What follows belongs to an exercise in optimizing a design on an open flow for small area; a production flow would make more cautious choices.
Where RTL was checked, it was by simulation tests only, not by an equivalence proof against the original.
The series may have gaps, and a smaller design here may also do less where the tests do not look.
For runs 3 to 5 and 14, only the layout was checked, not whether the RTL still works.
Power and IR drop assume default switching activity.

Figure 1. Routing congestion (run 1).
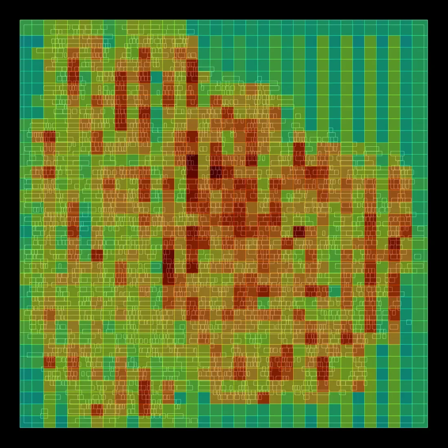
Figure 2. Placement by cell class (run 1).
Scale: 1.5 px per um.
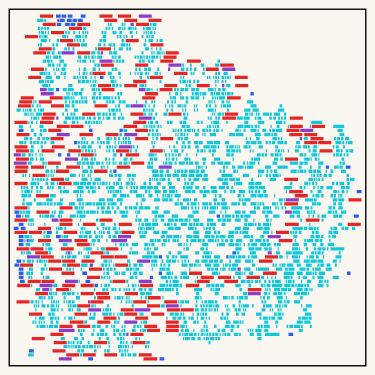
Figure 3. Supply network (run 1).
Scale: 2 px per um. Pins as bars on the die edge. Tap cells in grey.
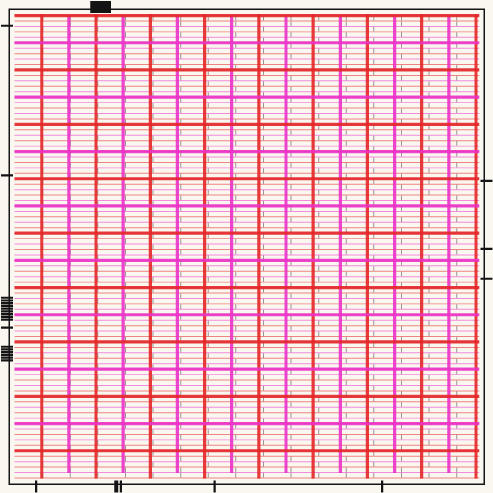
==> design/flow/design.v <==
`timescale 1ns / 1ps
module mainClock(
    output reg Vsync,  
    output reg Hsync,  
    output reg [2:0] Rcolor,  
    output reg [2:0] Gcolor,  
    output reg [1:0] Bcolor,  
    output reg [3:0] lScore,  
    output reg [3:0] rScore,  
    output reg [1:0] winner,  
    output reg speakerOut,  
    input FPGAclk,  
    input reset,  
    input startGame,  
    input setColor,  
    input setSpeed,  
    input [2:0] Rinput,  
    input [2:0] Ginput,  
    input [1:0] Binput,  
    input encoderLA,  
    input encoderLB,  
    input encoderRA,  
    input encoderRB  
    );
    reg display;
    reg clockCount;
    reg [10:0] Hcount;
    reg [18:0] Vcount;
    reg [9:0] VpixelCount;
    reg [9:0] HpixelCount;
    reg [10:0] LpaddleTLH;
    reg [10:0] LpaddleHeight;
    reg [18:0] LpaddleTLV;
    reg [18:0] LpaddleWidth;
    reg [10:0] RpaddleTLH;
    reg [10:0] RpaddleHeight;
    reg [18:0] RpaddleTLV;
    reg [18:0] RpaddleWidth;
    reg [10:0] ballTLH;
    reg [10:0] ballHeight;
    reg [18:0] ballTLV;
    reg [18:0] ballWidth;
    reg [3:0] ballVspeed;
    reg [3:0] ballHspeed;
    reg ballMovingRight;
    reg ballMovingDown;
    reg [4:0] ballOffset;  
    reg [7:0] gameSpeed;
    reg [7:0] gameCount;
    reg [2:0] Rmem;
    reg [2:0] Gmem;
    reg [1:0] Bmem;
    reg [11:0] screenWidth;
    reg [11:0] screenHeight;
    reg [1:0] gameState;
    reg [26:0] pauseCount;
    reg prevRA;
    reg prevLA;
    reg playTone;
    reg [16:0] toneFrq;
    parameter toneFrqMax=31;  
    parameter toneLength=6200;  
    always@(posedge FPGAclk or posedge reset)
    begin
        if(reset) begin
            Vcount = 0;
            Hcount = 0;
            Vsync = 1;
            Hsync = 1;
            display = 0;
            VpixelCount = 0;
            HpixelCount = 0;
            clockCount = 0;
            ballOffset = 25;
            Rcolor = 0;
            Rmem = 0;
            Gcolor = 0;
            Gmem = 0;
            Bcolor = 0;
            Bmem = 0;
            LpaddleWidth = 20;
            LpaddleHeight = 100;
            LpaddleTLH = 20;
            LpaddleTLV = 190;
            RpaddleWidth = 20;
            RpaddleHeight = 100;
            RpaddleTLH = 600;
            RpaddleTLV = 190;
            ballTLH = 310;
            ballHeight = 20;
            ballTLV = 230;
            ballWidth = 20;
            playTone = 1;
            ballVspeed = 50;
            ballHspeed = 50;
            ballMovingRight = 0;
            ballMovingDown = 0;
            gameState = 0;
            gameSpeed = 128;
            gameCount = 0;
            screenWidth = 639;
            screenHeight = 479;
            lScore = 0;
            rScore = 0;
            pauseCount = 0;
            prevRA = 0;
            prevLA = 0;
            speakerOut = 0;
            toneFrq = 0;
            winner = 0;
        end else begin
            if(playTone == 1) begin
                if(pauseCount < toneLength) begin
                    if(toneFrq == toneFrqMax) begin
                        speakerOut = ~speakerOut;
                        toneFrq = 0;
                    end else begin
                        toneFrq = toneFrq + 1;
                    end
                    pauseCount = pauseCount + 1;   
                end else begin
                    pauseCount = 0;
                    playTone = 0;
                end
            end
            if(prevRA != encoderRA) begin
                if(gameState != 0 && prevRA == 0) begin
                    if(encoderRB == 1) begin
                        if(RpaddleTLV > (16 - gameSpeed/16)) begin
                            RpaddleTLV = RpaddleTLV - (16 - gameSpeed/16) - 1;
                        end
                    end else begin
                        if(RpaddleTLV + RpaddleHeight < screenHeight - ballOffset - (16 - gameSpeed/16)) begin
                            RpaddleTLV = RpaddleTLV + (16 - gameSpeed/16) + 1;
                        end
                    end
                end
                prevRA = encoderRA;
            end
            if(prevLA != encoderLA) begin
                if(gameState != 0 && prevLA == 0) begin
                    if(encoderLB == 1) begin
                        if(LpaddleTLV > (16 - gameSpeed/16)) begin
                            LpaddleTLV = LpaddleTLV - (16-gameSpeed/16) - 1;
                        end
                    end else begin
                        if(LpaddleTLV + LpaddleHeight < screenHeight - ballOffset - (16-gameSpeed/16)) begin
                            LpaddleTLV = LpaddleTLV + (16 - gameSpeed/16) + 1;
                        end
                    end
                end
                prevLA = encoderLA;
            end
            if(clockCount == 0) begin
                if(display == 1) begin
                if(setColor == 1) begin
                    Rmem=Rinput;
                    Gmem=Ginput;
                    Bmem=Binput;
                end
                if(setSpeed == 1) begin
                    gameSpeed[7:5] = Rinput;
                    gameSpeed[4:2] = Ginput;
                    gameSpeed[1:0] = Binput;
                end
                if (((HpixelCount > RpaddleTLH
                        && HpixelCount < (RpaddleTLH+RpaddleWidth)
                        && (((VpixelCount-15) > RpaddleTLV))
                        && (VpixelCount-15) < (RpaddleTLV+RpaddleHeight)))
                        || (((HpixelCount > LpaddleTLH)
                        && (HpixelCount < (LpaddleTLH+LpaddleWidth))))
                        && (((VpixelCount-15) > LpaddleTLV)
                        && ((VpixelCount-15) < (LpaddleTLV+LpaddleHeight)))
                        || (((HpixelCount > ballTLH)
                        && (HpixelCount < (ballTLH+ballWidth))))
                        && (((VpixelCount-15) > ballTLV)
                        && ((VpixelCount-15) < (ballTLV+ballHeight)))) begin
                    Rcolor = ~Rmem;
                    Gcolor = ~Gmem;
                    Bcolor = ~Bmem;
                end else begin
                    Rcolor = Rmem;
                    Gcolor = Gmem;
                    Bcolor = Bmem;
                end
                case(gameState)
                    0:  
                    begin  
                        if(startGame == 1) begin
                            gameState = 1;
                        end
                    end
                    1:  
                    begin
                        begin
                            if(gameCount == gameSpeed || gameCount > gameSpeed) begin
                                gameCount=0;
                                if(ballMovingRight==1) begin
                                    if((ballTLH + ballWidth) > screenWidth) begin
                                        if(lScore == 9) begin
                                            gameState = 3;
                                            winner = 1;
                                            pauseCount = 0;
                                        end else begin
                                            lScore = lScore + 1;
                                            gameState = 2;
                                            winner = 0;
                                        end
                                        ballMovingRight = 0;
                                        ballTLH = (screenWidth - ballWidth);
                                        ballTLH = 310;
                                        ballTLV = 230;
                                    end
                                    else if((ballTLH+ballWidth)>RpaddleTLH
                                            && (ballTLH+ballWidth)<(RpaddleTLH+RpaddleWidth)
                                            && ballTLV<(RpaddleTLV+RpaddleHeight)
                                            && (ballTLV+ballHeight)>RpaddleTLV) begin
                                        ballMovingRight = 0;
                                        playTone = 1;
                                    end else begin
                                        ballTLH = (ballTLH + ballHspeed);
                                    end
                                end else begin
                                    if(ballTLH < ballHspeed) begin
                                        if(rScore == 9)  begin
                                            gameState = 3;
                                            pauseCount = 0;
                                            winner = 2;
                                        end else begin
                                            rScore = rScore + 1;
                                            gameState = 2;
                                            winner = 0;
                                        end
                                        ballMovingRight = 1;
                                        ballTLH = 310;
                                        ballTLV = 230;
                                    end else if(ballTLH < (LpaddleTLH + LpaddleWidth)
                                                && ballTLH>LpaddleTLH
                                                && ballTLV<(LpaddleTLV+LpaddleHeight)
                                                && (ballTLV+ballHeight)>LpaddleTLV) begin
                                        ballMovingRight = 1;
                                        playTone = 1;
                                    end else begin
                                        ballTLH = (ballTLH - ballHspeed);
                                    end
                                end
                                if(ballMovingDown == 1) begin
                                    if((ballTLV + ballHeight + ballOffset) > screenHeight) begin
                                        ballMovingDown=0;
                                        ballTLV = (screenHeight - ballHeight - ballOffset);
                                    end else begin
                                        ballTLV = (ballTLV + ballVspeed);
                                    end
                                end else begin
                                    if(ballTLV < ballVspeed) begin
                                        ballMovingDown = 1;
                                        ballTLV = 0;
                                    end else begin
                                        ballTLV = (ballTLV - ballVspeed);
                                    end
                                end
                            end else begin
                                gameCount = gameCount + 1;
                            end
                        end
                    end
                    2:  
                    begin
                        if(pauseCount == 16383) begin
                            pauseCount = 0;
                            gameState = 1;
                        end else begin
                            pauseCount = pauseCount + 1;
                        end
                    end
                    3:  
                    begin
                        if(startGame == 1) begin
                            rScore = 0;
                            lScore = 0;
                            gameState = 1;
                            winner = 0;
                        end else begin
                            case(winner)
                                0:
                                begin
                                    winner=3;
                                end
                                1:
                                begin
                                    if(pauseCount < 625) begin
                                        lScore = 9;
                                    end else begin
                                        lScore = 15;
                                    end
                                end
                                2:
                                begin
                                    if(pauseCount < 625) begin
                                        rScore = 9;
                                    end else begin
                                        rScore = 15;
                                    end
                                end
                                3:
                                begin
                                end
                            endcase
                            if(pauseCount > 1250) begin
                                pauseCount = 0;
                            end else begin
                                pauseCount = pauseCount + 1;
                            end
                        end
                    end
                endcase
                if(HpixelCount == 639) begin
                    HpixelCount = 0;
                    if(VpixelCount == 479) begin
                        VpixelCount = 0;
                    end else begin
                        VpixelCount = VpixelCount + 1;
                    end
                end else begin
                    HpixelCount = HpixelCount + 1;
                end
            end else begin
                Rcolor = 0;
                Gcolor = 0;
                Bcolor = 0;
            end
                if(Hcount==0) begin
                    Hsync = 0;
                end else if(Hcount==95) begin
                    Hsync=1;
                end
                else if(Hcount==143) begin
                    display = 1;
                    HpixelCount = 0;
                end else if(Hcount == 783) begin
                    display = 0;
                end
                Hcount = Hcount + 1;
                if(Hcount == 800) begin
                    Hcount = 0;
                end
                if(Vcount == 0) begin
                    Vsync = 0;
                end else if(Vcount==1600) begin
                    Vsync = 1;
                    VpixelCount = 0;
                end
                Vcount = Vcount + 1;
                if(Vcount == 416800) begin
                    Vcount = 0;
                end
                clockCount = ~clockCount;
            end else begin
                clockCount = ~clockCount;
            end
        end
    end
endmodule
==> design/flow/run.sh <==
#!/bin/bash
# synth_recipe.tcl (not shown) runs the flow's synth.tcl, then flattens the netlist and writes it again
# the make line also repeats each setting of config.mk as NAME=value (left out here)
make -C /OpenROAD-flow-scripts/flow DESIGN_CONFIG=/design/flow/config.mk WORK_HOME=/design/flow/orfs CLKGATE_MAP_FILE= SYNTH_SCRIPT=/design/flow/synth_recipe.tcl finish
==> design/flow/config.mk <==
export PLATFORM = sky130hd
export DESIGN_NAME = mainClock
export DESIGN_NICKNAME = mainClock
export VERILOG_FILES = /design/flow/design.v
export SDC_FILE = /design/flow/constraint.sdc
export NUM_CORES = 4
export LEC_CHECK = 0
export CAP_MARGIN = 20
export CORE_MARGIN = 2
export CORE_UTILIZATION = 40
export SLEW_MARGIN = 20
==> design/flow/constraint.sdc <==
create_clock -name core_clock -period 20.0 [get_ports {FPGAclk}]
set_input_delay 4.0000 -clock core_clock [delete_from_list [all_inputs] [get_ports {FPGAclk}]]
set_output_delay 4.0000 -clock core_clock [all_outputs]
set_load 0.01 [all_outputs]
==> metrics.md, run 1 <==
| Metric | Value |
|---|---|
| Sequential group share of total power | 0.328 |
| Vias in the first global route | approximately 19000 |
| Critical Path Start | encoderRA |
| Slew Limit Fails | 0 |
| Final setup violation count | 0 |
| Residual DRC | 0 |
| Area share of the largest cell type after synthesis | 0.218 |
| Most used DFF post-synth | dfrtp_1 |
| Die area | between 0.05 and 0.06 mm2 |
| Pre-Repair DR Iteration Count | 5 |
| Net Sw Power | 0.593 mW |
| Via count | 20000 |
| Status | finished clean |
| Antenna cells | 0 |
| Worst Path Required | 20450 ps |
| ANT nets after route | 0 |
| Synth top cells by count | ha_1 (268), nand2_1 (244), nor2_1 (221) |
| CP Capture Type | register |
| Post-route clock period utilization | 0.489 |
| Post-detail-place hpwl | 48.1 mm |
| Post-CTS Setup Bufs | 0 |
| Crit Path Max Fanout | 8 |
| First-pass GRT wire length | approximately 100 mm |
| Switching part of the total | 0.372 |
| Worst hold path startpoint | speakerOut$_DFFE_PP0P_ |
| Resized Gates After CTS | 0 |
| Filler cells | 5259 |
| Sequential cell area | between 0.005 and 0.006 mm2 |
| Ys Warns | 1 |
| Num CTS Buffers | 28 |
| Top-count cell post-synth | ha_1 |
| Mean post-synth cell area | 8.08 um2 |
| DP Area | 0.0225 mm2 |
| Lkg Pwr | between 9 and 10 nW |
| Area grow syn2layout | 8.52% |
| Leading cell types in the layout, fill and taps excluded | ha_1 (268), nand2_1 (244), nor2_1 (220) |
| Gr usage total | 0.223 |
| Worst Hold Path Cells | 1 |
| Number of cells produced by synthesis | about 2700 |
| Clock latency on the worst-skew pair | approximately 570 ps |
| Sequential area share after synthesis | 0.250 |
| Max_cap viols | 0 |
| Relative slew margins | 0.308 |
| Hold-fix buffers, CTS | 0 |
| CP max stage cell | clkdlybuf4s50_1 |
| Kind of critical path | input pin to register |
| Top cells by area, synth | dfrtp_1 (22%), ha_1 (15%), xnor2_1 (4.7%), nand2_1 (4.2%), o21ai_0 (4.1%) |
| Most common cell after layout, fill and taps aside | ha_1 |
| Number of cells on the critical path | 25 |
## Picture notes: Figure 1
grt peak-use layer: met2
Routed wire per std cell: 18.8 um

## Picture notes: Figure 2
[cyan] combinational and other logic | cells: 2341
[purple] clock drivers and dummy loads | cells: 52
[red] flops | cells: 215
[blue] other buffers and delay cells | cells: 56
final core utilization: 0.438
core region area: 0.0537 mm2
row count: 85
Seq/total area: 0.230
final cell area excluding filler cells: 0.0235 mm2

## Picture notes: Figure 3
[magenta] VDD
[red] VSS
met1 rails: 86
signal pins: 38
met5 straps: 17
met4 straps: 17
rows: 85
DIE WIDTH: 237 um
Worst VDD drop: 0.0728 mV
Die Y-Extent: 237 um

## run 1: worst reg2reg max path, delay by kind of cell (launching register included)
kind	cells	cell delay [ps]
simple gates	10	2470
fa+ha+maj	4	1150
compound gates	13	2890
flops	1	650
xor+xnor	3	930
buf+inv	2	460
## run 1: stage by stage
stage | hold WS [ps] | power (mW) | cells | worst slack (ps) | util
finish | 468 | 1.60 | 3360 | 10210 | 0.438
global route | 506 | 1.70 | 3360 | 9500 | 0.438
CTS | 473 | 1.61 | 3359 | 10330 | 0.438
detailed placement | 460 | 1.06 | 3307 | 9770 | 0.419
global placement | 456 | 1.05 | 3306 | 9990 | 0.419
floorplan | 442 | 0.923 | 2681 | 10160 | -
## run 1: power groups by stage
stage | combinational, mW | clock (mW) | sequential, mW
5_1_grt | 0.607 | 0.565 | 0.530
2_1_floorplan | 0.437 | 0 | 0.486
4_1_cts | 0.537 | 0.545 | 0.524
3_3_place_gp | 0.519 | 0 | 0.531
3_5_place_dp | 0.532 | 0 | 0.532
6_report | 0.542 | 0.531 | 0.524
## run 1: registers in the layout, indices dropped and copies added (netlist names), 3 cells and up
register	count
gameSpeed	8
Gcolor	3
ballTLV	19
lScore	4
LpaddleTLV	19
Gmem	3
Hcount	11
ballTLH	10
Vcount	19
Rmem	3
HpixelCount	10
gameCount	8
RpaddleTLV	19
toneFrq	17
pauseCount	27
Rcolor	3
VpixelCount	10
rScore	4
## run 1: cell type report
| type | count | area share |
|---|---|---|
| multi-input cells | 2203 | 0.647 |
| flip-flops and latches | 215 | 0.230 |
| well taps | 696 | 0.0370 |
| clock buffers | 41 | 0.0353 |
| inverters | 138 | 0.0224 |
| repair buffers | 56 | 0.0217 |
| clock inverters | 11 | 0.00591 |
## run 1: layer usage
metal	share of wire	global-route usage
met1	0.46	0.306
met2	0.46	0.371
met3	0.047	0.0210
met4	0.026	0.0679
met5	0	0
## run 1: logic make-up after synthesis
logic type,share of synthesized area
multiplexers,0.0181
flip-flops,0.250
AND/OR/NAND/NOR,0.245
adder cells (fa/ha/maj),0.159
AO/OA/AOI/OAI,0.211
XOR/XNOR,0.0686
buffers and inverters,0.0481
==> run 2: a larger rewrite; changed files in full <==
==> design/flow/design.v <==
module mainClock(
    output reg Vsync,
    output reg Hsync,
    output [2:0] Rcolor,
    output [2:0] Gcolor,
    output [1:0] Bcolor,
    output reg [3:0] lScore,
    output reg [3:0] rScore,
    output reg [1:0] winner,
    output reg speakerOut,
    input FPGAclk,
    input reset,
    input startGame,
    input setColor,
    input setSpeed,
    input [2:0] Rinput,
    input [2:0] Ginput,
    input [1:0] Binput,
    input encoderLA,
    input encoderLB,
    input encoderRA,
    input encoderRB
    );
    function [15:0] add;
        input [15:0] a;
        input [15:0] b;
        input ci;
        integer i;
        reg c;
        begin
            c = ci;
            for (i = 0; i < 16; i = i + 1) begin
                add[i] = a[i] ^ b[i] ^ c;
                c = (a[i] & b[i]) | (c & (a[i] ^ b[i]));
            end
        end
    endfunction
    function [10:0] sub;
        input [10:0] a;
        input [10:0] b;
        reg [15:0] t;
        begin
            t = add({5'b0, a}, {5'b0, ~b}, 1'b1);
            sub = t[10:0];
        end
    endfunction
    function ltu;
        input [15:0] a;
        input [15:0] b;
        integer i;
        reg c;
        begin
            c = 0;
            for (i = 0; i < 16; i = i + 1)
                c = (~a[i] & b[i]) | (~a[i] & c) | (b[i] & c);
            ltu = c;
        end
    endfunction
    reg ph;              
    reg [9:0] X;         
    reg [9:0] Y;         
    reg cv;              
    reg inv;             
    reg [2:0] Rmem;
    reg [2:0] Gmem;
    reg [1:0] Bmem;
    reg [7:0] gameSpeed;
    reg [7:0] gameCount;
    reg [13:0] pauseCount;
    reg [4:0] toneFrq;
    reg playTone;
    reg [8:0] lp;        
    reg [8:0] rp;        
    reg [8:0] bh;        
    reg [7:0] bv;        
    reg mr, md;
    reg prevRA, prevLA;
    reg [1:0] gameState;
    assign Rcolor = cv ? (Rmem ^ {3{inv}}) : 3'd0;
    assign Gcolor = cv ? (Gmem ^ {3{inv}}) : 3'd0;
    assign Bcolor = cv ? (Bmem ^ {2{inv}}) : 2'd0;
    wire [4:0] step = 5'd17 - {1'b0, gameSpeed[7:4]};
    wire ge480 = Y[9] | (&Y[8:5]);
    wire [9:0] V = ge480 ? {4'b0, Y[9], Y[4:0]} : Y;
    wire ff = Y[9] & Y[8];   
    wire mvR = (gameState != 0) & encoderRA & ~prevRA;
    wire mvL = (gameState != 0) & encoderLA & ~prevLA;
    wire [10:0] rsum = add({2'b0, rp}, {6'b0, step} ^ {11{encoderRB}}, encoderRB);
    wire [10:0] lsum = add({2'b0, lp}, {6'b0, step} ^ {11{encoderLB}}, encoderLB);
    wire rok = encoderRB ? ~rsum[10] : ltu(rsum, 11'd355);
    wire lok = encoderLB ? ~lsum[10] : ltu(lsum, 11'd355);
    wire [8:0] rp_n = (mvR & rok) ? rsum[8:0] : rp;
    wire [8:0] lp_n = (mvL & lok) ? lsum[8:0] : lp;
    wire [8:0] pd = X[9] ? rp_n : lp_n;
    wire [10:0] dP = sub({1'b0, V}, {2'b0, pd});
    wire vP = ~dP[10] & ~ltu(dP, 11'd16) & ltu(dP, 11'd115);
    wire hP = (~ltu({1'b0, X}, 11'd601) & ltu({1'b0, X}, 11'd620))
            | (~ltu({1'b0, X}, 11'd21) & ltu({1'b0, X}, 11'd40));
    wire [10:0] dBH = sub({2'b0, X[9:1]}, {2'b0, bh});
    wire hB = ~dBH[10] & ltu(dBH, 11'd10) & ((dBH[3:0] != 0) | X[0]);
    wire [10:0] dBV = sub({2'b0, V[9:1]}, {3'b0, bv});
    wire vB = ~dBV[10] & ~ltu(dBV, 11'd8) & (ltu(dBV, 11'd17) | ((dBV[9:0] == 17) & ~V[0]));
    wire hit = ((hP & vP) | (hB & vB)) & ~ff;
    wire [8:0] pc_ = mr ? rp_n : lp_n;
    wire [10:0] dC = sub({2'b0, bv, 1'b0}, {2'b0, pc_});
    wire pHit = dC[10] ? ~ltu(dC[10:0], 11'd2029) : ltu(dC, 11'd100);
    always @(posedge FPGAclk or posedge reset) begin
        if (reset) begin
            ph = 0; X = 656; Y = 1021; Vsync = 1; Hsync = 1; cv = 0; inv = 0;
            Rmem = 0; Gmem = 0; Bmem = 0;
            gameSpeed = 128; gameCount = 0; pauseCount = 0; toneFrq = 0; playTone = 1;
            speakerOut = 0;
            lp = 190; rp = 190; bh = 155; bv = 115; mr = 0; md = 0;
            prevRA = 0; prevLA = 0; gameState = 0; lScore = 0; rScore = 0; winner = 0;
        end else begin
            if (playTone) begin
                if (ltu(pauseCount, 6200)) begin
                    if (&toneFrq) speakerOut = ~speakerOut;
                    toneFrq = add(toneFrq, 0, 1);
                    pauseCount = add(pauseCount, 0, 1);
                end else begin
                    pauseCount = 0;
                    playTone = 0;
                end
            end
            rp = rp_n;
            lp = lp_n;
            prevRA = encoderRA;
            prevLA = encoderLA;
            if (!ph) begin
                if (~X[9] | ~(X[8] | X[7])) begin
                    if (setColor) begin
                        Rmem = Rinput; Gmem = Ginput; Bmem = Binput;
                    end
                    if (setSpeed) gameSpeed = {Rinput, Ginput, Binput};
                    inv = hit;
                    cv = 1;
                    case (gameState)
                        0: if (startGame) gameState = 1;
                        1: begin
                            if (!ltu(gameCount, gameSpeed)) begin
                                gameCount = 0;
                                if (mr) begin
                                    if (bh[8] & bh[5] & bh[4] & bh[2] & bh[1]) begin  
                                        if (lScore == 9) begin
                                            gameState = 3; winner = 1; pauseCount = 0;
                                        end else begin
                                            lScore = add(lScore, 0, 1); gameState = 2; winner = 0;
                                        end
                                        mr = 0; bh = 155; bv = 115;
                                    end else if (~ltu(bh, 291) && ltu(bh, 300) && pHit) begin
                                        mr = 0; playTone = 1;
                                    end else begin
                                        bh = add(bh, 0, 1);
                                    end
                                end else begin
                                    if (bh == 0) begin
                                        if (rScore == 9) begin
                                            gameState = 3; pauseCount = 0; winner = 2;
                                        end else begin
                                            rScore = add(rScore, 0, 1); gameState = 2; winner = 0;
                                        end
                                        mr = 1; bh = 155; bv = 115;
                                    end else if (ltu(bh, 20) && ~ltu(bh, 11) && pHit) begin
                                        mr = 1; playTone = 1;
                                    end else begin
                                        bh = add(bh, 16'hffff, 0);
                                    end
                                end
                                if (md) begin
                                    if (bv[7] & bv[6] & bv[4] & bv[3] & bv[1]) begin  
                                        md = 0; bv = 217;
                                    end else begin
                                        bv = add(bv, 0, 1);
                                    end
                                end else begin
                                    if (bv == 0) begin
                                        md = 1;
                                    end else begin
                                        bv = add(bv, 16'hffff, 0);
                                    end
                                end
                            end else begin
                                gameCount = add(gameCount, 0, 1);
                            end
                        end
                        2: begin
                            if (&pauseCount) gameState = 1;
                            pauseCount = add(pauseCount, 0, 1);
                        end
                        3: begin
                            if (startGame) begin
                                rScore = 0; lScore = 0; gameState = 1; winner = 0;
                            end else begin
                                if (winner[0]) lScore = ltu(pauseCount, 625) ? 9 : 15;
                                if (winner[1]) rScore = ltu(pauseCount, 625) ? 9 : 15;
                                if (ltu(1250, pauseCount)) pauseCount = 0;
                                else pauseCount = add(pauseCount, 0, 1);
                            end
                        end
                    endcase
                end else begin
                    cv = 0;
                end
                if (X == 656) begin
                    Hsync = 0;
                    Y = (Y[9] & ~Y[8] & Y[3]) ? 10'd0 : add(Y, 0, 1);
                    Vsync = ~(Y[9] & ((~Y[8] & (Y[3] | (Y[2] & Y[1] & Y[0]))) | (Y[8] & Y[1])));
                end else if (X == 751) begin
                    Hsync = 1;
                end
                X = (X[9] & X[8] & (&X[4:0])) ? 10'd0 : add(X, 0, 1);
                ph = 1;
            end else begin
                ph = 0;
            end
        end
    end
endmodule
Figure 4. Supply network (run 2).
Scale: 3 px per um. Pins as bars on the die edge. Tap cells in grey.
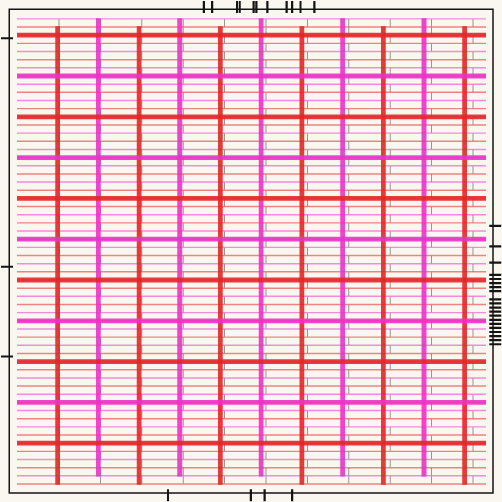
[red] VSS
[magenta] VDD
met4 straps: 11
signal pins: 38
tap cells: 324
Die Y-Extent: 161 um
Worst VDD drop: 0.0461 mV
core region area: 0.0242 mm2
DIE WIDTH: 161 um

Figure 5. Placement by cell class (run 2).
Scale: 2 px per um.
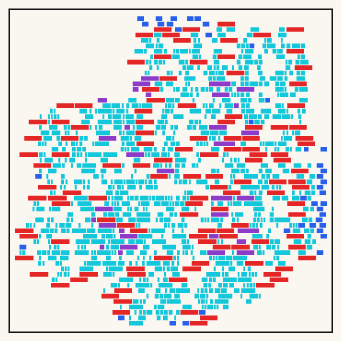
[cyan] combinational and other logic | cells: 876
[blue] other buffers and delay cells | cells: 41
[purple] clock drivers and dummy loads | cells: 32
[red] flops | cells: 121
row count: 57
final cell area excluding filler cells: 0.0111 mm2
final core utilization: 0.459
Seq/total area: 0.276

==> run 2 against run 1 <==
Effect of this change: register-to-register slack worse by 1400 ps; die area down 54%; global-route usage decreased by 4.1 points; non-clock buffer count down 15; cell count fell by 59%; sequential share of layout area rose by 4.6 points; wire length fell by 65%; clock power is 36% lower; clock skew down 1.4 ps; flip-flop and latch count down 94; via count is 63% lower; critical path type unchanged; largest power group unchanged.
==> metrics.md, run 2 <==
| Metric | Value |
|---|---|
| Status | finished clean |
| CP Capture Type | register |
| ANT nets after route | 0 (unchanged) |
| Slew Limit Fails | 0 (unchanged) |
| Number of cells produced by synthesis | 1028 (-62%) |
| Top-count cell post-synth | nand2_1 |
| Num CTS Buffers | 17 (-39%) |
| Max reg flops | 14 (-48%) |
| Gr usage total | 0.182 (-0.0412) |
| Most used DFF post-synth | dfrtp_1 |
| Hold WS | 461 ps (-7.00 ps) |
| Max_cap viols | 0 (unchanged) |
| Clock latency on the worst-skew pair | 420 ps (-150 ps) |
| Leading cell types in the layout, fill and taps excluded | nand2_1 (121), inv_1 (113), ha_1 (96) |
| Lkg Pwr | 5.18 nW (-47%) |
| Antenna cells | 0 (unchanged) |
| Resized Gates After CTS | 0 (unchanged) |
| Area share of the largest cell type after synthesis | 0.211 (-0.00693) |
| Routed wire per std cell | 15.8 um (-16%) |
| Residual DRC | 0 (unchanged) |
| Vias in the first global route | 7543 (-61%) |
| Worst Path Required | 20340 ps (-110 ps) |
| Pre-Repair DR Iteration Count | 5 (unchanged) |
| Die area | 0.0258 mm2 (-54%) |
| Mean post-synth cell area | 9.56 um2 (+18%) |
| Post-CTS Setup Bufs | 0 (unchanged) |
| DP Area | 0.0105 mm2 (-54%) |
## run 2: per-stage QoR
| step | setup WS (ps) | std cells | utilization | power [mW] |
|---|---|---|---|---|
| after floorplan | 7240 | 1029 | - | 0.766 |
| after global placement | 6010 | 1362 | 0.432 | 0.912 |
| after detailed placement | 5760 | 1362 | 0.432 | 0.926 |
| after CTS | 6200 | 1394 | 0.459 | 1.27 |
| after global routing | 5500 | 1394 | 0.459 | 1.37 |
| final | 6240 | 1394 | 0.459 | 1.26 |
## run 2: critical path: cells and delay by family
kind	cells	cell delay, ps
AOI/OAI and AO/OA	5	1160
buffers and inverters	11	1280
and+or+nand+nor	6	1880
muxes	3	1180
adders and majority gates	16	4590
## run 2: path summary, 6_finish.rpt
check                                          from                 endpoint  slack [ps]  depth (start not counted)
setup / recovery                          encoderLB        bh[0]$_DFFE_PP1P_        6240                         41
hold / removal                    Vsync$_DFFE_PP1P_        Vsync$_DFFE_PP1P_         460                          2
setup reg to reg           gameSpeed[4]$_DFFE_PP0P_        bh[0]$_DFFE_PP1P_        9890                         40
hold reg to reg                   Vsync$_DFFE_PP1P_        Vsync$_DFFE_PP1P_         460                          2
max in group asynchronous                     reset        bv[3]$_DFFE_PP0P_       14560                          3
min in group asynchronous                     reset  pauseCount[1]$_DFF_PP0_        4020                          2
## run 2: where the power goes
part | switching [mW] | leakage (nW) | internal, mW
registers | 0.0656 | 1.43 | 0.308
clock network | 0.122 | 0.306 | 0.220
logic | 0.302 | 3.45 | 0.246
## run 2: cell families after synthesis
logic type      Yosys count  share of synthesized area
compound gates          213                      0.149
xor+xnor                 25                     0.0223
fa+ha+maj               143                      0.217
buf+inv                 147                     0.0606
flops                   121                      0.313
mux                      62                     0.0707
other cells               1                   0.000382
simple gates            316                      0.167
## run 2: cell type report
type                       instances  area, um2
sequential                       121       3080
clock inverter                    12        185
multi-input combinational        761       6160
timing repair buffer              41        400
inverter                         115        434
clock buffer                      20        467
tap                              324        405
fill                            2325      13100
## run 2: layer usage
metal / vias to the layer above / routed length (um) / global-route usage
met5: - / 0 / 0
met4: 0 / 396 / 0.0588
met3: 25 / 719 / 0.0258
met2: 127 / 10400 / 0.296
met1: 3623 / 10600 / 0.250
li1: 3642 / - / -
## Run 3: files that changed since run 2, shown whole
==> design/flow/design.v <==
module mainClock(
    output Vsync,
    output Hsync,
    output [2:0] Rcolor,
    output [2:0] Gcolor,
    output [1:0] Bcolor,
    output reg [3:0] lScore,
    output reg [3:0] rScore,
    output [1:0] winner,
    output reg speakerOut,
    input FPGAclk,
    input reset,
    input startGame,
    input setColor,
    input setSpeed,
    input [2:0] Rinput,
    input [2:0] Ginput,
    input [1:0] Binput,
    input encoderLA,
    input encoderLB,
    input encoderRA,
    input encoderRB
    );
    function [15:0] add;
        input [15:0] a;
        input [15:0] b;
        input ci;
        integer i;
        reg c;
        begin
            c = ci;
            for (i = 0; i < 16; i = i + 1) begin
                add[i] = a[i] ^ b[i] ^ c;
                c = (a[i] & b[i]) | (c & (a[i] ^ b[i]));
            end
        end
    endfunction
    function ltu;
        input [15:0] a;
        input [15:0] b;
        integer i;
        reg c;
        begin
            c = 0;
            for (i = 0; i < 16; i = i + 1)
                c = (~a[i] & b[i]) | (~a[i] & c) | (b[i] & c);
            ltu = c;
        end
    endfunction
    reg ph;              
    reg [9:0] X;         
    reg [9:0] Y;         
    reg inv;             
    reg [2:0] Rmem;
    reg [2:0] Gmem;
    reg [1:0] Bmem;
    reg [7:0] gameSpeed;
    reg [7:0] gameCount;
    reg [13:0] pauseCount;
    reg [4:0] toneFrq;
    reg playTone;
    reg [8:0] lp;        
    reg [8:0] rp;        
    reg [8:0] bh;        
    reg [7:0] bv;        
    reg mr, md;
    reg prevRA, prevLA;
    reg [1:0] gameState;
    reg wl;              
    wire disp = ~(X[9] & (X[8] | X[7]));            
    wire dp = ~ph & disp;                           
    wire cv = (X != 0) & ltu(X, 641);   
    assign Hsync = ~(~ltu(X, 657) & ltu(X, 752));
    wire yhigh = Y[9] & ((~Y[8] & (Y[3] | (Y[2] & Y[1] & Y[0]))) | (Y[8] & Y[1]));
    assign Vsync = ~yhigh;
    wire x656 = (X == 656);
    wire x799 = X[9] & X[8] & (&X[4:0]);
    wire y520 = Y[9] & ~Y[8] & Y[3];
    assign Rcolor = cv ? (Rmem ^ {3{inv}}) : 3'd0;
    assign Gcolor = cv ? (Gmem ^ {3{inv}}) : 3'd0;
    assign Bcolor = cv ? (Bmem ^ {2{inv}}) : 2'd0;
    wire g3 = gameState[1] & gameState[0];
    assign winner = {g3 & ~wl, g3 & wl};
    wire ge480 = Y[9] | (&Y[8:5]);
    wire [9:0] V = ge480 ? {4'b0, Y[9], Y[4:0]} : Y;
    wire ff = Y[9] & Y[8];   
    wire [4:0] step = 5'd17 - {1'b0, gameSpeed[7:4]};
    wire run = gameState[1] | gameState[0];
    wire mvR = run & encoderRA & ~prevRA;
    wire mvL = run & encoderLA & ~prevLA;
    wire [15:0] rsum = add({7'b0, rp}, {11'b0, step} ^ {16{encoderRB}}, encoderRB);
    wire [15:0] lsum = add({7'b0, lp}, {11'b0, step} ^ {16{encoderLB}}, encoderLB);
    wire rok = encoderRB ? ~rsum[15] : ltu(rsum, 355);
    wire lok = encoderLB ? ~lsum[15] : ltu(lsum, 355);
    wire [8:0] rp_n = (mvR & rok) ? rsum[8:0] : rp;
    wire [8:0] lp_n = (mvL & lok) ? lsum[8:0] : lp;
    wire [8:0] pd = X[9] ? rp_n : lp_n;
    wire [15:0] dP = add({6'b0, V}, ~{7'b0, pd}, 1'b1);
    wire vP = ~dP[15] & ~ltu(dP, 16) & ltu(dP, 115);
    wire hP = (~ltu(X, 601) & ltu(X, 620)) | (~ltu(X, 21) & ltu(X, 40));
    wire [15:0] dBH = add({7'b0, X[9:1]}, ~{7'b0, bh}, 1'b1);
    wire hB = ~dBH[15] & ltu(dBH, 10) & ((dBH[3:0] != 0) | X[0]);
    wire [15:0] dBV = add({7'b0, V[9:1]}, ~{8'b0, bv}, 1'b1);
    wire vB = ~dBV[15] & ~ltu(dBV, 8) & (ltu(dBV, 17) | ((dBV[9:0] == 17) & ~V[0]));
    wire hit = ((hP & vP) | (hB & vB)) & ~ff;
    wire [7:0] gs_n = setSpeed ? {Rinput, Ginput, Binput} : gameSpeed;
    wire stepNow = ~ltu(gameCount, gs_n);
    wire s1 = gameState == 1;
    wire s2 = gameState == 2;
    wire gstep = dp & s1 & stepNow;
    wire rw = mr & bh[8] & bh[5] & bh[4] & bh[2] & bh[1];    
    wire lw = ~mr & (bh == 0);
    wire wall = rw | lw;
    wire lwin = rw & lScore[3] & lScore[0];                  
    wire rwin = lw & rScore[3] & rScore[0];
    wire win = lwin | rwin;
    wire [8:0] pc_ = mr ? rp_n : lp_n;
    wire [15:0] dC = add({7'b0, bv, 1'b0}, ~{7'b0, pc_}, 1'b1);
    wire pHit = dC[15] ? ~ltu(dC, 16'hffed) : ltu(dC, 100);
    wire inCol = mr ? (~ltu(bh, 291) & ltu(bh, 300)) : (ltu(bh, 20) & ~ltu(bh, 11));
    wire phit = ~wall & inCol & pHit;
    wire lt6200 = ltu(pauseCount, 6200);
    wire tinc = playTone & lt6200;
    wire tz = playTone & ~lt6200;
    wire s3ns = dp & g3 & ~startGame;
    wire s23 = (dp & s2) | s3ns;
    wire [15:0] pcsum = add({2'b0, pauseCount}, {14'b0, tinc & s23, 1'b0}, tinc ^ s23);
    wire gt1250 = ~tz & (tinc ? ~ltu(pauseCount, 1250) : ~ltu(pauseCount, 1251));
    wire ge625 = ~tz & (tinc ? ~ltu(pauseCount, 624) : ~ltu(pauseCount, 625));
    wire pclr = (gstep & win) | (s3ns & gt1250) | tz;
    always @(posedge FPGAclk or posedge reset) begin
        if (reset) begin
            ph <= 0; X <= 656; Y <= 1021; inv <= 0;
            Rmem <= 0; Gmem <= 0; Bmem <= 0;
            gameSpeed <= 128; gameCount <= 0; pauseCount <= 0; toneFrq <= 0; playTone <= 1;
            speakerOut <= 0;
            lp <= 190; rp <= 190; bh <= 155; bv <= 115; mr <= 0; md <= 0;
            prevRA <= 0; prevLA <= 0; gameState <= 0; wl <= 0; lScore <= 0; rScore <= 0;
        end else begin
            ph <= ~ph;
            prevRA <= encoderRA;
            prevLA <= encoderLA;
            rp <= rp_n;
            lp <= lp_n;
            if (tinc) begin
                toneFrq <= add(toneFrq, 0, 1);
                if (&toneFrq) speakerOut <= ~speakerOut;
            end
            playTone <= (playTone & lt6200) | (gstep & phit);
            pauseCount <= pclr ? {13'b0, tz & s23} : pcsum[13:0];
            if (~ph) begin
                X <= x799 ? 10'd0 : add(X, 0, 1);
                if (x656) Y <= y520 ? 10'd0 : add(Y, 0, 1);
            end
            if (dp) begin
                inv <= hit;
                if (setColor) begin
                    Rmem <= Rinput; Gmem <= Ginput; Bmem <= Binput;
                end
                gameSpeed <= gs_n;
                case (gameState)
                    0: if (startGame) gameState <= 1;
                    1: begin
                        gameCount <= stepNow ? 8'd0 : add(gameCount, 0, 1);
                        if (stepNow) begin
                            if (wall) begin
                                mr <= lw;
                                bh <= 155;
                                bv <= md ? 116 : 114;
                                gameState <= win ? 2'd3 : 2'd2;
                                wl <= rw;
                                if (rw & ~win) lScore <= add(lScore, 0, 1);
                                if (lw & ~win) rScore <= add(rScore, 0, 1);
                            end else begin
                                if (phit) mr <= ~mr;
                                else bh <= add(bh, mr ? 0 : 16'hffff, mr);
                                if (md) begin
                                    bv <= add(bv, (bv == 218) ? 16'hffff : 0, bv != 218);
                                    if (bv == 218) md <= 0;
                                end else begin
                                    if (bv == 0) md <= 1;
                                    else bv <= add(bv, 16'hffff, 0);
                                end
                            end
                        end
                    end
                    2: if (~playTone & (&pauseCount)) gameState <= 1;
                    3: begin
                        if (startGame) begin
                            lScore <= 0; rScore <= 0; gameState <= 1;
                        end else if (wl) begin
                            lScore[2:1] <= {2{ge625}};
                        end else begin
                            rScore[2:1] <= {2{ge625}};
                        end
                    end
                endcase
            end
        end
    end
endmodule
Figure 6. Wiring by layer (run 3).
Scale: 3 px per um.
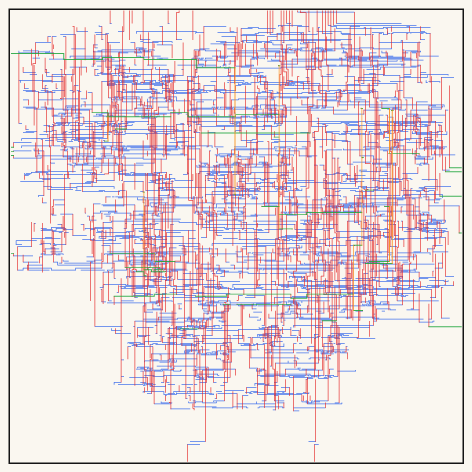
[red] metal 2 | wire length: 9040 um
[green] metal 3 | wire length: 453 um
[orange] metal 4 | wire length: 285 um
[blue] metal 1 | wire length: 9300 um
Routed WL: 19.1 mm
Routed wire per std cell: 16.0 um

Figure 7. Supply network (run 3).
Scale: 3 px per um. Pins as bars on the die edge. Tap cells in grey.
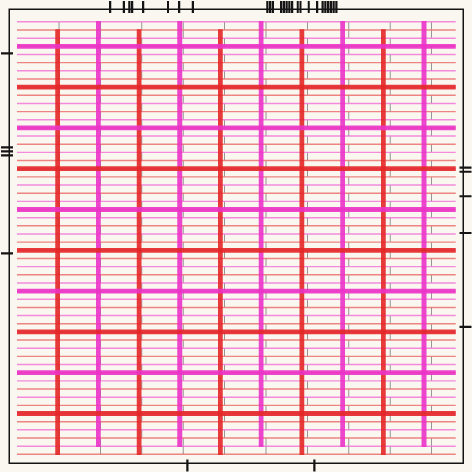
[magenta] VDD
[red] VSS
met1 rails: 54
met5 straps: 10
rows: 53
signal pins: 38
core region area: 0.0211 mm2
Die Y-Extent: 151 um

==> run 3 against run 2 <==
Effect of this change: still clean; final area fell by 12%; sequential power fell by 1%; via count fell by 17%; combinational power is 7.7% lower; hold slack better by 15 ps; core utilization is 0.71 points higher; largest power group unchanged; highest routed layer unchanged.
==> metrics.md, run 3 <==
| Metric | Value |
|---|---|
| Number of cells produced by synthesis | 869 (-15%) |
| DP Worst Slack | 5900 ps (+140 ps) |
| DIE WIDTH | 151 um (-6.2%) |
| CP top delay family | adder cells |
| Overall Power | 1.17 mW (-7.7%) |
| Sequential group share of total power | 0.317 (+0.021) |
| ANT nets after route | 0 (unchanged) |
| Row count | 53 (-7.0%) |
| WP buf/inv | 8 (-3) |
| Area share of the largest cell type after synthesis | 0.235 (+0.0236) |
| Pre-Repair DR Iteration Count | 4 (-1) |
| Vias in the first global route | 6371 (-16%) |
| Mean post-synth cell area | 9.92 um2 (+3.8%) |
| Power Internal | 0.693 mW (-10%) |
| Status | finished clean |
| Final setup margin | 6370 ps (+128 ps) |
| Lkg Pwr | 4.56 nW (-12%) |
| Non-filler cells, final | 1193 (-14%) |
| Antenna cells | 0 (unchanged) |
| Comb pwr share | 0.434 (about the same) |
| Hold WS | 476 ps (+15.0 ps) |
| CP Capture Type | register |
| Resized Gates After CTS | 0 (unchanged) |
| Worst Path Required | 20360 ps (+20 ps) |
| Residual DRC | 0 (unchanged) |
| Die area | 0.0227 mm2 (-12%) |
| Most used DFF post-synth | dfrtp_1 |
| Final core utilization | 0.466 (+0.00705) |
| Num CTS Buffers | 17 (unchanged) |
| Post-CTS Setup Bufs | 0 (unchanged) |
| Clock latency on the worst-skew pair | 430 ps (about the same) |
| Net Sw Power | 0.472 mW (-3.6%) |
| Final cell area excluding filler cells | 0.00982 mm2 (-12%) |
| Switching part of the total | 0.405 (+0.0176) |
-- run 3: cell types whose count changed in the layout (fill, tap and decap cells not counted), sizes merged, moves of 8 or more --
| cell | change |
|---|---|
| a31oi | -10 |
| ha | -32 |
| a21oi | -15 |
| nor2b | -16 |
| nand2b | -8 |
| inv | -21 |
| a22o | -13 |
| nand4 | -11 |
| nand2 | -17 |
| fa | +14 |
-- run 3: layer usage --
metal  up-vias  wire length, um  GRT usage  part of all wire
met4         0              284     0.0556             0.015
li1       3065                -          -                 -
met2        62             9040      0.296              0.47
met3        28              452     0.0367             0.024
met5         -                0          0                 0
met1      3001             9300      0.249              0.49
-- run 3: layout make-up --
type	count	area [um2]
Tap cell	275	344
Sequential cell	117	2970
Clock inverter	13	101
Timing Repair Buffer	43	415
Fill cell	2030	11300
Multi-Input combinational cell	631	5180
Clock buffer	19	453
Inverter	95	359
-- run 3: cell families (layout without fill, tap and decap cells) --
group | count (synthesis) | count (layout) | synth area share
AO/OA/AOI/OAI | 162 | 162 | 0.121
XOR/XNOR | 25 | 25 | 0.0254
adder cells (fa/ha/maj) | 124 | 124 | 0.232
buffers and inverters | 122 | 170 | 0.0553
flip-flops | 117 | 117 | 0.345
multiplexers | 57 | 57 | 0.0702
other | 1 | 2 | 0.000435
AND/OR/NAND/NOR | 261 | 261 | 0.151
-- run 3: final timing paths --
check | depth (start not counted) | to | slack (ps) | startpoint
min reg2reg | 1 | toneFrq[4]$_DFFE_PP0P_ | 480 | toneFrq[4]$_DFFE_PP0P_
max reg2reg | 38 | bh[3]$_DFFE_PP1P_ | 10010 | gameSpeed[4]$_DFFE_PP0P_
max in group asynchronous | 3 | Gmem[1]$_DFFE_PP0P_ | 14650 | reset
min in group asynchronous | 2 | gameSpeed[0]$_DFFE_PP0P_ | 4030 | reset
min | 1 | toneFrq[4]$_DFFE_PP0P_ | 480 | toneFrq[4]$_DFFE_PP0P_
max | 39 | bh[3]$_DFFE_PP1P_ | 6370 | encoderRB
-- run 3: power groups by stage --
stage          sequential [mW]  clock (mW)  combinational [mW]
3_3_place_gp             0.373           0               0.495
4_1_cts                  0.370       0.297               0.510
3_5_place_dp             0.374           0               0.504
6_report                 0.369       0.290               0.506
5_1_grt                  0.380       0.307               0.589
2_1_floorplan            0.354           0               0.377
==> inputs of run 4 (changes only) <==
--- a/design/flow/design.v
+++ b/design/flow/design.v
@@ -83,5 +83,5 @@
     assign winner = {g3 & ~wl, g3 & wl};
     wire ge480 = Y[9] | (&Y[8:5]);
-    wire [9:0] V = ge480 ? {4'b0, Y[9], Y[4:0]} : Y;
+    wire [8:0] V = ge480 ? {3'b0, Y[9], Y[4:0]} : Y[8:0];
     wire ff = Y[9] & Y[8];   
     wire [4:0] step = 5'd17 - {1'b0, gameSpeed[7:4]};
@@ -89,18 +89,18 @@
     wire mvR = run & encoderRA & ~prevRA;
     wire mvL = run & encoderLA & ~prevLA;
-    wire [15:0] rsum = add({7'b0, rp}, {11'b0, step} ^ {16{encoderRB}}, encoderRB);
-    wire [15:0] lsum = add({7'b0, lp}, {11'b0, step} ^ {16{encoderLB}}, encoderLB);
-    wire rok = encoderRB ? ~rsum[15] : ltu(rsum, 355);
-    wire lok = encoderLB ? ~lsum[15] : ltu(lsum, 355);
+    wire [15:0] rsum = add({7'b0, rp}, {6'b0, {5{encoderRB}}, step ^ {5{encoderRB}}}, encoderRB);
+    wire [15:0] lsum = add({7'b0, lp}, {6'b0, {5{encoderLB}}, step ^ {5{encoderLB}}}, encoderLB);
+    wire rok = encoderRB ? ~rsum[9] : ltu(rsum[8:0], 355);
+    wire lok = encoderLB ? ~lsum[9] : ltu(lsum[8:0], 355);
     wire [8:0] rp_n = (mvR & rok) ? rsum[8:0] : rp;
     wire [8:0] lp_n = (mvL & lok) ? lsum[8:0] : lp;
     wire [8:0] pd = X[9] ? rp_n : lp_n;
-    wire [15:0] dP = add({6'b0, V}, ~{7'b0, pd}, 1'b1);
-    wire vP = ~dP[15] & ~ltu(dP, 16) & ltu(dP, 115);
+    wire [15:0] dP = add({7'b0, V}, {6'b0, 1'b1, ~pd}, 1'b1);
+    wire vP = ~dP[9] & ~ltu(dP[8:0], 16) & ltu(dP[8:0], 115);
     wire hP = (~ltu(X, 601) & ltu(X, 620)) | (~ltu(X, 21) & ltu(X, 40));
-    wire [15:0] dBH = add({7'b0, X[9:1]}, ~{7'b0, bh}, 1'b1);
-    wire hB = ~dBH[15] & ltu(dBH, 10) & ((dBH[3:0] != 0) | X[0]);
-    wire [15:0] dBV = add({7'b0, V[9:1]}, ~{8'b0, bv}, 1'b1);
-    wire vB = ~dBV[15] & ~ltu(dBV, 8) & (ltu(dBV, 17) | ((dBV[9:0] == 17) & ~V[0]));
+    wire [15:0] dBH = add({7'b0, X[9:1]}, {6'b0, 1'b1, ~bh}, 1'b1);
+    wire hB = ~dBH[9] & ltu(dBH[8:0], 10) & ((dBH[3:0] != 0) | X[0]);
+    wire [15:0] dBV = add({8'b0, V[8:1]}, {7'b0, 1'b1, ~bv}, 1'b1);
+    wire vB = ~dBV[8] & ~ltu(dBV[7:0], 8) & (ltu(dBV[7:0], 17) | ((dBV[7:0] == 17) & ~V[0]));
     wire hit = ((hP & vP) | (hB & vB)) & ~ff;
     wire [7:0] gs_n = setSpeed ? {Rinput, Ginput, Binput} : gameSpeed;
@@ -116,6 +116,6 @@
     wire win = lwin | rwin;
     wire [8:0] pc_ = mr ? rp_n : lp_n;
-    wire [15:0] dC = add({7'b0, bv, 1'b0}, ~{7'b0, pc_}, 1'b1);
-    wire pHit = dC[15] ? ~ltu(dC, 16'hffed) : ltu(dC, 100);
+    wire [15:0] dC = add({7'b0, bv, 1'b0}, {6'b0, 1'b1, ~pc_}, 1'b1);
+    wire pHit = dC[9] ? ~ltu(dC[8:0], 9'h1ed) : ltu(dC[8:0], 100);
     wire inCol = mr ? (~ltu(bh, 291) & ltu(bh, 300)) : (ltu(bh, 20) & ~ltu(bh, 11));
     wire phit = ~wall & inCol & pHit;
--- a/design/flow/config.mk
+++ b/design/flow/config.mk
@@ -8,4 +8,5 @@
 export CAP_MARGIN = 20
 export CORE_MARGIN = 2
-export CORE_UTILIZATION = 40
+export CORE_UTILIZATION = 65
+export CTS_BUF_LIST = sky130_fd_sc_hd__clkbuf_4
 export SLEW_MARGIN = 20
==> run 4 against run 3 <==
Effect of this change: hold slack improved by 7.1 ps; register-to-register slack about the same; clock power shrank about 30%; die area fell by 36%; critical path depth did not move; count of clock-buffer cells in the layout unchanged; synthesized cell count up 3.9%; clock skew rose by 7.6 ps; critical path type unchanged.
==> metrics.md, run 4 <==
| Metric | Value |
|---|---|
| Combinational Power | 0.540 mW (+6.7%) |
| Switching part of the total | 0.412 (+0.00655) |
| Worst R2R Setup Slack | 10000 ps (about the same) |
| Area share of the largest cell type after synthesis | 0.230 (-0.00481) |
| Num CTS Buffers | 17 (unchanged) |
| Vias in the first global route | 6865 (+7.8%) |
| Most used DFF post-synth | dfrtp_1 |
| DIE WIDTH | 120 um (-20%) |
| Clock latency on the worst-skew pair | 560 ps (+130 ps) |
| Pre-Repair DR Iteration Count | 9 (+5) |
| Post-CTS Setup Bufs | 0 (unchanged) |
| Resized Gates After CTS | 0 (unchanged) |
| Status | finished clean |
| Power Internal | 0.658 mW (-5.1%) |
| Non-filler cells, final | 1121 (-6.0%) |
| Max power group | combinational logic |
| Multi-input logic area | 0.00535 mm2 (+3.4%) |
| Worst Hold Path Cells | 1 (unchanged) |
| Lkg Pwr | 4.34 nW (-4.7%) |
| Filler cells | 1005 (-50%) |
| Final setup margin | 6570 ps (+197 ps) |
| ANT nets after route | 0 (unchanged) |
| Number of cells produced by synthesis | 903 (+3.9%) |
| Sequential cell area | 0.00297 mm2 (unchanged) |
| Row count | 42 (-21%) |
| Power Clock | 0.202 mW (-30%) |
## run 4: changes by cell type after synthesis, sizes merged, moves of 7 or more
cell / previous run / this run
nand3: 16 / 25
o21ai: 71 / 63
inv: 95 / 82
a31oi: 8 / 15
nor2: 40 / 57
nand2: 104 / 116
nor3: 16 / 24
## run 4: through the flow
| stage | util | hold WS, ps |
|---|---|---|
| 3_5_place_dp | 0.700 | 465 |
| 5_1_grt | 0.725 | 498 |
| 3_3_place_gp | 0.700 | 461 |
| 2_1_floorplan | - | 445 |
| 6_report | 0.725 | 483 |
| 4_1_cts | 0.725 | 482 |
## run 4: kinds of logic after synthesis
logic type | share of synthesized area
adder cells (fa/ha/maj) | 0.223
AND/OR/NAND/NOR | 0.179
multiplexers | 0.0679
flip-flops | 0.338
buffers and inverters | 0.0543
XOR/XNOR | 0.0249
AO/OA/AOI/OAI | 0.114
## run 4: cell type report
class,instances,share of cell area
well taps,176,0.0229
clock buffers,19,0.0149
repair buffers,42,0.0425
inverters,83,0.0327
clock inverters,13,0.0194
flip-flops and latches,117,0.310
multi-input cells,671,0.558
## run 4: worst max-delay path, delay by kind of cell
| kind | cells | cell delay, ps |
|---|---|---|
| adder cells (fa/ha/maj) | 16 | 5180 |
| buffers and inverters | 8 | 1160 |
| AO/OA/AOI/OAI | 3 | 550 |
| multiplexers | 3 | 1160 |
| AND/OR/NAND/NOR | 9 | 1810 |
## run 4: layer usage
metal / track usage / part of all wire / vias to the layer above
li1: - / - / 3168
met5: 0 / 0 / -
met1: 0.380 / 0.44 / 3301
met2: 0.475 / 0.49 / 193
met4: 0.0879 / 0.018 / 0
met3: 0.0656 / 0.050 / 40
## run 4: how the worst min path moves through the flow
stage / start / endpoint / slack, ps
3_5_place_dp: toneFrq[4]$_DFFE_PP0P_ / toneFrq[4]$_DFFE_PP0P_ / 460
2_1_floorplan: toneFrq[4]$_DFFE_PP0P_ / toneFrq[4]$_DFFE_PP0P_ / 440
3_3_place_gp: speakerOut$_DFFE_PP0P_ / speakerOut$_DFFE_PP0P_ / 460
4_1_cts: toneFrq[4]$_DFFE_PP0P_ / toneFrq[4]$_DFFE_PP0P_ / 480
6_report: toneFrq[4]$_DFFE_PP0P_ / toneFrq[4]$_DFFE_PP0P_ / 480
5_1_grt: speakerOut$_DFFE_PP0P_ / speakerOut$_DFFE_PP0P_ / 500
Figure 8. Wiring by layer (run 4).
Scale: 4 px per um.
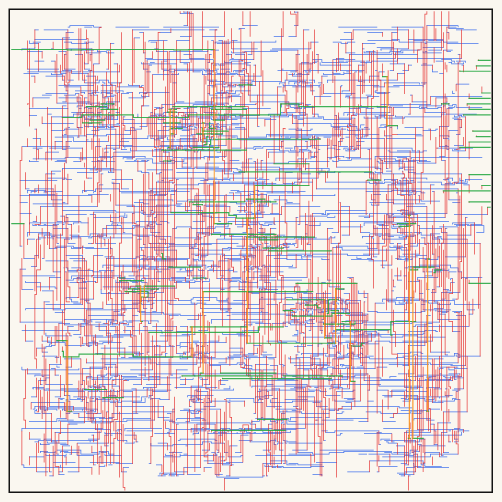
[green] metal 3 | wire length: 963 um
[red] metal 2 | wire length: 9410 um
[orange] metal 4 | wire length: 348 um
[blue] metal 1 | wire length: 8420 um
Routed wire per std cell: 17.1 um
Routed WL: 19.1 mm
via count: 6702
gr usage total: 0.287

Figure 9. Supply network (run 4).
Scale: 4 px per um. Pins as bars on the die edge. Tap cells in grey.
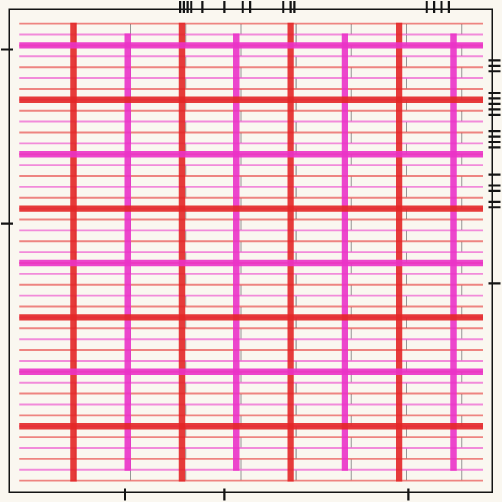
[magenta] VDD
[red] VSS
signal pins: 38
met1 rails: 43
tap cells: 176
met5 straps: 8
rows: 42
Die Y-Extent: 120 um
core region area: 0.0132 mm2
Worst VDD drop: 0.0878 mV

==> inputs of run 5 (changes only) <==
--- a/design/flow/config.mk
+++ b/design/flow/config.mk
@@ -8,5 +8,5 @@
 export CAP_MARGIN = 20
 export CORE_MARGIN = 2
-export CORE_UTILIZATION = 65
-export CTS_BUF_LIST = sky130_fd_sc_hd__clkbuf_4
+export CORE_UTILIZATION = 40
+export CTS_BUF_LIST = sky130_fd_sc_hd__clkbuf_8
 export SLEW_MARGIN = 20
==> run 5 against run 4 <==
Effect of this change: largest power group unchanged; hold slack worse by 9.5 ps; global-route usage down 11 points; first-iteration DRC count down 32%; core utilization down 27 points; still clean on timing, DRC and antenna; combinational power down 3.7%; clock power up 9%; area after synthesis unchanged; maximum frequency up 0.86%; flip-flop and latch count unchanged.
==> metrics.md, run 5 <==
| Metric | Value |
|---|---|
| Status | finished clean |
| Sink Count | about 120 |
| Resized Gates After CTS | 0 (unchanged) |
| Row count | 54 (+29%) |
| Worst Hold Path Cells | 1 (unchanged) |
| Starting Density | 0.406 |
| Clock latency on the worst-skew pair | 440 ps (-120 ps) |
| CP max stage cell | clkdlybuf4s50_1 |
| Antenna cells | 0 |
| Hold Fails Final Rpt | 0 |
| Area grow syn2layout | 11.2% |
| CTS tree | yes |
| Max reg flops | 14 |
| Num CTS Buffers | 17 (unchanged) |
| Non-filler cells, final | 1225 (+9.3%) |
| Filler cells | 2079 (+110%) |
| Number of cells produced by synthesis | 903 (unchanged) |
| Total grt overflow | 0 |
| Cell taking the most area after synthesis | dfrtp_1 |
| Post-Syn Area | 0.00880 mm2 |
| Most used DFF post-synth | dfrtp_1 |
| Kind of critical path | input pin to register |
| Core region area | 0.0217 mm2 (+64%) |
| Crit Path Max Fanout | 11 |
| Vias in the first global route | 6480 (-5.6%) |
| ANT nets after route | 0 (unchanged) |
| Ys Warns | 1 |
| Lkg Pwr | 4.36 nW (+0.45%) |
| H-tree levels | 4 |
| Top-count cell post-synth | nand2_1 |
| DIE WIDTH | 152 um (+27%) |
| Layout cells sized above 1 | 0.132 |
| Post-CTS Setup Bufs | 0 (unchanged) |
| Initial antenna violation count | 0 |
| I/O pins | 38 |
| Pre-Repair DR Iteration Count | 5 (-4) |
| Overall Power | ~1.1 mW |
| Worst VDD drop | 0.0501 mV (-43%) |
| Relative slew margins | 0.302 |
| RSZ-0062 raised after global routing | no |
| Crit path DAT | approximately 14000 ps |
| Post-synth EDFFs | 0 |
| Top cells by area, synth | dfrtp_1 (23%), fa_1 (14%), dfstp_2 (11%), ha_1 (8.7%), nand2_1 (4.9%) |
| Slew Limit Fails | 0 |
| Area share of the largest cell type after synthesis | 0.230 (unchanged) |
| Switching part of the total | 0.417 (+0.00514) |
| Die Y-Extent | 152 um (+27%) |
| CTS Buffer Depth | 2 |
| Post-route clock period utilization | 0.666 |
| Power Internal | 0.652 mW (-0.89%) |
-- run 5: path summary, 6_finish.rpt --
path	startpoint	endpoint	slack, ps
setup / recovery	encoderLB	bh[6]$_DFFE_PP0P_	6690
hold / removal	toneFrq[4]$_DFFE_PP0P_	toneFrq[4]$_DFFE_PP0P_	470
setup reg to reg	gameSpeed[4]$_DFFE_PP0P_	bh[6]$_DFFE_PP0P_	10250
hold reg to reg	toneFrq[4]$_DFFE_PP0P_	toneFrq[4]$_DFFE_PP0P_	470
max in group asynchronous	reset	X[5]$_DFFE_PP0N_	14950
min in group asynchronous	reset	Gmem[1]$_DFFE_PP0P_	3940
-- run 5: per-stage QoR --
step            util  area, um2  hold slack, ps  worst slack (ps)
4_1_cts        0.451       9790             483              6720
5_1_grt        0.452       9790             498              6050
3_5_place_dp   0.433       9400             463              6220
6_report       0.452       9790             474              6690
3_3_place_gp   0.433       9400             461              6430
2_1_floorplan      -       8800             445              7540
-- run 5: worst max-delay path, delay by kind of cell --
kind            cells  cell delay, ps
mux                 3            1170
simple gates        8            1590
buf+inv             8            1110
compound gates      3             630
fa+ha+maj          16            5110
-- run 5: layout make-up --
cell class / count / area, um2 / share of cell area
clock buffers: 17 / 234 / 0.0239
clock inverters: 15 / 158 / 0.0161
inverters: 83 / 314 / 0.0321
multi-input cells: 671 / 5350 / 0.547
flip-flops and latches: 117 / 2970 / 0.304
well taps: 280 / 350 / 0.0358
repair buffers: 42 / 412 / 0.0420
-- run 5: kinds of logic after synthesis --
family	share of synthesized area
fa+ha+maj	0.223
flops	0.338
compound gates	0.114
mux	0.0679
simple gates	0.179
xor+xnor	0.0249
buf+inv	0.0543
-- run 5: metal layers --
| layer | up-vias | routed length (um) | part of all wire | global-route usage |
|---|---|---|---|---|
| met5 | - | 0 | 0 | 0 |
| met3 | 17 | 581 | 0.030 | 0.0358 |
| met1 | 3113 | 9260 | 0.48 | 0.237 |
| li1 | 3166 | - | - | - |
| met2 | 100 | 9190 | 0.48 | 0.288 |
| met4 | 0 | 295 | 0.015 | 0.0498 |
-- run 5: power groups by stage --
stage	clock, mW	sequential (mW)	combinational, mW
3_3_place_gp	0	0.383	0.509
3_5_place_dp	0	0.382	0.519
5_1_grt	0.239	0.389	0.607
6_report	0.220	0.378	0.520
4_1_cts	0.228	0.379	0.523
2_1_floorplan	0	0.358	0.406
Figure 10. Wiring by layer (run 5).
Scale: 3 px per um.
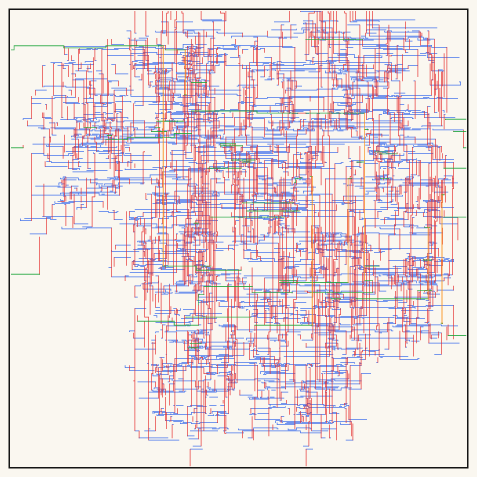
[red] metal 2 | wire length: 9190 um
[blue] metal 1 | wire length: 9260 um
[green] metal 3 | wire length: 581 um
[orange] metal 4 | wire length: 295 um
gr usage total: 0.176
via count: 6396
Routed WL: 19.3 mm
Routed wire per std cell: 15.8 um

Figure 11. Routing congestion (run 5).
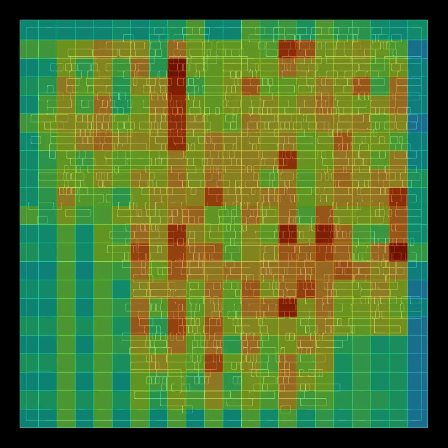
met3 Use GR: 0.0358
GR Layer Usage met2: 0.288
GRT met1 Usage: 0.237
final core utilization: 0.452

==> inputs of run 6 (changes only) <==
--- a/design/flow/design.v
+++ b/design/flow/design.v
@@ -72,9 +72,10 @@
     wire cv = (X != 0) & ltu(X, 641);   
     assign Hsync = ~(~ltu(X, 657) & ltu(X, 752));
-    wire yhigh = Y[9] & ((~Y[8] & (Y[3] | (Y[2] & Y[1] & Y[0]))) | (Y[8] & Y[1]));
+    wire yhigh = Y[9] & ((~Y[8] & Y[5] & (Y[3] | (Y[2] & Y[1] & Y[0]))) | (Y[8] & Y[1]));
     assign Vsync = ~yhigh;
     wire x656 = (X == 656);
     wire x799 = X[9] & X[8] & (&X[4:0]);
-    wire y520 = Y[9] & ~Y[8] & Y[3];
+    wire y479 = ~Y[9] & Y[8] & Y[7] & Y[6] & (&Y[4:0]);
+    wire y552 = Y[9] & ~Y[8] & Y[5] & Y[3];
     assign Rcolor = cv ? (Rmem ^ {3{inv}}) : 3'd0;
     assign Gcolor = cv ? (Gmem ^ {3{inv}}) : 3'd0;
@@ -82,7 +83,5 @@
     wire g3 = gameState[1] & gameState[0];
     assign winner = {g3 & ~wl, g3 & wl};
-    wire ge480 = Y[9] | (&Y[8:5]);
-    wire [8:0] V = ge480 ? {3'b0, Y[9], Y[4:0]} : Y[8:0];
-    wire ff = Y[9] & Y[8];   
+    wire [8:0] V = Y[8:0];
     wire [4:0] step = 5'd17 - {1'b0, gameSpeed[7:4]};
     wire run = gameState[1] | gameState[0];
@@ -103,5 +102,5 @@
     wire [15:0] dBV = add({8'b0, V[8:1]}, {7'b0, 1'b1, ~bv}, 1'b1);
     wire vB = ~dBV[8] & ~ltu(dBV[7:0], 8) & (ltu(dBV[7:0], 17) | ((dBV[7:0] == 17) & ~V[0]));
-    wire hit = ((hP & vP) | (hB & vB)) & ~ff;
+    wire hit = (hP & vP) | (hB & vB);
     wire [7:0] gs_n = setSpeed ? {Rinput, Ginput, Binput} : gameSpeed;
     wire stepNow = ~ltu(gameCount, gs_n);
@@ -129,16 +128,20 @@
     wire ge625 = ~tz & (tinc ? ~ltu(pauseCount, 624) : ~ltu(pauseCount, 625));
     wire pclr = (gstep & win) | (s3ns & gt1250) | tz;
+    always @(posedge FPGAclk) begin
+        prevRA <= encoderRA;
+        prevLA <= encoderLA;
+        if (dp) inv <= hit;
+        if (gstep & wall) wl <= rw;
+    end
     always @(posedge FPGAclk or posedge reset) begin
         if (reset) begin
-            ph <= 0; X <= 656; Y <= 1021; inv <= 0;
+            ph <= 0; X <= 656; Y <= 1021;
             Rmem <= 0; Gmem <= 0; Bmem <= 0;
             gameSpeed <= 128; gameCount <= 0; pauseCount <= 0; toneFrq <= 0; playTone <= 1;
             speakerOut <= 0;
             lp <= 190; rp <= 190; bh <= 155; bv <= 115; mr <= 0; md <= 0;
-            prevRA <= 0; prevLA <= 0; gameState <= 0; wl <= 0; lScore <= 0; rScore <= 0;
+            gameState <= 0; lScore <= 0; rScore <= 0;
         end else begin
             ph <= ~ph;
-            prevRA <= encoderRA;
-            prevLA <= encoderLA;
             rp <= rp_n;
             lp <= lp_n;
@@ -151,8 +154,7 @@
             if (~ph) begin
                 X <= x799 ? 10'd0 : add(X, 0, 1);
-                if (x656) Y <= y520 ? 10'd0 : add(Y, 0, 1);
+                if (x656) Y <= y479 ? 10'd512 : y552 ? 10'd0 : add(Y, 0, 1);
             end
             if (dp) begin
-                inv <= hit;
                 if (setColor) begin
                     Rmem <= Rinput; Gmem <= Ginput; Bmem <= Binput;
@@ -169,5 +171,4 @@
                                 bv <= md ? 116 : 114;
                                 gameState <= win ? 2'd3 : 2'd2;
-                                wl <= rw;
                                 if (rw & ~win) lScore <= add(lScore, 0, 1);
                                 if (lw & ~win) rScore <= add(rScore, 0, 1);
--- a/design/flow/config.mk
+++ b/design/flow/config.mk
@@ -6,4 +6,5 @@
 export NUM_CORES = 4
 export LEC_CHECK = 0
+export ABC_AREA = 1
 export CAP_MARGIN = 20
 export CORE_MARGIN = 2
==> run 6 against run 5 <==
Effect of this change: area after synthesis down 3.2%; core utilization increased by 0.42 points; clock skew is 2.8 ps higher; global-route usage grew 0.21 points; critical path type unchanged.
==> metrics.md, run 6 <==
| Metric | Value |
|---|---|
| Total grt overflow | 0 (unchanged) |
| Final setup margin | 7360 ps (+677 ps) |
| Gr usage total | 0.178 (+0.00208) |
| WP buf/inv | 9 (+1) |
| Pre-Repair DR Iteration Count | 5 (unchanged) |
| DIE WIDTH | 150 um (-1.6%) |
| Routed WL | 18.2 mm (-6.0%) |
| Top cells by area, synth | dfrtp_1 (23%), fa_1 (14%), dfstp_2 (11%), ha_1 (9.0%), nand2_1 (8.2%) |
| Post-synth EDFFs | 2 (+2) |
| Post-route clock period utilization | 0.632 (-0.0339) |
| Via count | 6386 (-0.16%) |
| Starting Density | 0.407 (+0.000708) |
| Resized Gates After CTS | 0 (unchanged) |
| Kind of critical path | input pin to register |
| Most used DFF post-synth | dfrtp_1 |
| GR Layer Usage met2 | 0.279 (-0.00908) |
| Cell taking the most area after synthesis | dfrtp_1 |
| Layout cells sized above 1 | 0.116 (-0.0159) |
| Filler cells | 2084 (+0.24%) |
| Crit path DAT | 13020 ps (-620 ps) |
| Relative slew margins | 0.374 (+0.0724) |
| Routed wire per std cell | 13.9 um (-12%) |
| Final cell area excluding filler cells | 0.00955 mm2 (-2.5%) |
| CP top delay family | adder cells |
| Sink Count | 117 (unchanged) |
| Top-count cell post-synth | nand2_1 |
| Grt peak-use layer | met2 |
| Initial antenna violation count | 0 (unchanged) |
| Final core utilization | 0.456 (+0.00416) |
| Num CTS Buffers | 17 (unchanged) |
| Area grow syn2layout | 12.1% |
| Vias in the first global route | 6405 (-1.2%) |
| Area share of the largest cell type after synthesis | 0.226 (-0.00411) |
| GRT met1 Usage | 0.246 (+0.00903) |
| Met3 Use GR | 0.0433 (+0.00746) |
| Slew Limit Fails | 0 (unchanged) |
| Number of cells produced by synthesis | 979 (+8.4%) |
| Hold Fails Final Rpt | 0 (unchanged) |
| CP max stage cell | clkdlybuf4s50_1 |
| Lkg Pwr | 4.53 nW (+3.9%) |
| Antenna cells | 0 (unchanged) |
| Status | finished clean |
| Crit Path Max Fanout | 14 (+3) |
| Post-CTS Setup Bufs | 0 (unchanged) |
| H-tree levels | 4 (unchanged) |
| Hold WS | 478 ps (+4.80 ps) |
| ANT nets after route | 0 (unchanged) |
[run 6: cell types whose count changed after synthesis, sizes merged, moves of 12 or more]
cell	change
o21ai	+43
mux2	-19
mux2i	-26
and2	-19
nor3	-12
inv	+87
nand3	+28
nand2	+80
nor2	+18
[run 6: cell type report]
cell class	instances	area, um2	share of cell area
clock buffers	19	262	0.0274
well taps	275	344	0.0360
flip-flops and latches	117	2970	0.311
multi-input cells	672	4810	0.504
clock inverters	13	123	0.0128
inverters	170	643	0.0673
repair buffers	40	393	0.0411
[run 6: cell families (layout without fill, tap and decap cells)]
| family | Yosys count | count (layout) | share of synthesized area |
|---|---|---|---|
| adders and majority gates | 121 | 121 | 0.231 |
| xor gates and xnor gates | 27 | 27 | 0.0278 |
| and+or+nand+nor | 363 | 363 | 0.190 |
| buffers and inverters | 190 | 242 | 0.0881 |
| muxes | 11 | 11 | 0.0145 |
| AOI/OAI and AO/OA | 150 | 150 | 0.100 |
| DFF | 117 | 117 | 0.349 |
[run 6: per-layer routing]
metal,up-vias,part of all wire
li1,3226,-
met1,3045,0.49
met2,95,0.46
met3,20,0.032
met4,0,0.018
met5,-,0
[run 6: worst paths after layout]
check | to | depth (start not counted) | slack [ps] | from
min reg2reg | speakerOut$_DFFE_PP0P_ | 1 | 480 | speakerOut$_DFFE_PP0P_
max in group asynchronous | Y[1]$_DFFE_PP0P_ | 3 | 14720 | reset
min | speakerOut$_DFFE_PP0P_ | 1 | 480 | speakerOut$_DFFE_PP0P_
max | bh[4]$_DFFE_PP1P_ | 40 | 7360 | encoderLB
min in group asynchronous | gameSpeed[3]$_DFFE_PP0P_ | 2 | 3940 | reset
max reg2reg | bh[4]$_DFFE_PP1P_ | 40 | 11250 | gameSpeed[4]$_DFFE_PP0P_
[run 6: worst register-to-register path: cells and delay by family (launching register included)]
family,cells,cell delay (ps)
adder cells (fa/ha/maj),16,5280
AND/OR/NAND/NOR,11,1440
AO/OA/AOI/OAI,4,620
buffers and inverters,8,550
flip-flops,1,420
multiplexers,1,390
[run 6: where the power goes]
part           switching, mW  total [mW]  internal, mW
Clock                  0.111       0.218         0.106
Combinational          0.350       0.601         0.250
Sequential            0.0750       0.388         0.313
Total                  0.537        1.21         0.670
[run 6: through the flow]
step	std cells	power, mW
floorplan	979	0.827
CTS	1306	1.22
detailed placement	1274	0.990
global route	1306	1.35
finish	1306	1.21
global placement	1274	0.984
Figure 12. Clock wires, drivers and flops (run 6).
Scale: 4 px per um.
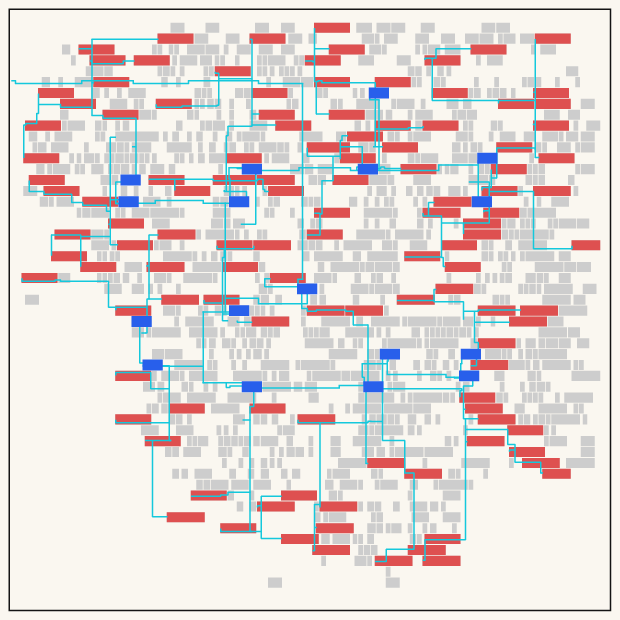
[blue] clock drivers | count: 17
[red] flip-flops | count: 117
[cyan] clock wires | length: 1870 um
routed clock nets: 18
clock network power share: 0.180
clk_skew: 15.2 ps
Power Clock: 0.218 mW
clock latency on the worst-skew pair: 460 ps

Figure 13. Supply network (run 6).
Scale: 3 px per um. Pins as bars on the die edge. Tap cells in grey.
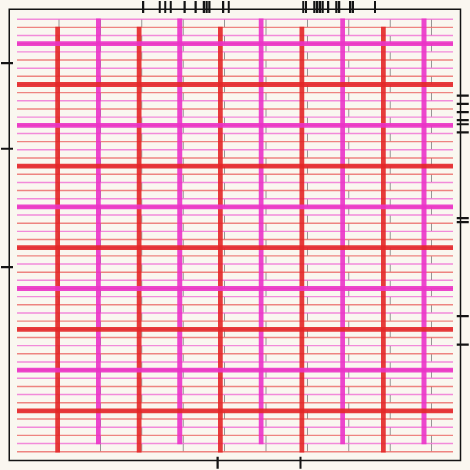
[red] VSS
[magenta] VDD
tap cells: 275
rows: 53
signal pins: 38
met4 straps: 10
core region area: 0.0210 mm2
Worst VDD drop: 0.0583 mV
Die Y-Extent: 150 um

==> inputs of run 7 (changes only) <==
==> design/flow/flow/run.sh (new file) <==
#!/bin/bash
set -euo pipefail
rm -rf scripts_area
cp -r "$FLOW_HOME/scripts" scripts_area
cp flow/abc_area.script scripts_area/abc_area.script
bash standard.sh "SCRIPTS_DIR=$PWD/scripts_area" ABC_AREA=1 ADDER_MAP_FILE= \
    "CTS_ARGS=-sink_clustering_enable -repair_clock_nets -dont_use_dummy_load -buf_list sky130_fd_sc_hd__clkbuf_8 -sink_clustering_size 30 -sink_clustering_max_diameter 100" \
    finish > flow_make.log 2>&1
==> design/flow/flow/abc_area.script (new file) <==
strash
dc2
balance
resub -K 8
rewrite -z
resub -K 10 -z
refactor -z
dc2
dch -f
amap
topo
==> design/flow/standard.sh (new file) <==
#!/bin/bash
# synth_recipe.tcl (not shown) runs the flow's synth.tcl, then flattens the netlist and writes it again
# the make line also repeats each setting of config.mk as NAME=value (left out here)
make -C /OpenROAD-flow-scripts/flow DESIGN_CONFIG=/design/flow/config.mk WORK_HOME=/design/flow/orfs CLKGATE_MAP_FILE= SYNTH_SCRIPT=/design/flow/synth_recipe.tcl "${@:-finish}"
--- a/design/flow/config.mk
+++ b/design/flow/config.mk
@@ -6,8 +6,6 @@
 export NUM_CORES = 4
 export LEC_CHECK = 0
-export ABC_AREA = 1
 export CAP_MARGIN = 20
 export CORE_MARGIN = 2
-export CORE_UTILIZATION = 40
-export CTS_BUF_LIST = sky130_fd_sc_hd__clkbuf_8
+export CORE_UTILIZATION = 55
 export SLEW_MARGIN = 20
removed: design/flow/run.sh
Figure 14. Placement by cell class (run 7).
Scale: 3 px per um.
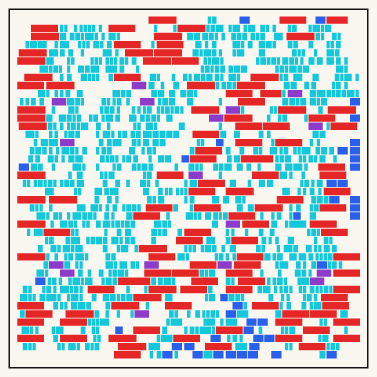
[cyan] combinational and other logic | cells: 858
[blue] other buffers and delay cells | cells: 42
[red] flops | cells: 117
[purple] clock drivers | cells: 17
Seq/total area: 0.365
final core utilization: 0.623
row count: 42
final cell area excluding filler cells: 0.00815 mm2

==> run 7 against run 6 <==
Effect of this change: still clean; register-to-register slack better by 610 ps; area after synthesis down 15%; wire length up 6.9%; critical path depth grew 7; via count rose by 13%; final area down 15%; cell count decreased by 7.4%; maximum frequency increased by 5.0%; global-route usage increased by 12 points; largest cell class unchanged; largest power group unchanged.
==> metrics.md, run 7 <==
| Metric | Value |
|---|---|
| Status | finished clean |
| Hold Fails Final Rpt | 0 (unchanged) |
| CP max stage cell | o22ai_1 |
| Vias in the first global route | 6745 (+5.3%) |
| Largest family of logic cells by synthesized area | compound AO/OA/AOI/OAI gates |
| Most common cell after layout, fill and taps aside | nor2_1 |
| Worst R2R Setup Slack | 11860 ps (+610 ps) |
| DIE WIDTH | 119 um (-21%) |
| Via count | 7222 (+13%) |
| H-tree levels | 4 (unchanged) |
| Cell taking the most area after synthesis | dfrtp_1 |
| Num CTS Buffers | 17 (unchanged) |
| Multiplexer area fraction after synthesis | 0 (-0.0145) |
| Die Y-Extent | 119 um (-21%) |
| Final setup margin | 7970 ps (+606 ps) |
| Post-route clock period utilization | 0.602 (-0.0303) |
| Total grt overflow | 0 (unchanged) |
| Synth Area in XOR/XNOR | 0 (-0.0278) |
| Initial antenna violation count | 0 (unchanged) |
| Worst VDD drop | 0.0603 mV (+3.5%) |
| WL met2 | 8.97 mm (+6.6%) |
| Hold WS | 494 ps (+15.3 ps) |
| Post-synth EDFFs | 2 (unchanged) |
| Crit Path Max Fanout | 13 (-1) |
| Starting Density | 0.556 (+0.149) |
| WL met3 | 1.07 mm (+84%) |
| Resized Gates After CTS | 0 (unchanged) |
| Clock latency on the worst-skew pair | 440 ps (-20 ps) |
| WP buf/inv | 6 (-3) |
| Number of placed instances, taps included | 1193 (-6.4%) |
| Most used DFF post-synth | dfrtp_1 |
| Routed WL | 19.4 mm (+6.9%) |
| Clk_skew | 18.1 ps (+2.88 ps) |
| Pre-Repair DR Iteration Count | 5 (unchanged) |
| Slew Limit Fails | 0 (unchanged) |
| Post-CTS Setup Bufs | 0 (unchanged) |
| ANT nets after route | 0 (unchanged) |
| Lkg Pwr | 3.02 nW (-33%) |
| Crit path DAT | 12380 ps (-640 ps) |
| Routed wire per std cell | 16.1 um (+15%) |
| Layout cells sized above 1 | 0.0580 (-0.0584) |
| Kind of critical path | input pin to register |
| PortBufs | 37 |
| Gr usage total | 0.293 (+0.115) |
| CP top delay family | compound AO/OA/AOI/OAI gates |
| RSZ-0062 raised after global routing | no |
| Antenna cells | 0 (unchanged) |
| DP Worst Slack | 7720 ps |
| Number of cells produced by synthesis | 975 (-0.41%) |
| Top cells by area, synth | dfrtp_1 (26%), dfstp_2 (13%), nor2_1 (8.3%), o21ai_0 (7.9%), clkinv_1 (6.9%) |
| Highest metal used | met4 |
| Filler cells | 1180 (-43%) |
| Complex-gate fraction of the synthesized area | 0.319 (+0.219) |
Figure 15. Routing congestion (run 7).
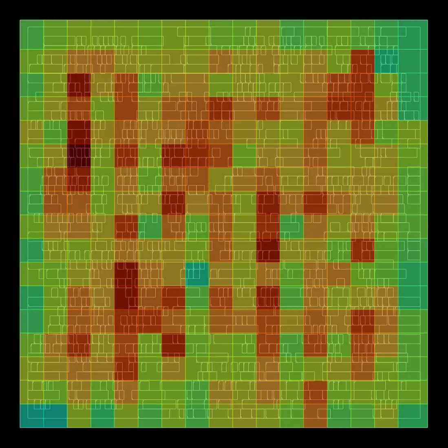
met3 Use GR: 0.0594
GRT met1 Usage: 0.404
GR Layer Usage met2: 0.469

## run 7: cell types whose count changed after synthesis, moves of 15 or more
cell / previous run / this run
o21ai_0: 90 / 115
ha_1: 61 / 0
nand2_1: 187 / 103
a22oi_1: 0 / 24
o22ai_1: 8 / 77
fa_1: 60 / 0
clkinv_1: 1 / 134
inv_1: 166 / 0
nand3_1: 50 / 14
nor3_1: 11 / 35
xor2_1: 15 / 0
nor2_1: 64 / 160
a21oi_1: 11 / 67
o21a_1: 2 / 24
## run 7: path summary, 6_finish.rpt
check	start	end	cells past startpoint
setup / recovery	encoderRB	bh[4]$_DFFE_PP1P_	47
hold / removal	gameSpeed[0]$_DFFE_PP0P_	gameSpeed[0]$_DFFE_PP0P_	2
setup reg to reg	gameSpeed[5]$_DFFE_PP0P_	bh[4]$_DFFE_PP1P_	46
hold reg to reg	gameSpeed[0]$_DFFE_PP0P_	gameSpeed[0]$_DFFE_PP0P_	2
max in group asynchronous	reset	rp[5]$_DFF_PP1_	3
min in group asynchronous	reset	Gmem[1]$_DFFE_PP0P_	2
## run 7: area by class of cell
type	instances	area (um2)	share of cell area
well taps	176	220	0.0270
repair buffers	42	408	0.0501
multi-input cells	724	3800	0.467
clock buffers	17	234	0.0287
flip-flops and latches	117	2970	0.365
inverters	134	508	0.0623
## run 7: routing by layer
layer  vias to the layer above  GRT usage
met5                         -          0
met4                         0     0.0848
met3                        41     0.0594
met2                       208      0.469
met1                      3313      0.404
li1                       3660          -
## run 7: stage by stage
step / cell area (um2) / power, mW
6_report: 8150 / 1.02
3_5_place_dp: 7910 / 0.860
2_1_floorplan: 7270 / 0.724
3_3_place_gp: 7910 / 0.855
5_1_grt: 8150 / 1.11
4_1_cts: 8150 / 1.02
## run 7: worst register-to-register path: cells and delay by family, from the launching register on
kind,cells,cell delay [ps]
AO/OA/AOI/OAI,19,3500
AND/OR/NAND/NOR,22,2910
buffers and inverters,5,1220
flip-flops,1,470
## run 7: kinds of logic after synthesis
logic type      Yosys count
simple gates            350
buf+inv                 134
flops                   117
compound gates          374
## run 7: power by group
group          leakage, nW  internal, mW  switching [mW]
clock                0.122        0.0744          0.0811
combinational         1.54         0.195           0.317
sequential            1.35         0.302          0.0524
==> inputs of run 8 (changes only) <==
==> design/flow/flow/run.sh (replaced) <==
#!/bin/bash
set -euo pipefail
rm -rf scripts_area
cp -r "$FLOW_HOME/scripts" scripts_area
cp flow/abc_area.script scripts_area/abc_area.script
bash standard.sh "SCRIPTS_DIR=$PWD/scripts_area" ABC_AREA=1 ADDER_MAP_FILE= \
    "CTS_ARGS=-sink_clustering_enable -repair_clock_nets -dont_use_dummy_load -buf_list sky130_fd_sc_hd__clkbuf_4 -sink_clustering_size 15 -sink_clustering_max_diameter 80" \
    finish > flow_make.log 2>&1
==> run 8 against run 7 <==
Effect of this change: still clean; core utilization fell by 0.81 points; global-route usage fell by 0.28 points; area after synthesis did not move; first-iteration DRC count rose by 2.4%; total power fell by 4.2%.
==> metrics.md, run 8 <==
| Metric | Value |
|---|---|
| Most common cell after layout, fill and taps aside | nor2_1 |
| Die Y-Extent | 119 um (unchanged) |
| Row count | 42 (unchanged) |
| Antenna cells | 0 (unchanged) |
| Post-synth EDFFs | 2 (unchanged) |
| Filler cells | 1189 (+0.76%) |
| Sink Count | between 100 and 150 |
| PortBufs | 37 (unchanged) |
| ANT nets after route | 0 (unchanged) |
| Initial antenna violation count | 0 (unchanged) |
| I/O pins | 38 |
| Worst r2r src | gameSpeed[5]$_DFFE_PP0P_ |
| Number of cells produced by synthesis | 975 (unchanged) |
| Slew Limit Fails | 0 (unchanged) |
| Total grt overflow | 0 (unchanged) |
| Status | finished clean |
| Post-route clock period utilization | 0.599 (-0.00284) |
| Routed WL | 19.3 mm (-0.56%) |
| Worst Hold Path Cells | 1 (-1) |
| Critical Path Start | encoderRB |
| Vias in the first global route | 6711 (-0.50%) |
| Largest net degree at the start of global routing | roughly 80 |
| H-tree levels | 4 (unchanged) |
| Number of placed instances, taps included | 1193 (unchanged) |
| Crit path DAT | 12420 ps (+40 ps) |
| Worst VDD drop | 0.0556 mV (-7.7%) |
| Hold Fails Final Rpt | 0 (unchanged) |
| Synthesized flop and latch total | 117 |
| Cell taking the most area after synthesis | dfrtp_1 |
| Starting Density | 0.556 (unchanged) |
| RSZ-0062 raised after global routing | no |
| Via count | 7254 (+0.44%) |
| Most used DFF post-synth | dfrtp_1 |
| Layout cells sized above 1 | 0.0580 (unchanged) |
| Resized Gates After CTS | 0 (unchanged) |
| Hold WS | 499 ps (+4.96 ps) |
| Clock latency on the worst-skew pair | 530 ps (+90 ps) |
| Overall Power | 0.979 mW (-4.2%) |
| Gr usage total | 0.290 (-0.00281) |
| CP max stage cell | clkdlybuf4s50_1 |
| Routed wire per std cell | 16.0 um (-0.56%) |
| DP Worst Slack | 7720 ps (unchanged) |
| Post-CTS Setup Bufs | 0 (unchanged) |
| Crit Path Max Fanout | 13 (unchanged) |
| Setup Total Neg Slack | 0 ps |
| Top cells by area, synth | dfrtp_1 (26%), dfstp_2 (13%), nor2_1 (8.3%), o21ai_0 (7.9%), clkinv_1 (6.9%) |
| 1st-iter DRT viols | between 600 and 700 |
| Worst hold path startpoint | speakerOut$_DFFE_PP0P_ |
| Final setup margin | 8030 ps (+56.8 ps) |
| Num CTS Buffers | 17 (unchanged) |
| Top-count cell post-synth | nor2_1 |
[run 8: cell counts after synthesis]
Identical to the previous run, type by type.
[run 8: worst paths after layout]
path / endpoint / slack (ps)
worst max-delay path: bh[4]$_DFFE_PP1P_ / 8030
min in group asynchronous: Rmem[1]$_DFFE_PP0P_ / 3960
worst max register to register: bh[4]$_DFFE_PP1P_ / 11830
worst min register to register: speakerOut$_DFFE_PP0P_ / 500
max in group asynchronous: rp[5]$_DFF_PP1_ / 15090
worst min-delay path: speakerOut$_DFFE_PP0P_ / 500
[run 8: worst max-delay path: cells and delay by family]
| kind | cells | cell delay [ps] |
|---|---|---|
| AOI/OAI and AO/OA | 19 | 3730 |
| buffers and inverters | 6 | 1970 |
| and+or+nand+nor | 21 | 2720 |
[run 8: cell families (layout without fill, tap and decap cells)]
logic type | count (synthesis) | after routing | synth area share
AND/OR/NAND/NOR | 350 | 350 | 0.203
buffers and inverters | 134 | 193 | 0.0692
flip-flops | 117 | 117 | 0.409
AO/OA/AOI/OAI | 374 | 374 | 0.319
[run 8: area by class of cell]
cell class                 instances  area (um2)  area share
timing repair buffer              42         408      0.0507
multi-input combinational        724        3800       0.473
sequential                       117        2970       0.370
inverter                         134         508      0.0632
clock buffer                      17         128      0.0159
tap                              176         220      0.0274
[run 8: per-stage QoR]
stage               utilization  area, um2
floorplan                     -       7270
global placement          0.605       7910
detailed placement        0.605       7910
CTS                       0.614       8040
global route              0.615       8040
finish                    0.615       8040
[run 8: where the power goes]
group	internal, mW	switching (mW)	total [mW]
clock network	0.0387	0.0752	0.114
registers	0.301	0.0523	0.353
logic	0.195	0.317	0.512
total	0.535	0.444	0.979
[run 8: per-layer routing]
metal / vias up / track usage / routed length, um
met5: - / 0 / 0
met4: 0 / 0.0871 / 459
met3: 47 / 0.0666 / 1040
met2: 221 / 0.457 / 8840
met1: 3323 / 0.400 / 8980
li1: 3663 / - / -
Figure 16. Clock wires, drivers and flops (run 8).
Scale: 6 px per um.
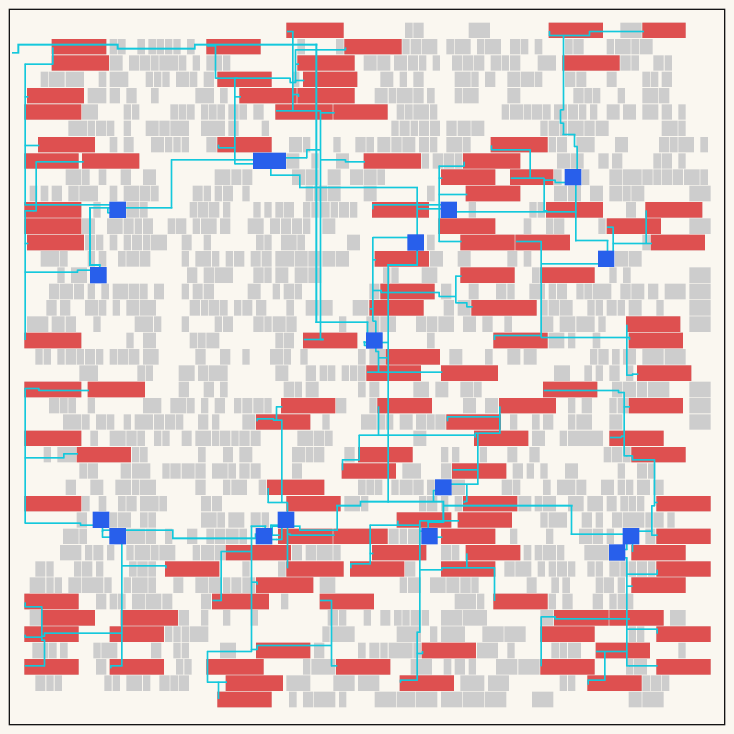
[red] flip-flops | count: 117
[blue] clock drivers | count: 17
[cyan] clock wires | length: 1480 um
routed clock nets: 18
flops lie: spread over the die
Power Clock: 0.114 mW
clock network power share: 0.116
clk_skew: 29.8 ps

Figure 17. Placement by cell class (run 8).
Scale: 3 px per um.
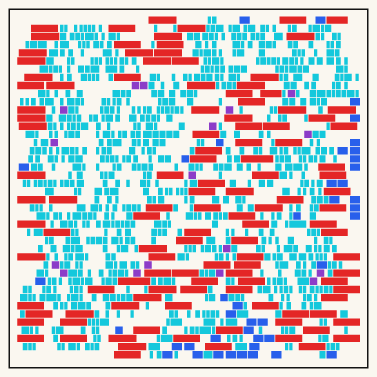
[red] flops | cells: 117
[blue] other buffers and delay cells | cells: 42
[purple] clock drivers | cells: 17
[cyan] combinational and other logic | cells: 858
final cell area excluding filler cells: 0.00804 mm2
final core utilization: 0.615
Seq/total area: 0.370
core region area: 0.0131 mm2

==> inputs of run 9 (changes only) <==
==> design/flow/flow/run.sh (replaced) <==
#!/bin/bash
# Own layout flow: the standard ORFS flow, with an area-oriented ABC
# script for the combinational mapping and a clock tree without dummy loads.
# Registers come from the standard synthesis unchanged (ABC does not touch
# flip-flops).  Each tool's output is in the ORFS logs under orfs/logs; the
# make output is in flow_make.log here.
set -euo pipefail
rm -rf scripts_area
cp -r "$FLOW_HOME/scripts" scripts_area
cp flow/abc_area.script scripts_area/abc_area.script
bash standard.sh "SCRIPTS_DIR=$PWD/scripts_area" ABC_AREA=1 \
    "CTS_ARGS=-sink_clustering_enable -repair_clock_nets -dont_use_dummy_load -buf_list sky130_fd_sc_hd__clkbuf_4" \
    finish > flow_make.log 2>&1
Figure 18. Clock wires, drivers and flops (run 9).
Scale: 6 px per um.
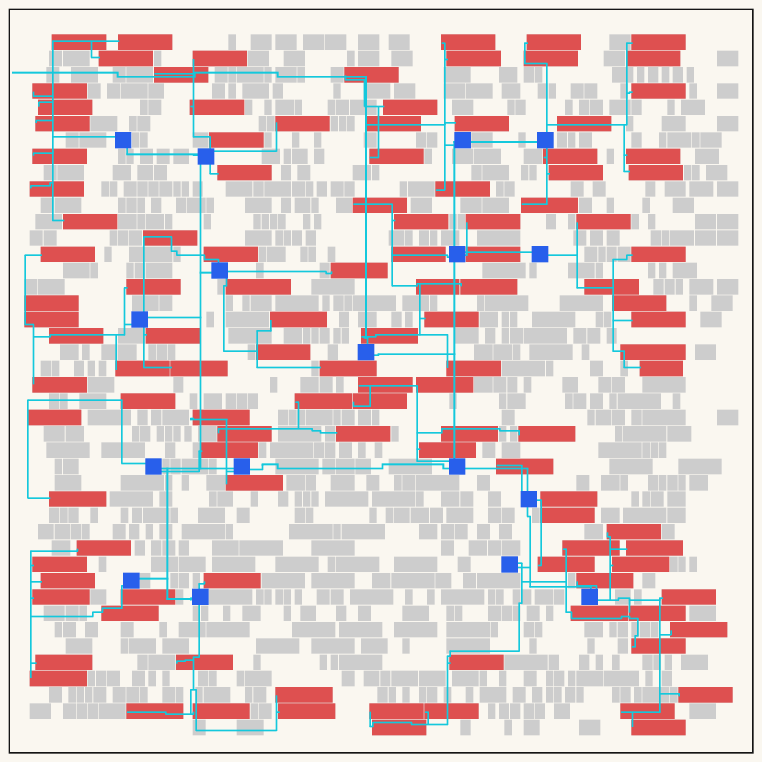
[red] flip-flops | count: 117
[blue] clock drivers | count: 17
[cyan] clock wires | length: 1460 um
routed clock nets: 18
clock network power share: 0.168
Power Clock: 0.112 mW
clk_skew: 47.3 ps
clock latency on the worst-skew pair: 530 ps

==> run 9 against run 8 <==
Effect of this change: largest cell class unchanged; total power shrank 32%; core utilization rose by 0.64 points; global-route usage down 3.1 points; final area up 7.6%; cell count is 14% lower; combinational power shrank 49%; non-clock buffer count stayed put; sequential power decreased by 16%; setup slack lost 2100 ps; flip-flop and latch count is the same; area after synthesis is 8.3% higher; still clean; via count fell by 14%.
==> metrics.md, run 9 <==
| Metric | Value |
|---|---|
| Status | finished clean |
| Sink Count | 117 (unchanged) |
| Crit Path Max Fanout | 10 (-3) |
| Worst R2R Setup Slack | 9710 ps (-2120 ps) |
| DP Worst Slack | 5490 ps (-2240 ps) |
| ANT nets after route | 0 (unchanged) |
| Layout cells sized above 1 | 0.0709 (+0.0129) |
| Cell taking the most area after synthesis | dfrtp_1 |
| RSZ-0062 raised after global routing | no |
| Net Sw Power | 0.242 mW (-45%) |
| Number of cells produced by synthesis | 801 (-18%) |
| Most used DFF post-synth | dfrtp_1 |
| Top cells by area, synth | dfrtp_1 (24%), fa_1 (15%), dfstp_2 (12%), ha_1 (9.7%), clkinv_1 (7.1%) |
| Crit path DAT | 14450 ps (+2030 ps) |
| Top-count cell post-synth | clkinv_1 |
| 1st-iter DRT viols | 403 (-38%) |
| Vias in the first global route | 6237 (-7.1%) |
| Reg2reg end | bh[8]$_DFFE_PP0P_ |
| Critical Path Start | encoderRB |
| Most common cell after layout, fill and taps aside | clkinv_1 |
| Row count | 43 (+2.4%) |
| Critical Path Sink | bh[8]$_DFFE_PP0P_ |
| Sequential group share of total power | 0.444 (+0.083) |
| Resized Gates After CTS | 0 (unchanged) |
| DP Area | 0.00852 mm2 (+7.7%) |
| Power Internal | 0.425 mW (-21%) |
| Core region area | 0.0139 mm2 (+6.5%) |
| CP max stage cell | clkdlybuf4s50_1 |
| Slew Limit Fails | 0 (unchanged) |
| Final setup margin | 5930 ps (-2090 ps) |
| Starting Density | 0.565 (+0.00939) |
| Final core utilization | 0.621 (+0.00644) |
| Worst Setup Start Kind | input pin |
| Number of placed instances, taps included | 1023 (-14%) |
| Comb pwr share | 0.388 (-0.135) |
| I/O pins | 38 (unchanged) |
| Hold WS | 470 ps (-28.9 ps) |
| Post-detail-place hpwl | ~14 mm |
| PortBufs | 37 (unchanged) |
| Worst VDD drop | 0.0385 mV (-31%) |
| Total grt overflow | 0 (unchanged) |
| Overall Power | 0.667 mW (-32%) |
| Setup Total Neg Slack | 0 ps (unchanged) |
| Synthesized flop and latch total | 117 (unchanged) |
| Relative slew margins | 0.388 |
| Largest net degree at the start of global routing | 75 (-8.5%) |
| Post-CTS Setup Bufs | 0 (unchanged) |
| Hold Fails Final Rpt | 0 (unchanged) |
| Post-synth EDFFs | 2 (unchanged) |
| Post-route clock period utilization | 0.703 (+0.105) |
| Antenna cells | 0 (unchanged) |
| Switching part of the total | 0.363 (-0.0904) |
| Worst r2r src | gameSpeed[5]$_DFFE_PP0P_ |
| Die Y-Extent | 124 um (+3.9%) |
Figure 19. Wiring by layer (run 9).
Scale: 4 px per um.
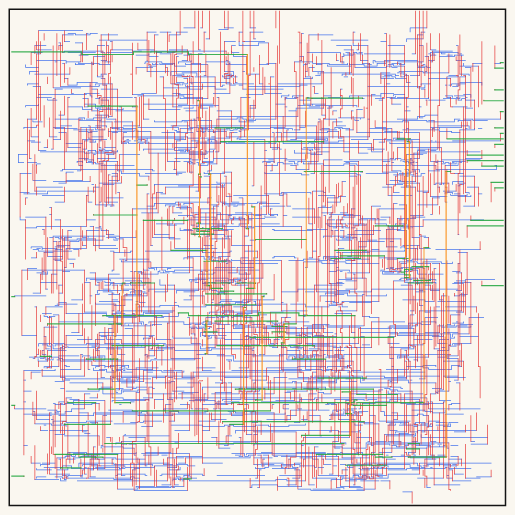
[orange] metal 4 | wire length: 526 um
[red] metal 2 | wire length: 8370 um
[blue] metal 1 | wire length: 8090 um
[green] metal 3 | wire length: 976 um
Routed WL: 18.0 mm
Routed wire per std cell: 17.3 um
via count: 6205
gr usage total: 0.259

-- run 9: cell types whose count changed after synthesis, sizes merged, moves of 22 or more --
cell,change
nor2,-89
o21ai,-78
ha,+61
fa,+60
nand2,-55
a21oi,-28
o22ai,-24
a22oi,-22
-- run 9: per-layer routing --
metal  up-vias  global-route usage  routed length, um
met5         -                   0                  0
met2       184               0.398               8370
met4         0               0.104                525
met3        43              0.0508                975
met1      3025               0.363               8090
li1       2953                   -                  -
-- run 9: power by group through the flow --
| stage | clock network (mW) | registers, mW | logic (mW) |
|---|---|---|---|
| finish | 0.112 | 0.296 | 0.259 |
| CTS | 0.118 | 0.297 | 0.258 |
| global placement | 0 | 0.300 | 0.244 |
| detailed placement | 0 | 0.301 | 0.256 |
| floorplan | 0 | 0.295 | 0.188 |
| global route | 0.128 | 0.300 | 0.291 |
-- run 9: how the worst min path moves through the flow --
stage,from,end,slack [ps],cells after the start
3_5_place_dp,speakerOut$_DFFE_PP0P_,speakerOut$_DFFE_PP0P_,460,1
6_report,speakerOut$_DFFE_PP0P_,speakerOut$_DFFE_PP0P_,470,1
2_1_floorplan,gameSpeed[0]$_DFFE_PP0P_,gameSpeed[0]$_DFFE_PP0P_,450,2
4_1_cts,speakerOut$_DFFE_PP0P_,speakerOut$_DFFE_PP0P_,480,1
5_1_grt,speakerOut$_DFFE_PP0P_,speakerOut$_DFFE_PP0P_,500,1
3_3_place_gp,speakerOut$_DFFE_PP0P_,speakerOut$_DFFE_PP0P_,460,1
-- run 9: worst max-delay path: cells and delay by family --
kind                       cells  cell delay, ps
adders and majority gates     16            4840
AOI/OAI and AO/OA              9            2350
buffers and inverters         11            2260
and+or+nand+nor                6             990
-- run 9: cell families (layout without fill, tap and decap cells) --
| family | after synthesis | count (layout) | share of synthesized area |
|---|---|---|---|
| buf+inv | 148 | 207 | 0.0705 |
| simple gates | 196 | 196 | 0.115 |
| compound gates | 219 | 219 | 0.188 |
| fa+ha+maj | 121 | 121 | 0.249 |
| flops | 117 | 117 | 0.377 |
-- run 9: cell type report --
class                           count  area (um2)
Clock buffer                       17         128
Fill cell                        1184        5280
Inverter                          148         558
Multi-Input combinational cell    536        4360
Sequential cell                   117        2970
Tap cell                          180         225
Timing Repair Buffer               42         408
==> inputs of run 10 (changes only) <==
==> design/flow/flow/run.sh (replaced) <==
#!/bin/bash
# Own layout flow: the standard ORFS flow (standard.sh) with
#  - an area-oriented ABC script (flow/abc_area.script) for the
#    combinational mapping, and no separate full/half-adder extraction,
#    so ABC maps the adders too;
#  - a clock tree built from clkbuf_4 without dummy loads.
# Registers come from the standard synthesis unchanged (dfflibmap runs before
# ABC, which does not touch flip-flops).  Each tool's full output is in the
# ORFS logs under orfs/logs; make's own output is in flow_make.log here.
set -euo pipefail
rm -rf scripts_area
cp -r "$FLOW_HOME/scripts" scripts_area
cp flow/abc_area.script scripts_area/abc_area.script
bash standard.sh "SCRIPTS_DIR=$PWD/scripts_area" ABC_AREA=1 ADDER_MAP_FILE= \
    "CTS_ARGS=-sink_clustering_enable -repair_clock_nets -dont_use_dummy_load -buf_list sky130_fd_sc_hd__clkbuf_4" \
    finish > flow_make.log 2>&1
==> design/flow/flow/abc_area.script (replaced) <==
strash
&get -n
&deepsyn -T 60
&put
dch -f
amap
topo
==> run 10 against run 9 <==
Effect of this change: via count up 10%; still clean on timing, DRC and antenna; synthesized cell count increased by 13%; largest cell class unchanged; setup slack improved by 2100 ps; die area down 11%.
==> metrics.md, run 10 <==
| Metric | Value |
|---|---|
| Status | finished clean |
| Overall Power | 0.864 mW (+29%) |
| Slew Limit Fails | 0 (unchanged) |
| Most common cell after layout, fill and taps aside | nor2_1 |
| Top cells by area, synth | dfrtp_1 (28%), dfstp_2 (14%), nor2_1 (9.8%), clkinv_1 (7.2%), o22ai_1 (5.9%) |
| Top-count cell post-synth | nor2_1 |
| Worst Setup Start Kind | input pin |
| Setup Total Neg Slack | 0 ps (unchanged) |
| Most used DFF post-synth | dfrtp_1 |
| Post-CTS Setup Bufs | 0 (unchanged) |
| Power Internal | 0.493 mW (+16%) |
| Row count | 41 (-4.7%) |
| Post-synth EDFFs | 2 (unchanged) |
| Crit path DAT | 12360 ps (-2090 ps) |
| Cell taking the most area after synthesis | dfrtp_1 |
| Largest net degree at the start of global routing | 70 (-6.7%) |
| Switching part of the total | 0.429 (+0.0659) |
| RSZ-0062 raised after global routing | no |
| Number of cells produced by synthesis | 909 (+13%) |
| Core region area | 0.0125 mm2 (-10%) |
| Layout cells sized above 1 | 0.0580 (-0.0129) |
| Die Y-Extent | 117 um (-5.6%) |
| Synthesized flop and latch total | 117 (unchanged) |
| Starting Density | 0.558 (-0.00676) |
| Total grt overflow | 0 (unchanged) |
| Worst VDD drop | 0.0694 mV (+80%) |
| Sequential group share of total power | 0.428 (-0.016) |
| Net Sw Power | 0.371 mW (+53%) |
| Via count | 6854 (+10%) |
| Hold Fails Final Rpt | 0 (unchanged) |
| PortBufs | 37 (unchanged) |
| I/O pins | 38 (unchanged) |
| Comb pwr share | 0.441 (+0.053) |
| Resized Gates After CTS | 0 (unchanged) |
[run 10: logic make-up (layout without fill, tap and decap cells)]
| family | after synthesis | after routing | synth area share |
|---|---|---|---|
| AND/OR/NAND/NOR | 352 | 352 | 0.220 |
| AO/OA/AOI/OAI | 306 | 306 | 0.283 |
| buffers and inverters | 134 | 190 | 0.0720 |
| flip-flops | 117 | 117 | 0.425 |
[run 10: metrics by stage]
stage	cell area, um2	util	setup WS (ps)
2_1_floorplan	6990	-	9370
3_3_place_gp	7590	0.607	8060
3_5_place_dp	7590	0.607	7660
4_1_cts	7720	0.617	8190
5_1_grt	7720	0.617	7060
6_report	7720	0.617	8070
[run 10: power by group through the flow]
stage	sequential [mW]	combinational, mW	clock, mW
final	0.370	0.381	0.113
after global routing	0.378	0.428	0.126
after CTS	0.368	0.376	0.116
after detailed placement	0.372	0.373	0
after global placement	0.370	0.361	0
after floorplan	0.355	0.288	0
[run 10: area by class of cell]
cell class / count / area, um2
inverters: 134 / 505
clock buffers: 17 / 128
flip-flops and latches: 117 / 2970
multi-input cells: 658 / 3510
well taps: 172 / 215
fillers: 1211 / 4800
repair buffers: 39 / 385
[run 10: worst max-delay path, delay by kind of cell]
family / cells / cell delay, ps
compound gates: 20 / 4800
simple gates: 15 / 1860
buf+inv: 6 / 1690
[run 10: path summary, 6_finish.rpt]
check	from	endpoint	slack [ps]	cells past startpoint
setup / recovery	encoderLB	bh[2]$_DFFE_PP0P_	8070	41
hold / removal	ph$_DFF_PP0_	X[0]$_DFFE_PP0N_	480	1
setup reg to reg	gameSpeed[5]$_DFFE_PP0P_	bh[2]$_DFFE_PP0P_	11630	40
hold reg to reg	ph$_DFF_PP0_	X[0]$_DFFE_PP0N_	480	1
max in group asynchronous	reset	lp[0]$_DFF_PP0_	14850	3
min in group asynchronous	reset	toneFrq[4]$_DFFE_PP0P_	3860	2
[run 10: per-layer routing]
| metal | part of all wire | track usage |
|---|---|---|
| met5 | 0 | 0 |
| met4 | 0.025 | 0.0996 |
| met3 | 0.045 | 0.0597 |
| met2 | 0.46 | 0.422 |
| met1 | 0.47 | 0.365 |
Figure 20. Routing congestion (run 10).
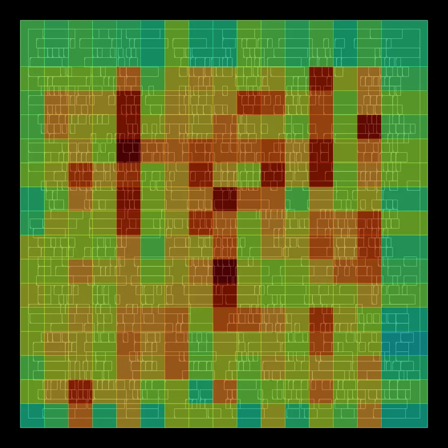
met3 Use GR: 0.0597
GRT met1 Usage: 0.365
gr usage total: 0.268
Routed wire per std cell: 15.4 um

Figure 21. Clock wires, drivers and flops (run 10).
Scale: 6 px per um.
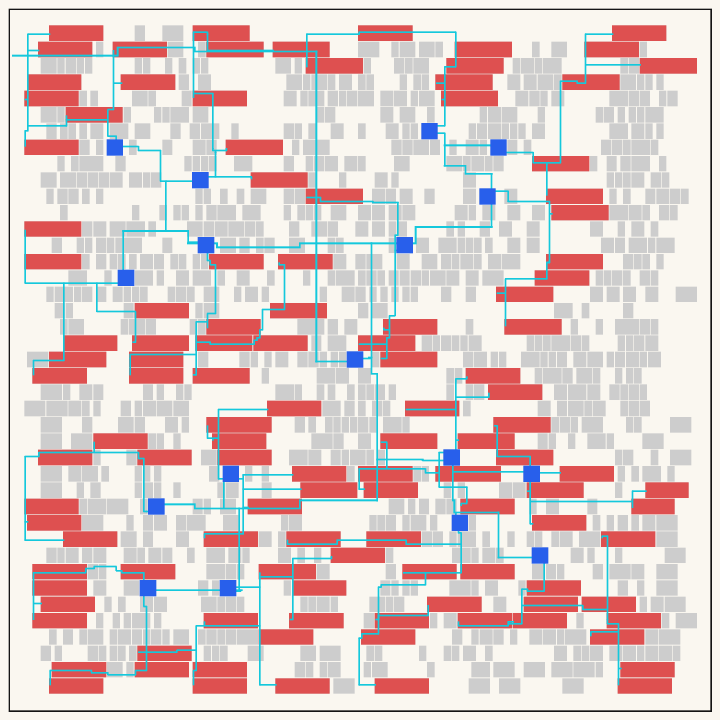
[red] flip-flops | count: 117
[blue] clock drivers | count: 17
[cyan] clock wires | length: 1440 um
routed clock nets: 18
flops lie: spread over the die
clk_skew: 31.7 ps
Power Clock: 0.113 mW
clock network power share: 0.131

==> inputs of run 11 (changes only) <==
==> design/flow/flow/abc_area.script (replaced) <==
strash
&get -n
&deepsyn -T 120
&put
dch -f
amap
topo
--- a/design/flow/config.mk
+++ b/design/flow/config.mk
@@ -8,4 +8,4 @@
 export CAP_MARGIN = 20
 export CORE_MARGIN = 2
-export CORE_UTILIZATION = 55
+export CORE_UTILIZATION = 80
 export SLEW_MARGIN = 20
==> run 11 against run 10 <==
Effect of this change: the run now fails in 3_3_place_gp; synthesized cell count is 0.99% higher; area after synthesis is 0.55% lower.
==> metrics.md, run 11 <==
| Metric | Value |
|---|---|
| Synth top cells by count | nor2_1 (199), clkinv_1 (136), dfrtp_1 (77) |
| Most used DFF post-synth | dfrtp_1 |
| Starting Density | 0.813 (+0.255) |
| PortBufs | 37 (unchanged) |
| Sequential area share after synthesis | 0.428 |
| Area share of the largest cell type after synthesis | 0.277 |
| Post-synth EDFFs | 2 (unchanged) |
| Post-Syn Area | roughly 0.0070 mm2 |
| Failing step | 3_3_place_gp |
| Top cells by area, synth | dfrtp_1 (28%), dfstp_2 (14%), nor2_1 (11%), clkinv_1 (7.3%), o22ai_1 (6.5%) |
| Netlist cell types | 47 |
| Row count | 34 (-17%) |
| Synthesized flop and latch total | 117 (unchanged) |
| Mean post-synth cell area | approximately 7.6 um2 |
| Top-count cell post-synth | nor2_1 |
| I/O pins | 38 (unchanged) |
| Die Y-Extent | 97.2 um (-17%) |
| Status | did not finish |
| DIE WIDTH | roughly 97 um |
| Ys Warns | 1 |
| Number of cells produced by synthesis | 918 (+0.99%) |
| Ys async rst share | 0.966 |
| Cell taking the most area after synthesis | dfrtp_1 |
| First error | [ERROR GPL-0301] Utilization 100.190 % exceeds 100%. |
## run 11: logic make-up after synthesis
group / synth area share
flip-flops: 0.428
buffers and inverters: 0.0734
AO/OA/AOI/OAI: 0.278
AND/OR/NAND/NOR: 0.221
==> inputs of run 12 (changes only) <==
--- a/design/flow/config.mk
+++ b/design/flow/config.mk
@@ -8,4 +8,4 @@
 export CAP_MARGIN = 20
 export CORE_MARGIN = 2
-export CORE_UTILIZATION = 80
+export CORE_UTILIZATION = 70
 export SLEW_MARGIN = 20
Figure 22. Routing congestion (run 12).
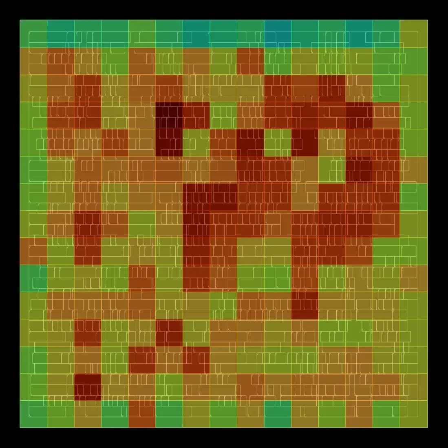
Routed wire per std cell: 16.8 um
met3 Use GR: 0.0812
GRT met1 Usage: 0.426

Figure 23. Placement by cell class (run 12).
Scale: 4 px per um.
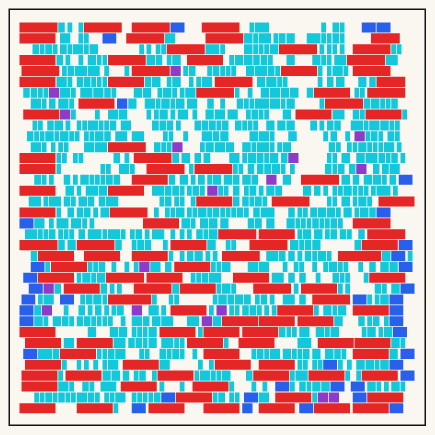
[cyan] combinational and other logic | cells: 801
[purple] clock drivers | cells: 17
[blue] other buffers and delay cells | cells: 39
[red] flops | cells: 117
core region area: 0.00968 mm2
final cell area excluding filler cells: 0.00763 mm2
final core utilization: 0.788
row count: 36
Seq/total area: 0.389

==> run 12 against run 11 <==
Effect of this change: the run now finishes clean; synthesized cell count did not move; area after synthesis did not move.
==> metrics.md, run 12 <==
| Metric | Value |
|---|---|
| Ys async rst share | 0.966 (unchanged) |
| Number of cells produced by synthesis | 918 (unchanged) |
| Post-Syn Area | 0.00695 mm2 (unchanged) |
| Simple-gate share of the synthesized area | 0.221 (unchanged) |
| Most used DFF post-synth | dfrtp_1 |
| DIE WIDTH | 104 um (+6.6%) |
| Antenna cells | 0 |
| CP max stage cell | a311oi_1 |
| Mean post-synth cell area | 7.57 um2 (unchanged) |
| First-pass GRT wire length | slightly above 30 mm |
| Final setup violation count | 0 |
| Ys Warns | 1 (unchanged) |
| Worst Path Required | 20430 ps |
| Lkg Pwr | roughly 2.9 nW |
| Die Y-Extent | 104 um (+6.6%) |
| Netlist cell types | 47 (unchanged) |
| Worst Setup Start Kind | input pin |
| Worst r2r src | gameSpeed[5]$_DFFE_PP0P_ |
| I/O pins | 38 (unchanged) |
| Largest family of logic cells by synthesized area | compound AO/OA/AOI/OAI gates |
| Pre-Repair DR Iteration Count | 7 |
| Post-synth EDFFs | 2 (unchanged) |
| Complex-gate fraction of the synthesized area | 0.278 (unchanged) |
| Reg2reg end | bh[8]$_DFFE_PP0P_ |
| Area share of the largest cell type after synthesis | 0.277 (unchanged) |
| PortBufs | 37 (unchanged) |
| Synthesized flop and latch total | 117 (unchanged) |
| Hold Fails Final Rpt | 0 |
| Filler cells | ~680 |
| CTS clk-pin slew, worst paths | 80 ps |
| Top cells by area, synth | dfrtp_1 (28%), dfstp_2 (14%), nor2_1 (11%), clkinv_1 (7.3%), o22ai_1 (6.5%) |
| Adder-Cell Fraction of Synth Area | 0 (unchanged) |
| Multiplexer area fraction after synthesis | 0 (unchanged) |
| Via count | about 7300 |
| Starting Density | 0.718 (-0.0952) |
| Total grt overflow | 0 |
| Cell taking the most area after synthesis | dfrtp_1 |
| Synth top cells by count | nor2_1 (199), clkinv_1 (136), dfrtp_1 (77) |
| Synth Area in XOR/XNOR | 0 (unchanged) |
| Status | finished clean |
| Sequential area share after synthesis | 0.428 (unchanged) |
| Top-count cell post-synth | nor2_1 |
| Hold-fix buffers, CTS | 0 |
| Clk_skew | between 20 and 25 ps |
==> run 12: cell counts after synthesis <==
Identical to the previous run, type by type.
==> run 12: how the worst max path moves through the flow <==
stage / from / end / slack, ps / depth (start not counted)
after global routing: encoderLB / bh[8]$_DFFE_PP0P_ / 6120 / 51
after floorplan: encoderLB / bh[8]$_DFFE_PP0P_ / 9250 / 50
final: encoderLB / bh[8]$_DFFE_PP0P_ / 7100 / 51
after global placement: encoderLB / bh[8]$_DFFE_PP0P_ / 7120 / 51
after CTS: encoderLB / bh[8]$_DFFE_PP0P_ / 7320 / 51
after detailed placement: encoderLB / bh[8]$_DFFE_PP0P_ / 6810 / 51
==> run 12: layout make-up <==
class	instances	share of cell area
flip-flops and latches	117	0.389
clock buffers	17	0.0167
multi-input cells	665	0.454
inverters	136	0.0672
well taps	133	0.0218
repair buffers	39	0.0505
==> run 12: metrics by stage <==
| step | area (um2) | setup slack (ps) |
|---|---|---|
| after detailed placement | 7510 | 6810 |
| after global routing | 7630 | 6120 |
| after CTS | 7630 | 7320 |
| after global placement | 7510 | 7120 |
| after floorplan | 6950 | 9250 |
| final | 7630 | 7100 |
==> run 12: per-layer routing <==
metal	share of wire	track usage	up-vias
met4	0.035	0.143	0
met2	0.48	0.599	391
met5	0	0	-
li1	-	-	3408
met3	0.081	0.0812	89
met1	0.40	0.426	3399
==> run 12: kinds of logic after synthesis <==
| logic type | count (synthesis) |
|---|---|
| AOI/OAI and AO/OA | 309 |
| buffers and inverters | 136 |
| DFF | 117 |
| and+or+nand+nor | 356 |
==> run 12: power by group <==
part | internal (mW) | total, mW | switching, mW
registers | 0.304 | 0.361 | 0.0566
clock network | 0.0387 | 0.115 | 0.0761
logic | 0.127 | 0.351 | 0.224
total | 0.470 | 0.826 | 0.356
==> run 12: tightest hold or removal path, stage by stage (launching register included) <==
cell and delay, ps:
dfrtp_1 350, nand2_1 50, o21ai_0 70
==> inputs of run 13 (changes only) <==
--- a/design/flow/config.mk
+++ b/design/flow/config.mk
@@ -8,4 +8,4 @@
 export CAP_MARGIN = 20
 export CORE_MARGIN = 2
-export CORE_UTILIZATION = 70
+export CORE_UTILIZATION = 55
 export SLEW_MARGIN = 20
==> run 13 against run 12 <==
Effect of this change: combinational power is 3% lower; area after synthesis did not move; die area is 26% higher; synthesized cell count is the same; setup slack better by 210 ps; global-route usage shrank 7.9 points.
==> metrics.md, run 13 <==
| Metric | Value |
|---|---|
| Top cells by area, synth | dfrtp_1 (28%), dfstp_2 (14%), nor2_1 (11%), clkinv_1 (7.3%), o22ai_1 (6.5%) |
| Post-Syn Area | 0.00695 mm2 (unchanged) |
| Die Y-Extent | 116 um (+12%) |
| Pre-Repair DR Iteration Count | 6 (-1) |
| CP max stage cell | a311oi_1 |
| Core region area | 0.0125 mm2 (+29%) |
| Lkg Pwr | 2.87 nW (unchanged) |
| Routed wire per std cell | 15.4 um (-8.1%) |
| Row count | 41 (+14%) |
| Number of cells produced by synthesis | 918 (unchanged) |
| Cell taking the most area after synthesis | dfrtp_1 |
| Final setup violation count | 0 (unchanged) |
| Ys Warns | 1 (unchanged) |
| Post-synth EDFFs | 2 (unchanged) |
| Total grt overflow | 0 (unchanged) |
| First-pass GRT wire length | 28.7 mm (-7.2%) |
| Area share of the largest cell type after synthesis | 0.277 (unchanged) |
| Worst Setup Start Kind | input pin |
| Status | finished clean |
| Via count | 6854 (-5.9%) |
| Ys async rst share | 0.966 (unchanged) |
| Hold Fails Final Rpt | 0 (unchanged) |
| Worst Path Required | 20410 ps (-20 ps) |
| Filler cells | 1121 (+65%) |
| Power Internal | 0.470 mW (about the same) |
| Most used DFF post-synth | dfrtp_1 |
| Hold-fix buffers, CTS | 0 (unchanged) |
| I/O pins | 38 (unchanged) |
| Mean post-synth cell area | 7.57 um2 (unchanged) |
| Switching part of the total | 0.420 (-0.0114) |
| PortBufs | 37 (unchanged) |
| DIE WIDTH | 116 um (+12%) |
| Antenna cells | 0 (unchanged) |
| Netlist cell types | 47 (unchanged) |
| Synthesized flop and latch total | 117 (unchanged) |
| Net Sw Power | 0.340 mW (-4.6%) |
| Sequential group share of total power | 0.441 (+0.004) |
==> run 13: cell counts in the layout (fill, tap and decap cells not counted) <==
Identical to the previous run, type by type.
==> run 13: cells by family (layout without fill, tap and decap cells) <==
family,Yosys count,in the layout,synth area share
AND/OR/NAND/NOR,356,356,0.221
flip-flops,117,117,0.428
buffers and inverters,136,192,0.0734
AO/OA/AOI/OAI,309,309,0.278
==> run 13: per-layer routing <==
metal	part of all wire	up-vias	GRT usage
met3	0.063	33	0.0618
met2	0.47	218	0.444
met4	0.018	0	0.0937
li1	-	3416	-
met1	0.45	3187	0.355
met5	0	-	0
==> run 13: layout make-up <==
type                            count  area, um2  area share
Multi-Input combinational cell    665       3470       0.451
Timing Repair Buffer               39        385      0.0502
Sequential cell                   117       2970       0.387
Tap cell                          172        215      0.0280
Inverter                          136        513      0.0668
Clock buffer                       17        128      0.0166
==> run 13: worst reg2reg max path, delay by kind of cell, from the launching register on <==
kind	cells	cell delay [ps]
buf+inv	6	990
flops	1	520
compound gates	25	5310
simple gates	17	2190
==> run 13: final timing paths <==
path                                           from                  endpoint  cells past startpoint
max reg2reg                gameSpeed[5]$_DFFE_PP0P_         bh[8]$_DFFE_PP0P_                     48
min                          toneFrq[4]$_DFFE_PP0P_    toneFrq[4]$_DFFE_PP0P_                      1
min reg2reg                  toneFrq[4]$_DFFE_PP0P_    toneFrq[4]$_DFFE_PP0P_                      1
max in group asynchronous                     reset          X[5]$_DFFE_PP0N_                      3
max                                       encoderLB         bh[8]$_DFFE_PP0P_                     49
min in group asynchronous                     reset  gameSpeed[5]$_DFFE_PP0P_                      2
==> run 13: power groups by stage <==
stage / Clock, mW / Sequential (mW) / Combinational [mW]
finish: 0.113 / 0.357 / 0.339
global route: 0.127 / 0.366 / 0.384
CTS: 0.117 / 0.356 / 0.335
detailed placement: 0 / 0.360 / 0.334
global placement: 0 / 0.359 / 0.322
floorplan: 0 / 0.346 / 0.260
==> run 13: stage by stage <==
step / cell area, um2 / worst slack (ps) / hold slack (ps)
finish: 7680 / 7310 / 490
global route: 7680 / 6210 / 509
CTS: 7680 / 7530 / 493
detailed placement: 7550 / 7000 / 478
global placement: 7550 / 7260 / 471
floorplan: 6950 / 9250 / 451
Figure 24. Routing congestion (run 13).
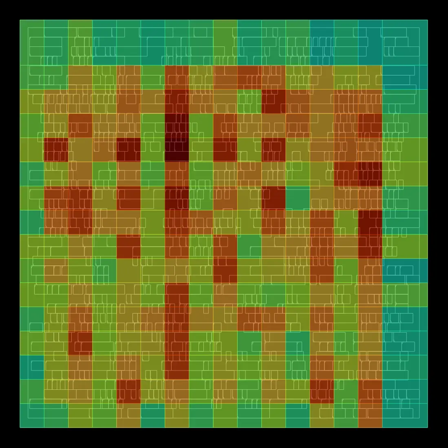
final core utilization: 0.616
gr usage total: 0.271

Figure 25. Clock wires, drivers and flops (run 13).
Scale: 6 px per um.
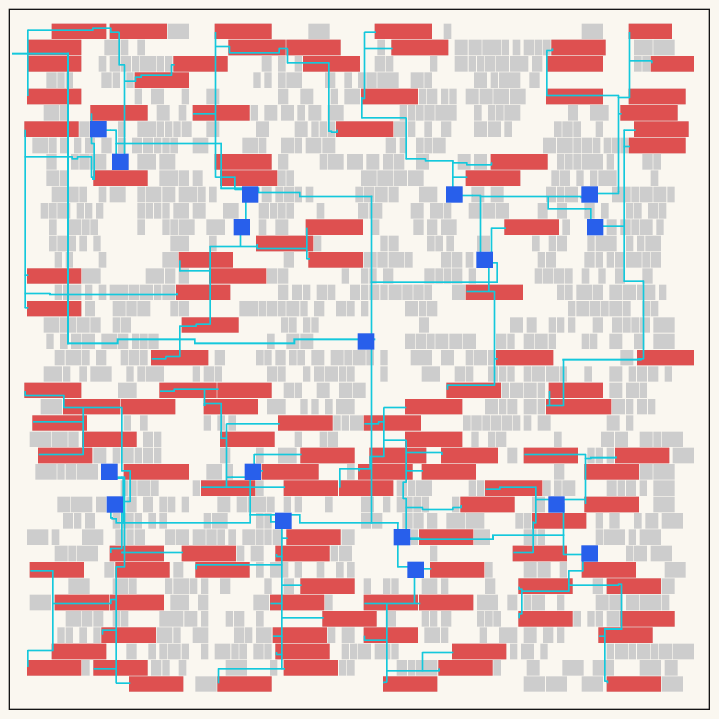
[blue] clock drivers | count: 17
[red] flip-flops | count: 117
[cyan] clock wires | length: 1480 um
routed clock nets: 18
clock network power share: 0.140
clock latency on the worst-skew pair: 520 ps
clk_skew: 33.0 ps

==> inputs of run 14 (changes only) <==
--- a/design/flow/design.v
+++ b/design/flow/design.v
@@ -67,5 +67,4 @@
     reg prevRA, prevLA;
     reg [1:0] gameState;
-    reg wl;              
     wire disp = ~(X[9] & (X[8] | X[7]));            
     wire dp = ~ph & disp;                           
@@ -82,5 +81,5 @@
     assign Bcolor = cv ? (Bmem ^ {2{inv}}) : 2'd0;
     wire g3 = gameState[1] & gameState[0];
-    assign winner = {g3 & ~wl, g3 & wl};
+    assign winner = {g3 & mr, g3 & ~mr};
     wire [8:0] V = Y[8:0];
     wire [4:0] step = 5'd17 - {1'b0, gameSpeed[7:4]};
@@ -132,5 +131,4 @@
         prevLA <= encoderLA;
         if (dp) inv <= hit;
-        if (gstep & wall) wl <= rw;
     end
     always @(posedge FPGAclk or posedge reset) begin
@@ -190,5 +188,5 @@
                         if (startGame) begin
                             lScore <= 0; rScore <= 0; gameState <= 1;
-                        end else if (wl) begin
+                        end else if (~mr) begin
                             lScore[2:1] <= {2{ge625}};
                         end else begin
==> run 14 against run 13 <==
Effect of this change: still clean on timing, DRC and antenna; die area about the same; count of clock-buffer cells in the layout unchanged; clock power about the same; wire length up 1.5%; sequential share of layout area down 0.47 points; via count up 0.99%; register-to-register slack better by 1000 ps; hold slack worse by 2.6 ps; flip-flop and latch count down 1; largest power group unchanged; highest routed layer unchanged.
==> metrics.md, run 14 <==
| Metric | Value |
|---|---|
| Status | finished clean |
| Ys async rst share | 0.974 (+0.00833) |
| Least-Margin Pin Slew | 1130 ps |
| DIE WIDTH | 116 um (about the same) |
| Layout cells sized above 1 | 0.0589 |
| Final setup violation count | 0 (unchanged) |
| Total grt overflow | 0 (unchanged) |
| Top cells by area, synth | dfrtp_1 (28%), dfstp_2 (14%), nor2_1 (10%), clkinv_1 (7.1%), o21ai_0 (5.2%) |
| Area grow syn2layout | 10.6% |
| Net Sw Power | 0.287 mW (-16%) |
| Mean post-synth cell area | 7.64 um2 (+0.86%) |
| Post-synth EDFFs | 1 (-1) |
| Final setup margin | 8750 ps (+1440 ps) |
| Max_cap viols | 0 |
| GR Layer Usage met2 | 0.464 (+0.0194) |
| Worst Path Required | 20430 ps (+20 ps) |
| Number of placed instances, taps included | approximately 1100 |
| Met3 Use GR | 0.0540 (-0.00778) |
| H-tree levels | 4 |
| Grt peak-use layer | met2 |
| Hold-fix buffers, CTS | 0 (unchanged) |
| Number of cells produced by synthesis | 911 (-0.76%) |
| Cell taking the most area after synthesis | dfrtp_1 |
| Switching part of the total | 0.403 (-0.0164) |
| Post-Syn Area | 0.00696 mm2 (about the same) |
| Most used cell along the critical path | o21ai_0 |
| Relative slew margins | 0.236 |
| Most used DFF post-synth | dfrtp_1 |
| PortBufs | 37 (unchanged) |
| Die Y-Extent | 116 um (about the same) |
| DP Worst Slack | 8500 ps (+1490 ps) |
| Clock network power share | 0.160 (+0.020) |
| Clk_skew | 33.2 ps (+0.235 ps) |
| Hold WS | 488 ps (-2.59 ps) |
| Worst Setup Start Kind | input pin |
| Residual DRC | 0 |
| Worst VDD drop | roughly 0.056 mV |
| Power Internal | 0.424 mW (-9.7%) |
| Non-filler cells, final | approximately 1100 |
| Netlist cell types | 51 (+8.5%) |
| I/O pins | 38 (unchanged) |
| Area share of the largest cell type after synthesis | 0.277 (about the same) |
| Pre-Repair DR Iteration Count | 5 (-1) |
| Ys Warns | 1 (unchanged) |
| Synthesized flop and latch total | 116 (-0.85%) |
| Lkg Pwr | 2.87 nW (about the same) |
| Kind of critical path | input pin to register |
| Sequential group share of total power | 0.450 (+0.009) |
| Hold Fails Final Rpt | 0 (unchanged) |
| Via count | 6922 (+0.99%) |
| Clock latency on the worst-skew pair | 550 ps (+30 ps) |
| CP max stage cell | o41ai_1 |
| First-pass GRT wire length | 30.2 mm (+5.2%) |
| GRT met1 Usage | 0.377 (+0.0222) |
run 14: cell count changes after synthesis, moves of 6 or more:
| cell | change |
|---|---|
| a221oi_1 | +7 |
| nor2_1 | -6 |
| nor3_1 | +6 |
| o22ai_1 | -17 |
| a21oi_1 | -12 |
run 14: critical path: cells and delay by family:
| family | cells | cell delay, ps |
|---|---|---|
| compound gates | 21 | 5100 |
| buf+inv | 4 | 1320 |
| simple gates | 8 | 1260 |
run 14: path summary, 6_finish.rpt:
| kind | slack [ps] | to | cells past startpoint | start |
|---|---|---|---|---|
| worst min register to register | 490 | speakerOut$_DFFE_PP0P_ | 1 | speakerOut$_DFFE_PP0P_ |
| worst max-delay path | 8750 | bh[6]$_DFFE_PP0P_ | 33 | encoderLB |
| max in group asynchronous | 14840 | rp[6]$_DFF_PP0_ | 3 | reset |
| worst max register to register | 11890 | bh[6]$_DFFE_PP0P_ | 37 | gameSpeed[5]$_DFFE_PP0P_ |
| worst min-delay path | 490 | speakerOut$_DFFE_PP0P_ | 1 | speakerOut$_DFFE_PP0P_ |
| min in group asynchronous | 3830 | gameCount[2]$_DFFE_PP0P_ | 2 | reset |
run 14: final cells by class:
| type | count | area, um2 |
|---|---|---|
| flip-flops and latches | 116 | 2940 |
| multi-input cells | 664 | 3520 |
| well taps | 172 | 215 |
| diodes | 1 | 2.50 |
| inverters | 131 | 494 |
| repair buffers | 40 | 393 |
| fillers | 1164 | 4770 |
| clock buffers | 17 | 128 |
run 14: cells by family (layout without fill, tap and decap cells):
family,count (synthesis),after routing,share of synthesized area
and+or+nand+nor,362,362,0.224
AOI/OAI and AO/OA,302,302,0.282
buffers and inverters,131,188,0.0707
DFF,116,116,0.423
other,0,1,0
run 14: metal layers:
metal  up-vias  routed length (um)
met5         -                   0
met4         0                 437
met3        43                1060
met2       261                8410
met1      3237                8010
li1       3381                   -
run 14: metrics by stage:
step	utilization	area [um2]	power [mW]
after floorplan	-	6960	0.520
after global placement	0.607	7570	0.583
after detailed placement	0.607	7570	0.593
after CTS	0.617	7700	0.709
after global routing	0.617	7700	0.763
final	0.618	7700	0.711
run 14: power groups by stage:
stage	Combinational, mW	Sequential, mW	Clock, mW
detailed placement	0.271	0.323	0
global placement	0.262	0.322	0
CTS	0.272	0.319	0.118
finish	0.278	0.320	0.114
floorplan	0.207	0.313	0
global route	0.310	0.326	0.127
Figure 26. Wiring by layer (run 14).
Scale: 4 px per um.
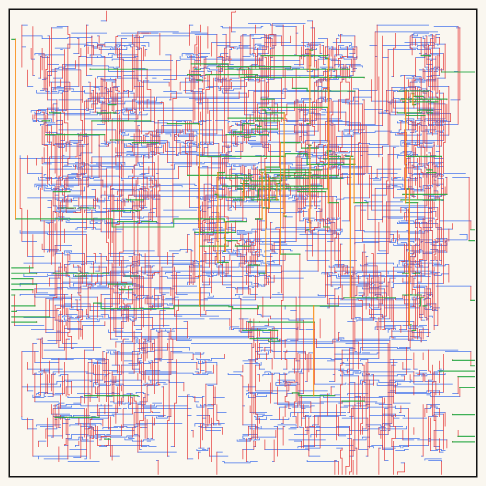
[blue] metal 1 | wire length: 8010 um
[red] metal 2 | wire length: 8410 um
[green] metal 3 | wire length: 1060 um
[orange] metal 4 | wire length: 437 um
Routed wire per std cell: 15.7 um
Routed WL: 17.9 mm
gr usage total: 0.283

Figure 27. Placement by cell class (run 14).
Scale: 3 px per um.
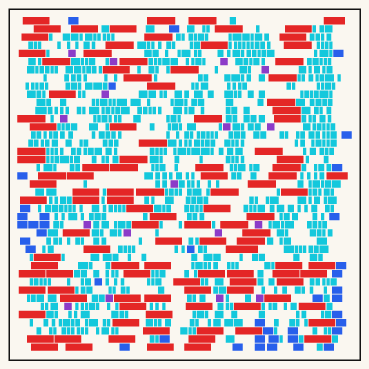
[cyan] combinational and other logic | cells: 795
[blue] other buffers and delay cells | cells: 40
[purple] clock drivers | cells: 17
[red] flops | cells: 116
core region area: 0.0125 mm2
final cell area excluding filler cells: 0.00770 mm2
row count: 41

[static timing again, ports no longer ideal]
Ports are ideal in the flow. The routed layouts listed here were re-timed in OpenROAD.
Step 1 assumes that a clkbuf_16 drives the clock port and a buf_2 every other input.
Step 2 adds t to the input delays and takes it off the output delays; t is the mean of the earliest and latest rising clock arrival at the registers after step 1. Input paths then give back, and output paths get back, about the clock's delay inside the block.
Three values: ideal ports, drivers, drivers and shift; two values: the first two.
run | shift t [ns] | setup WS [ns] | worst hold slack (ns) | worst data-port slew with drivers (ns) | pins driven straight from the clock port
run 1 | 0.616 | 10.213 / 10.246 / 9.630 | 0.468 / 0.468 / 0.468 | 0.04 | 1
run 2 | 0.464 | 6.245 / 6.267 / 5.803 | 0.461 / 0.461 / 0.461 | 0.04 | 1
run 3 | 0.474 | 6.373 / 6.392 / 5.918 | 0.476 / 0.476 / 0.476 | 0.04 | 1
run 4 | 0.587 | 6.571 / 6.583 / 5.996 | 0.483 / 0.483 / 0.483 | 0.03 | 1
run 5 | 0.480 | 6.686 / 6.708 / 6.228 | 0.474 / 0.474 / 0.474 | 0.04 | 1
run 6 | 0.489 | 7.363 / 7.381 / 6.892 | 0.478 / 0.478 / 0.478 | 0.03 | 1
run 7 | 0.465 | 7.969 / 7.967 / 7.502 | 0.494 / 0.494 / 0.494 | 0.05 | 1
run 8 | 0.553 | 8.026 / 8.021 / 7.468 | 0.499 / 0.499 / 0.499 | 0.05 | 1
run 9 | 0.544 | 5.933 / 5.944 / 5.400 | 0.470 / 0.470 / 0.470 | 0.04 | 1
run 10 | 0.554 | 8.074 / 8.086 / 7.532 | 0.482 / 0.482 / 0.482 | 0.04 | 1
run 12 | 0.562 | 7.100 / 7.104 / 6.541 | 0.499 / 0.499 / 0.499 | 0.04 | 1
run 13 | 0.546 | 7.314 / 7.323 / 6.776 | 0.490 / 0.490 / 0.490 | 0.04 | 1
run 14 | 0.571 | 8.751 / 8.760 / 8.189 | 0.488 / 0.488 / 0.488 | 0.03 | 1
After both steps setup and hold are still met in every run listed. The setup slack of run 1, which loses most, moves by +0.033 ns with the drivers and by -0.583 ns with both steps.
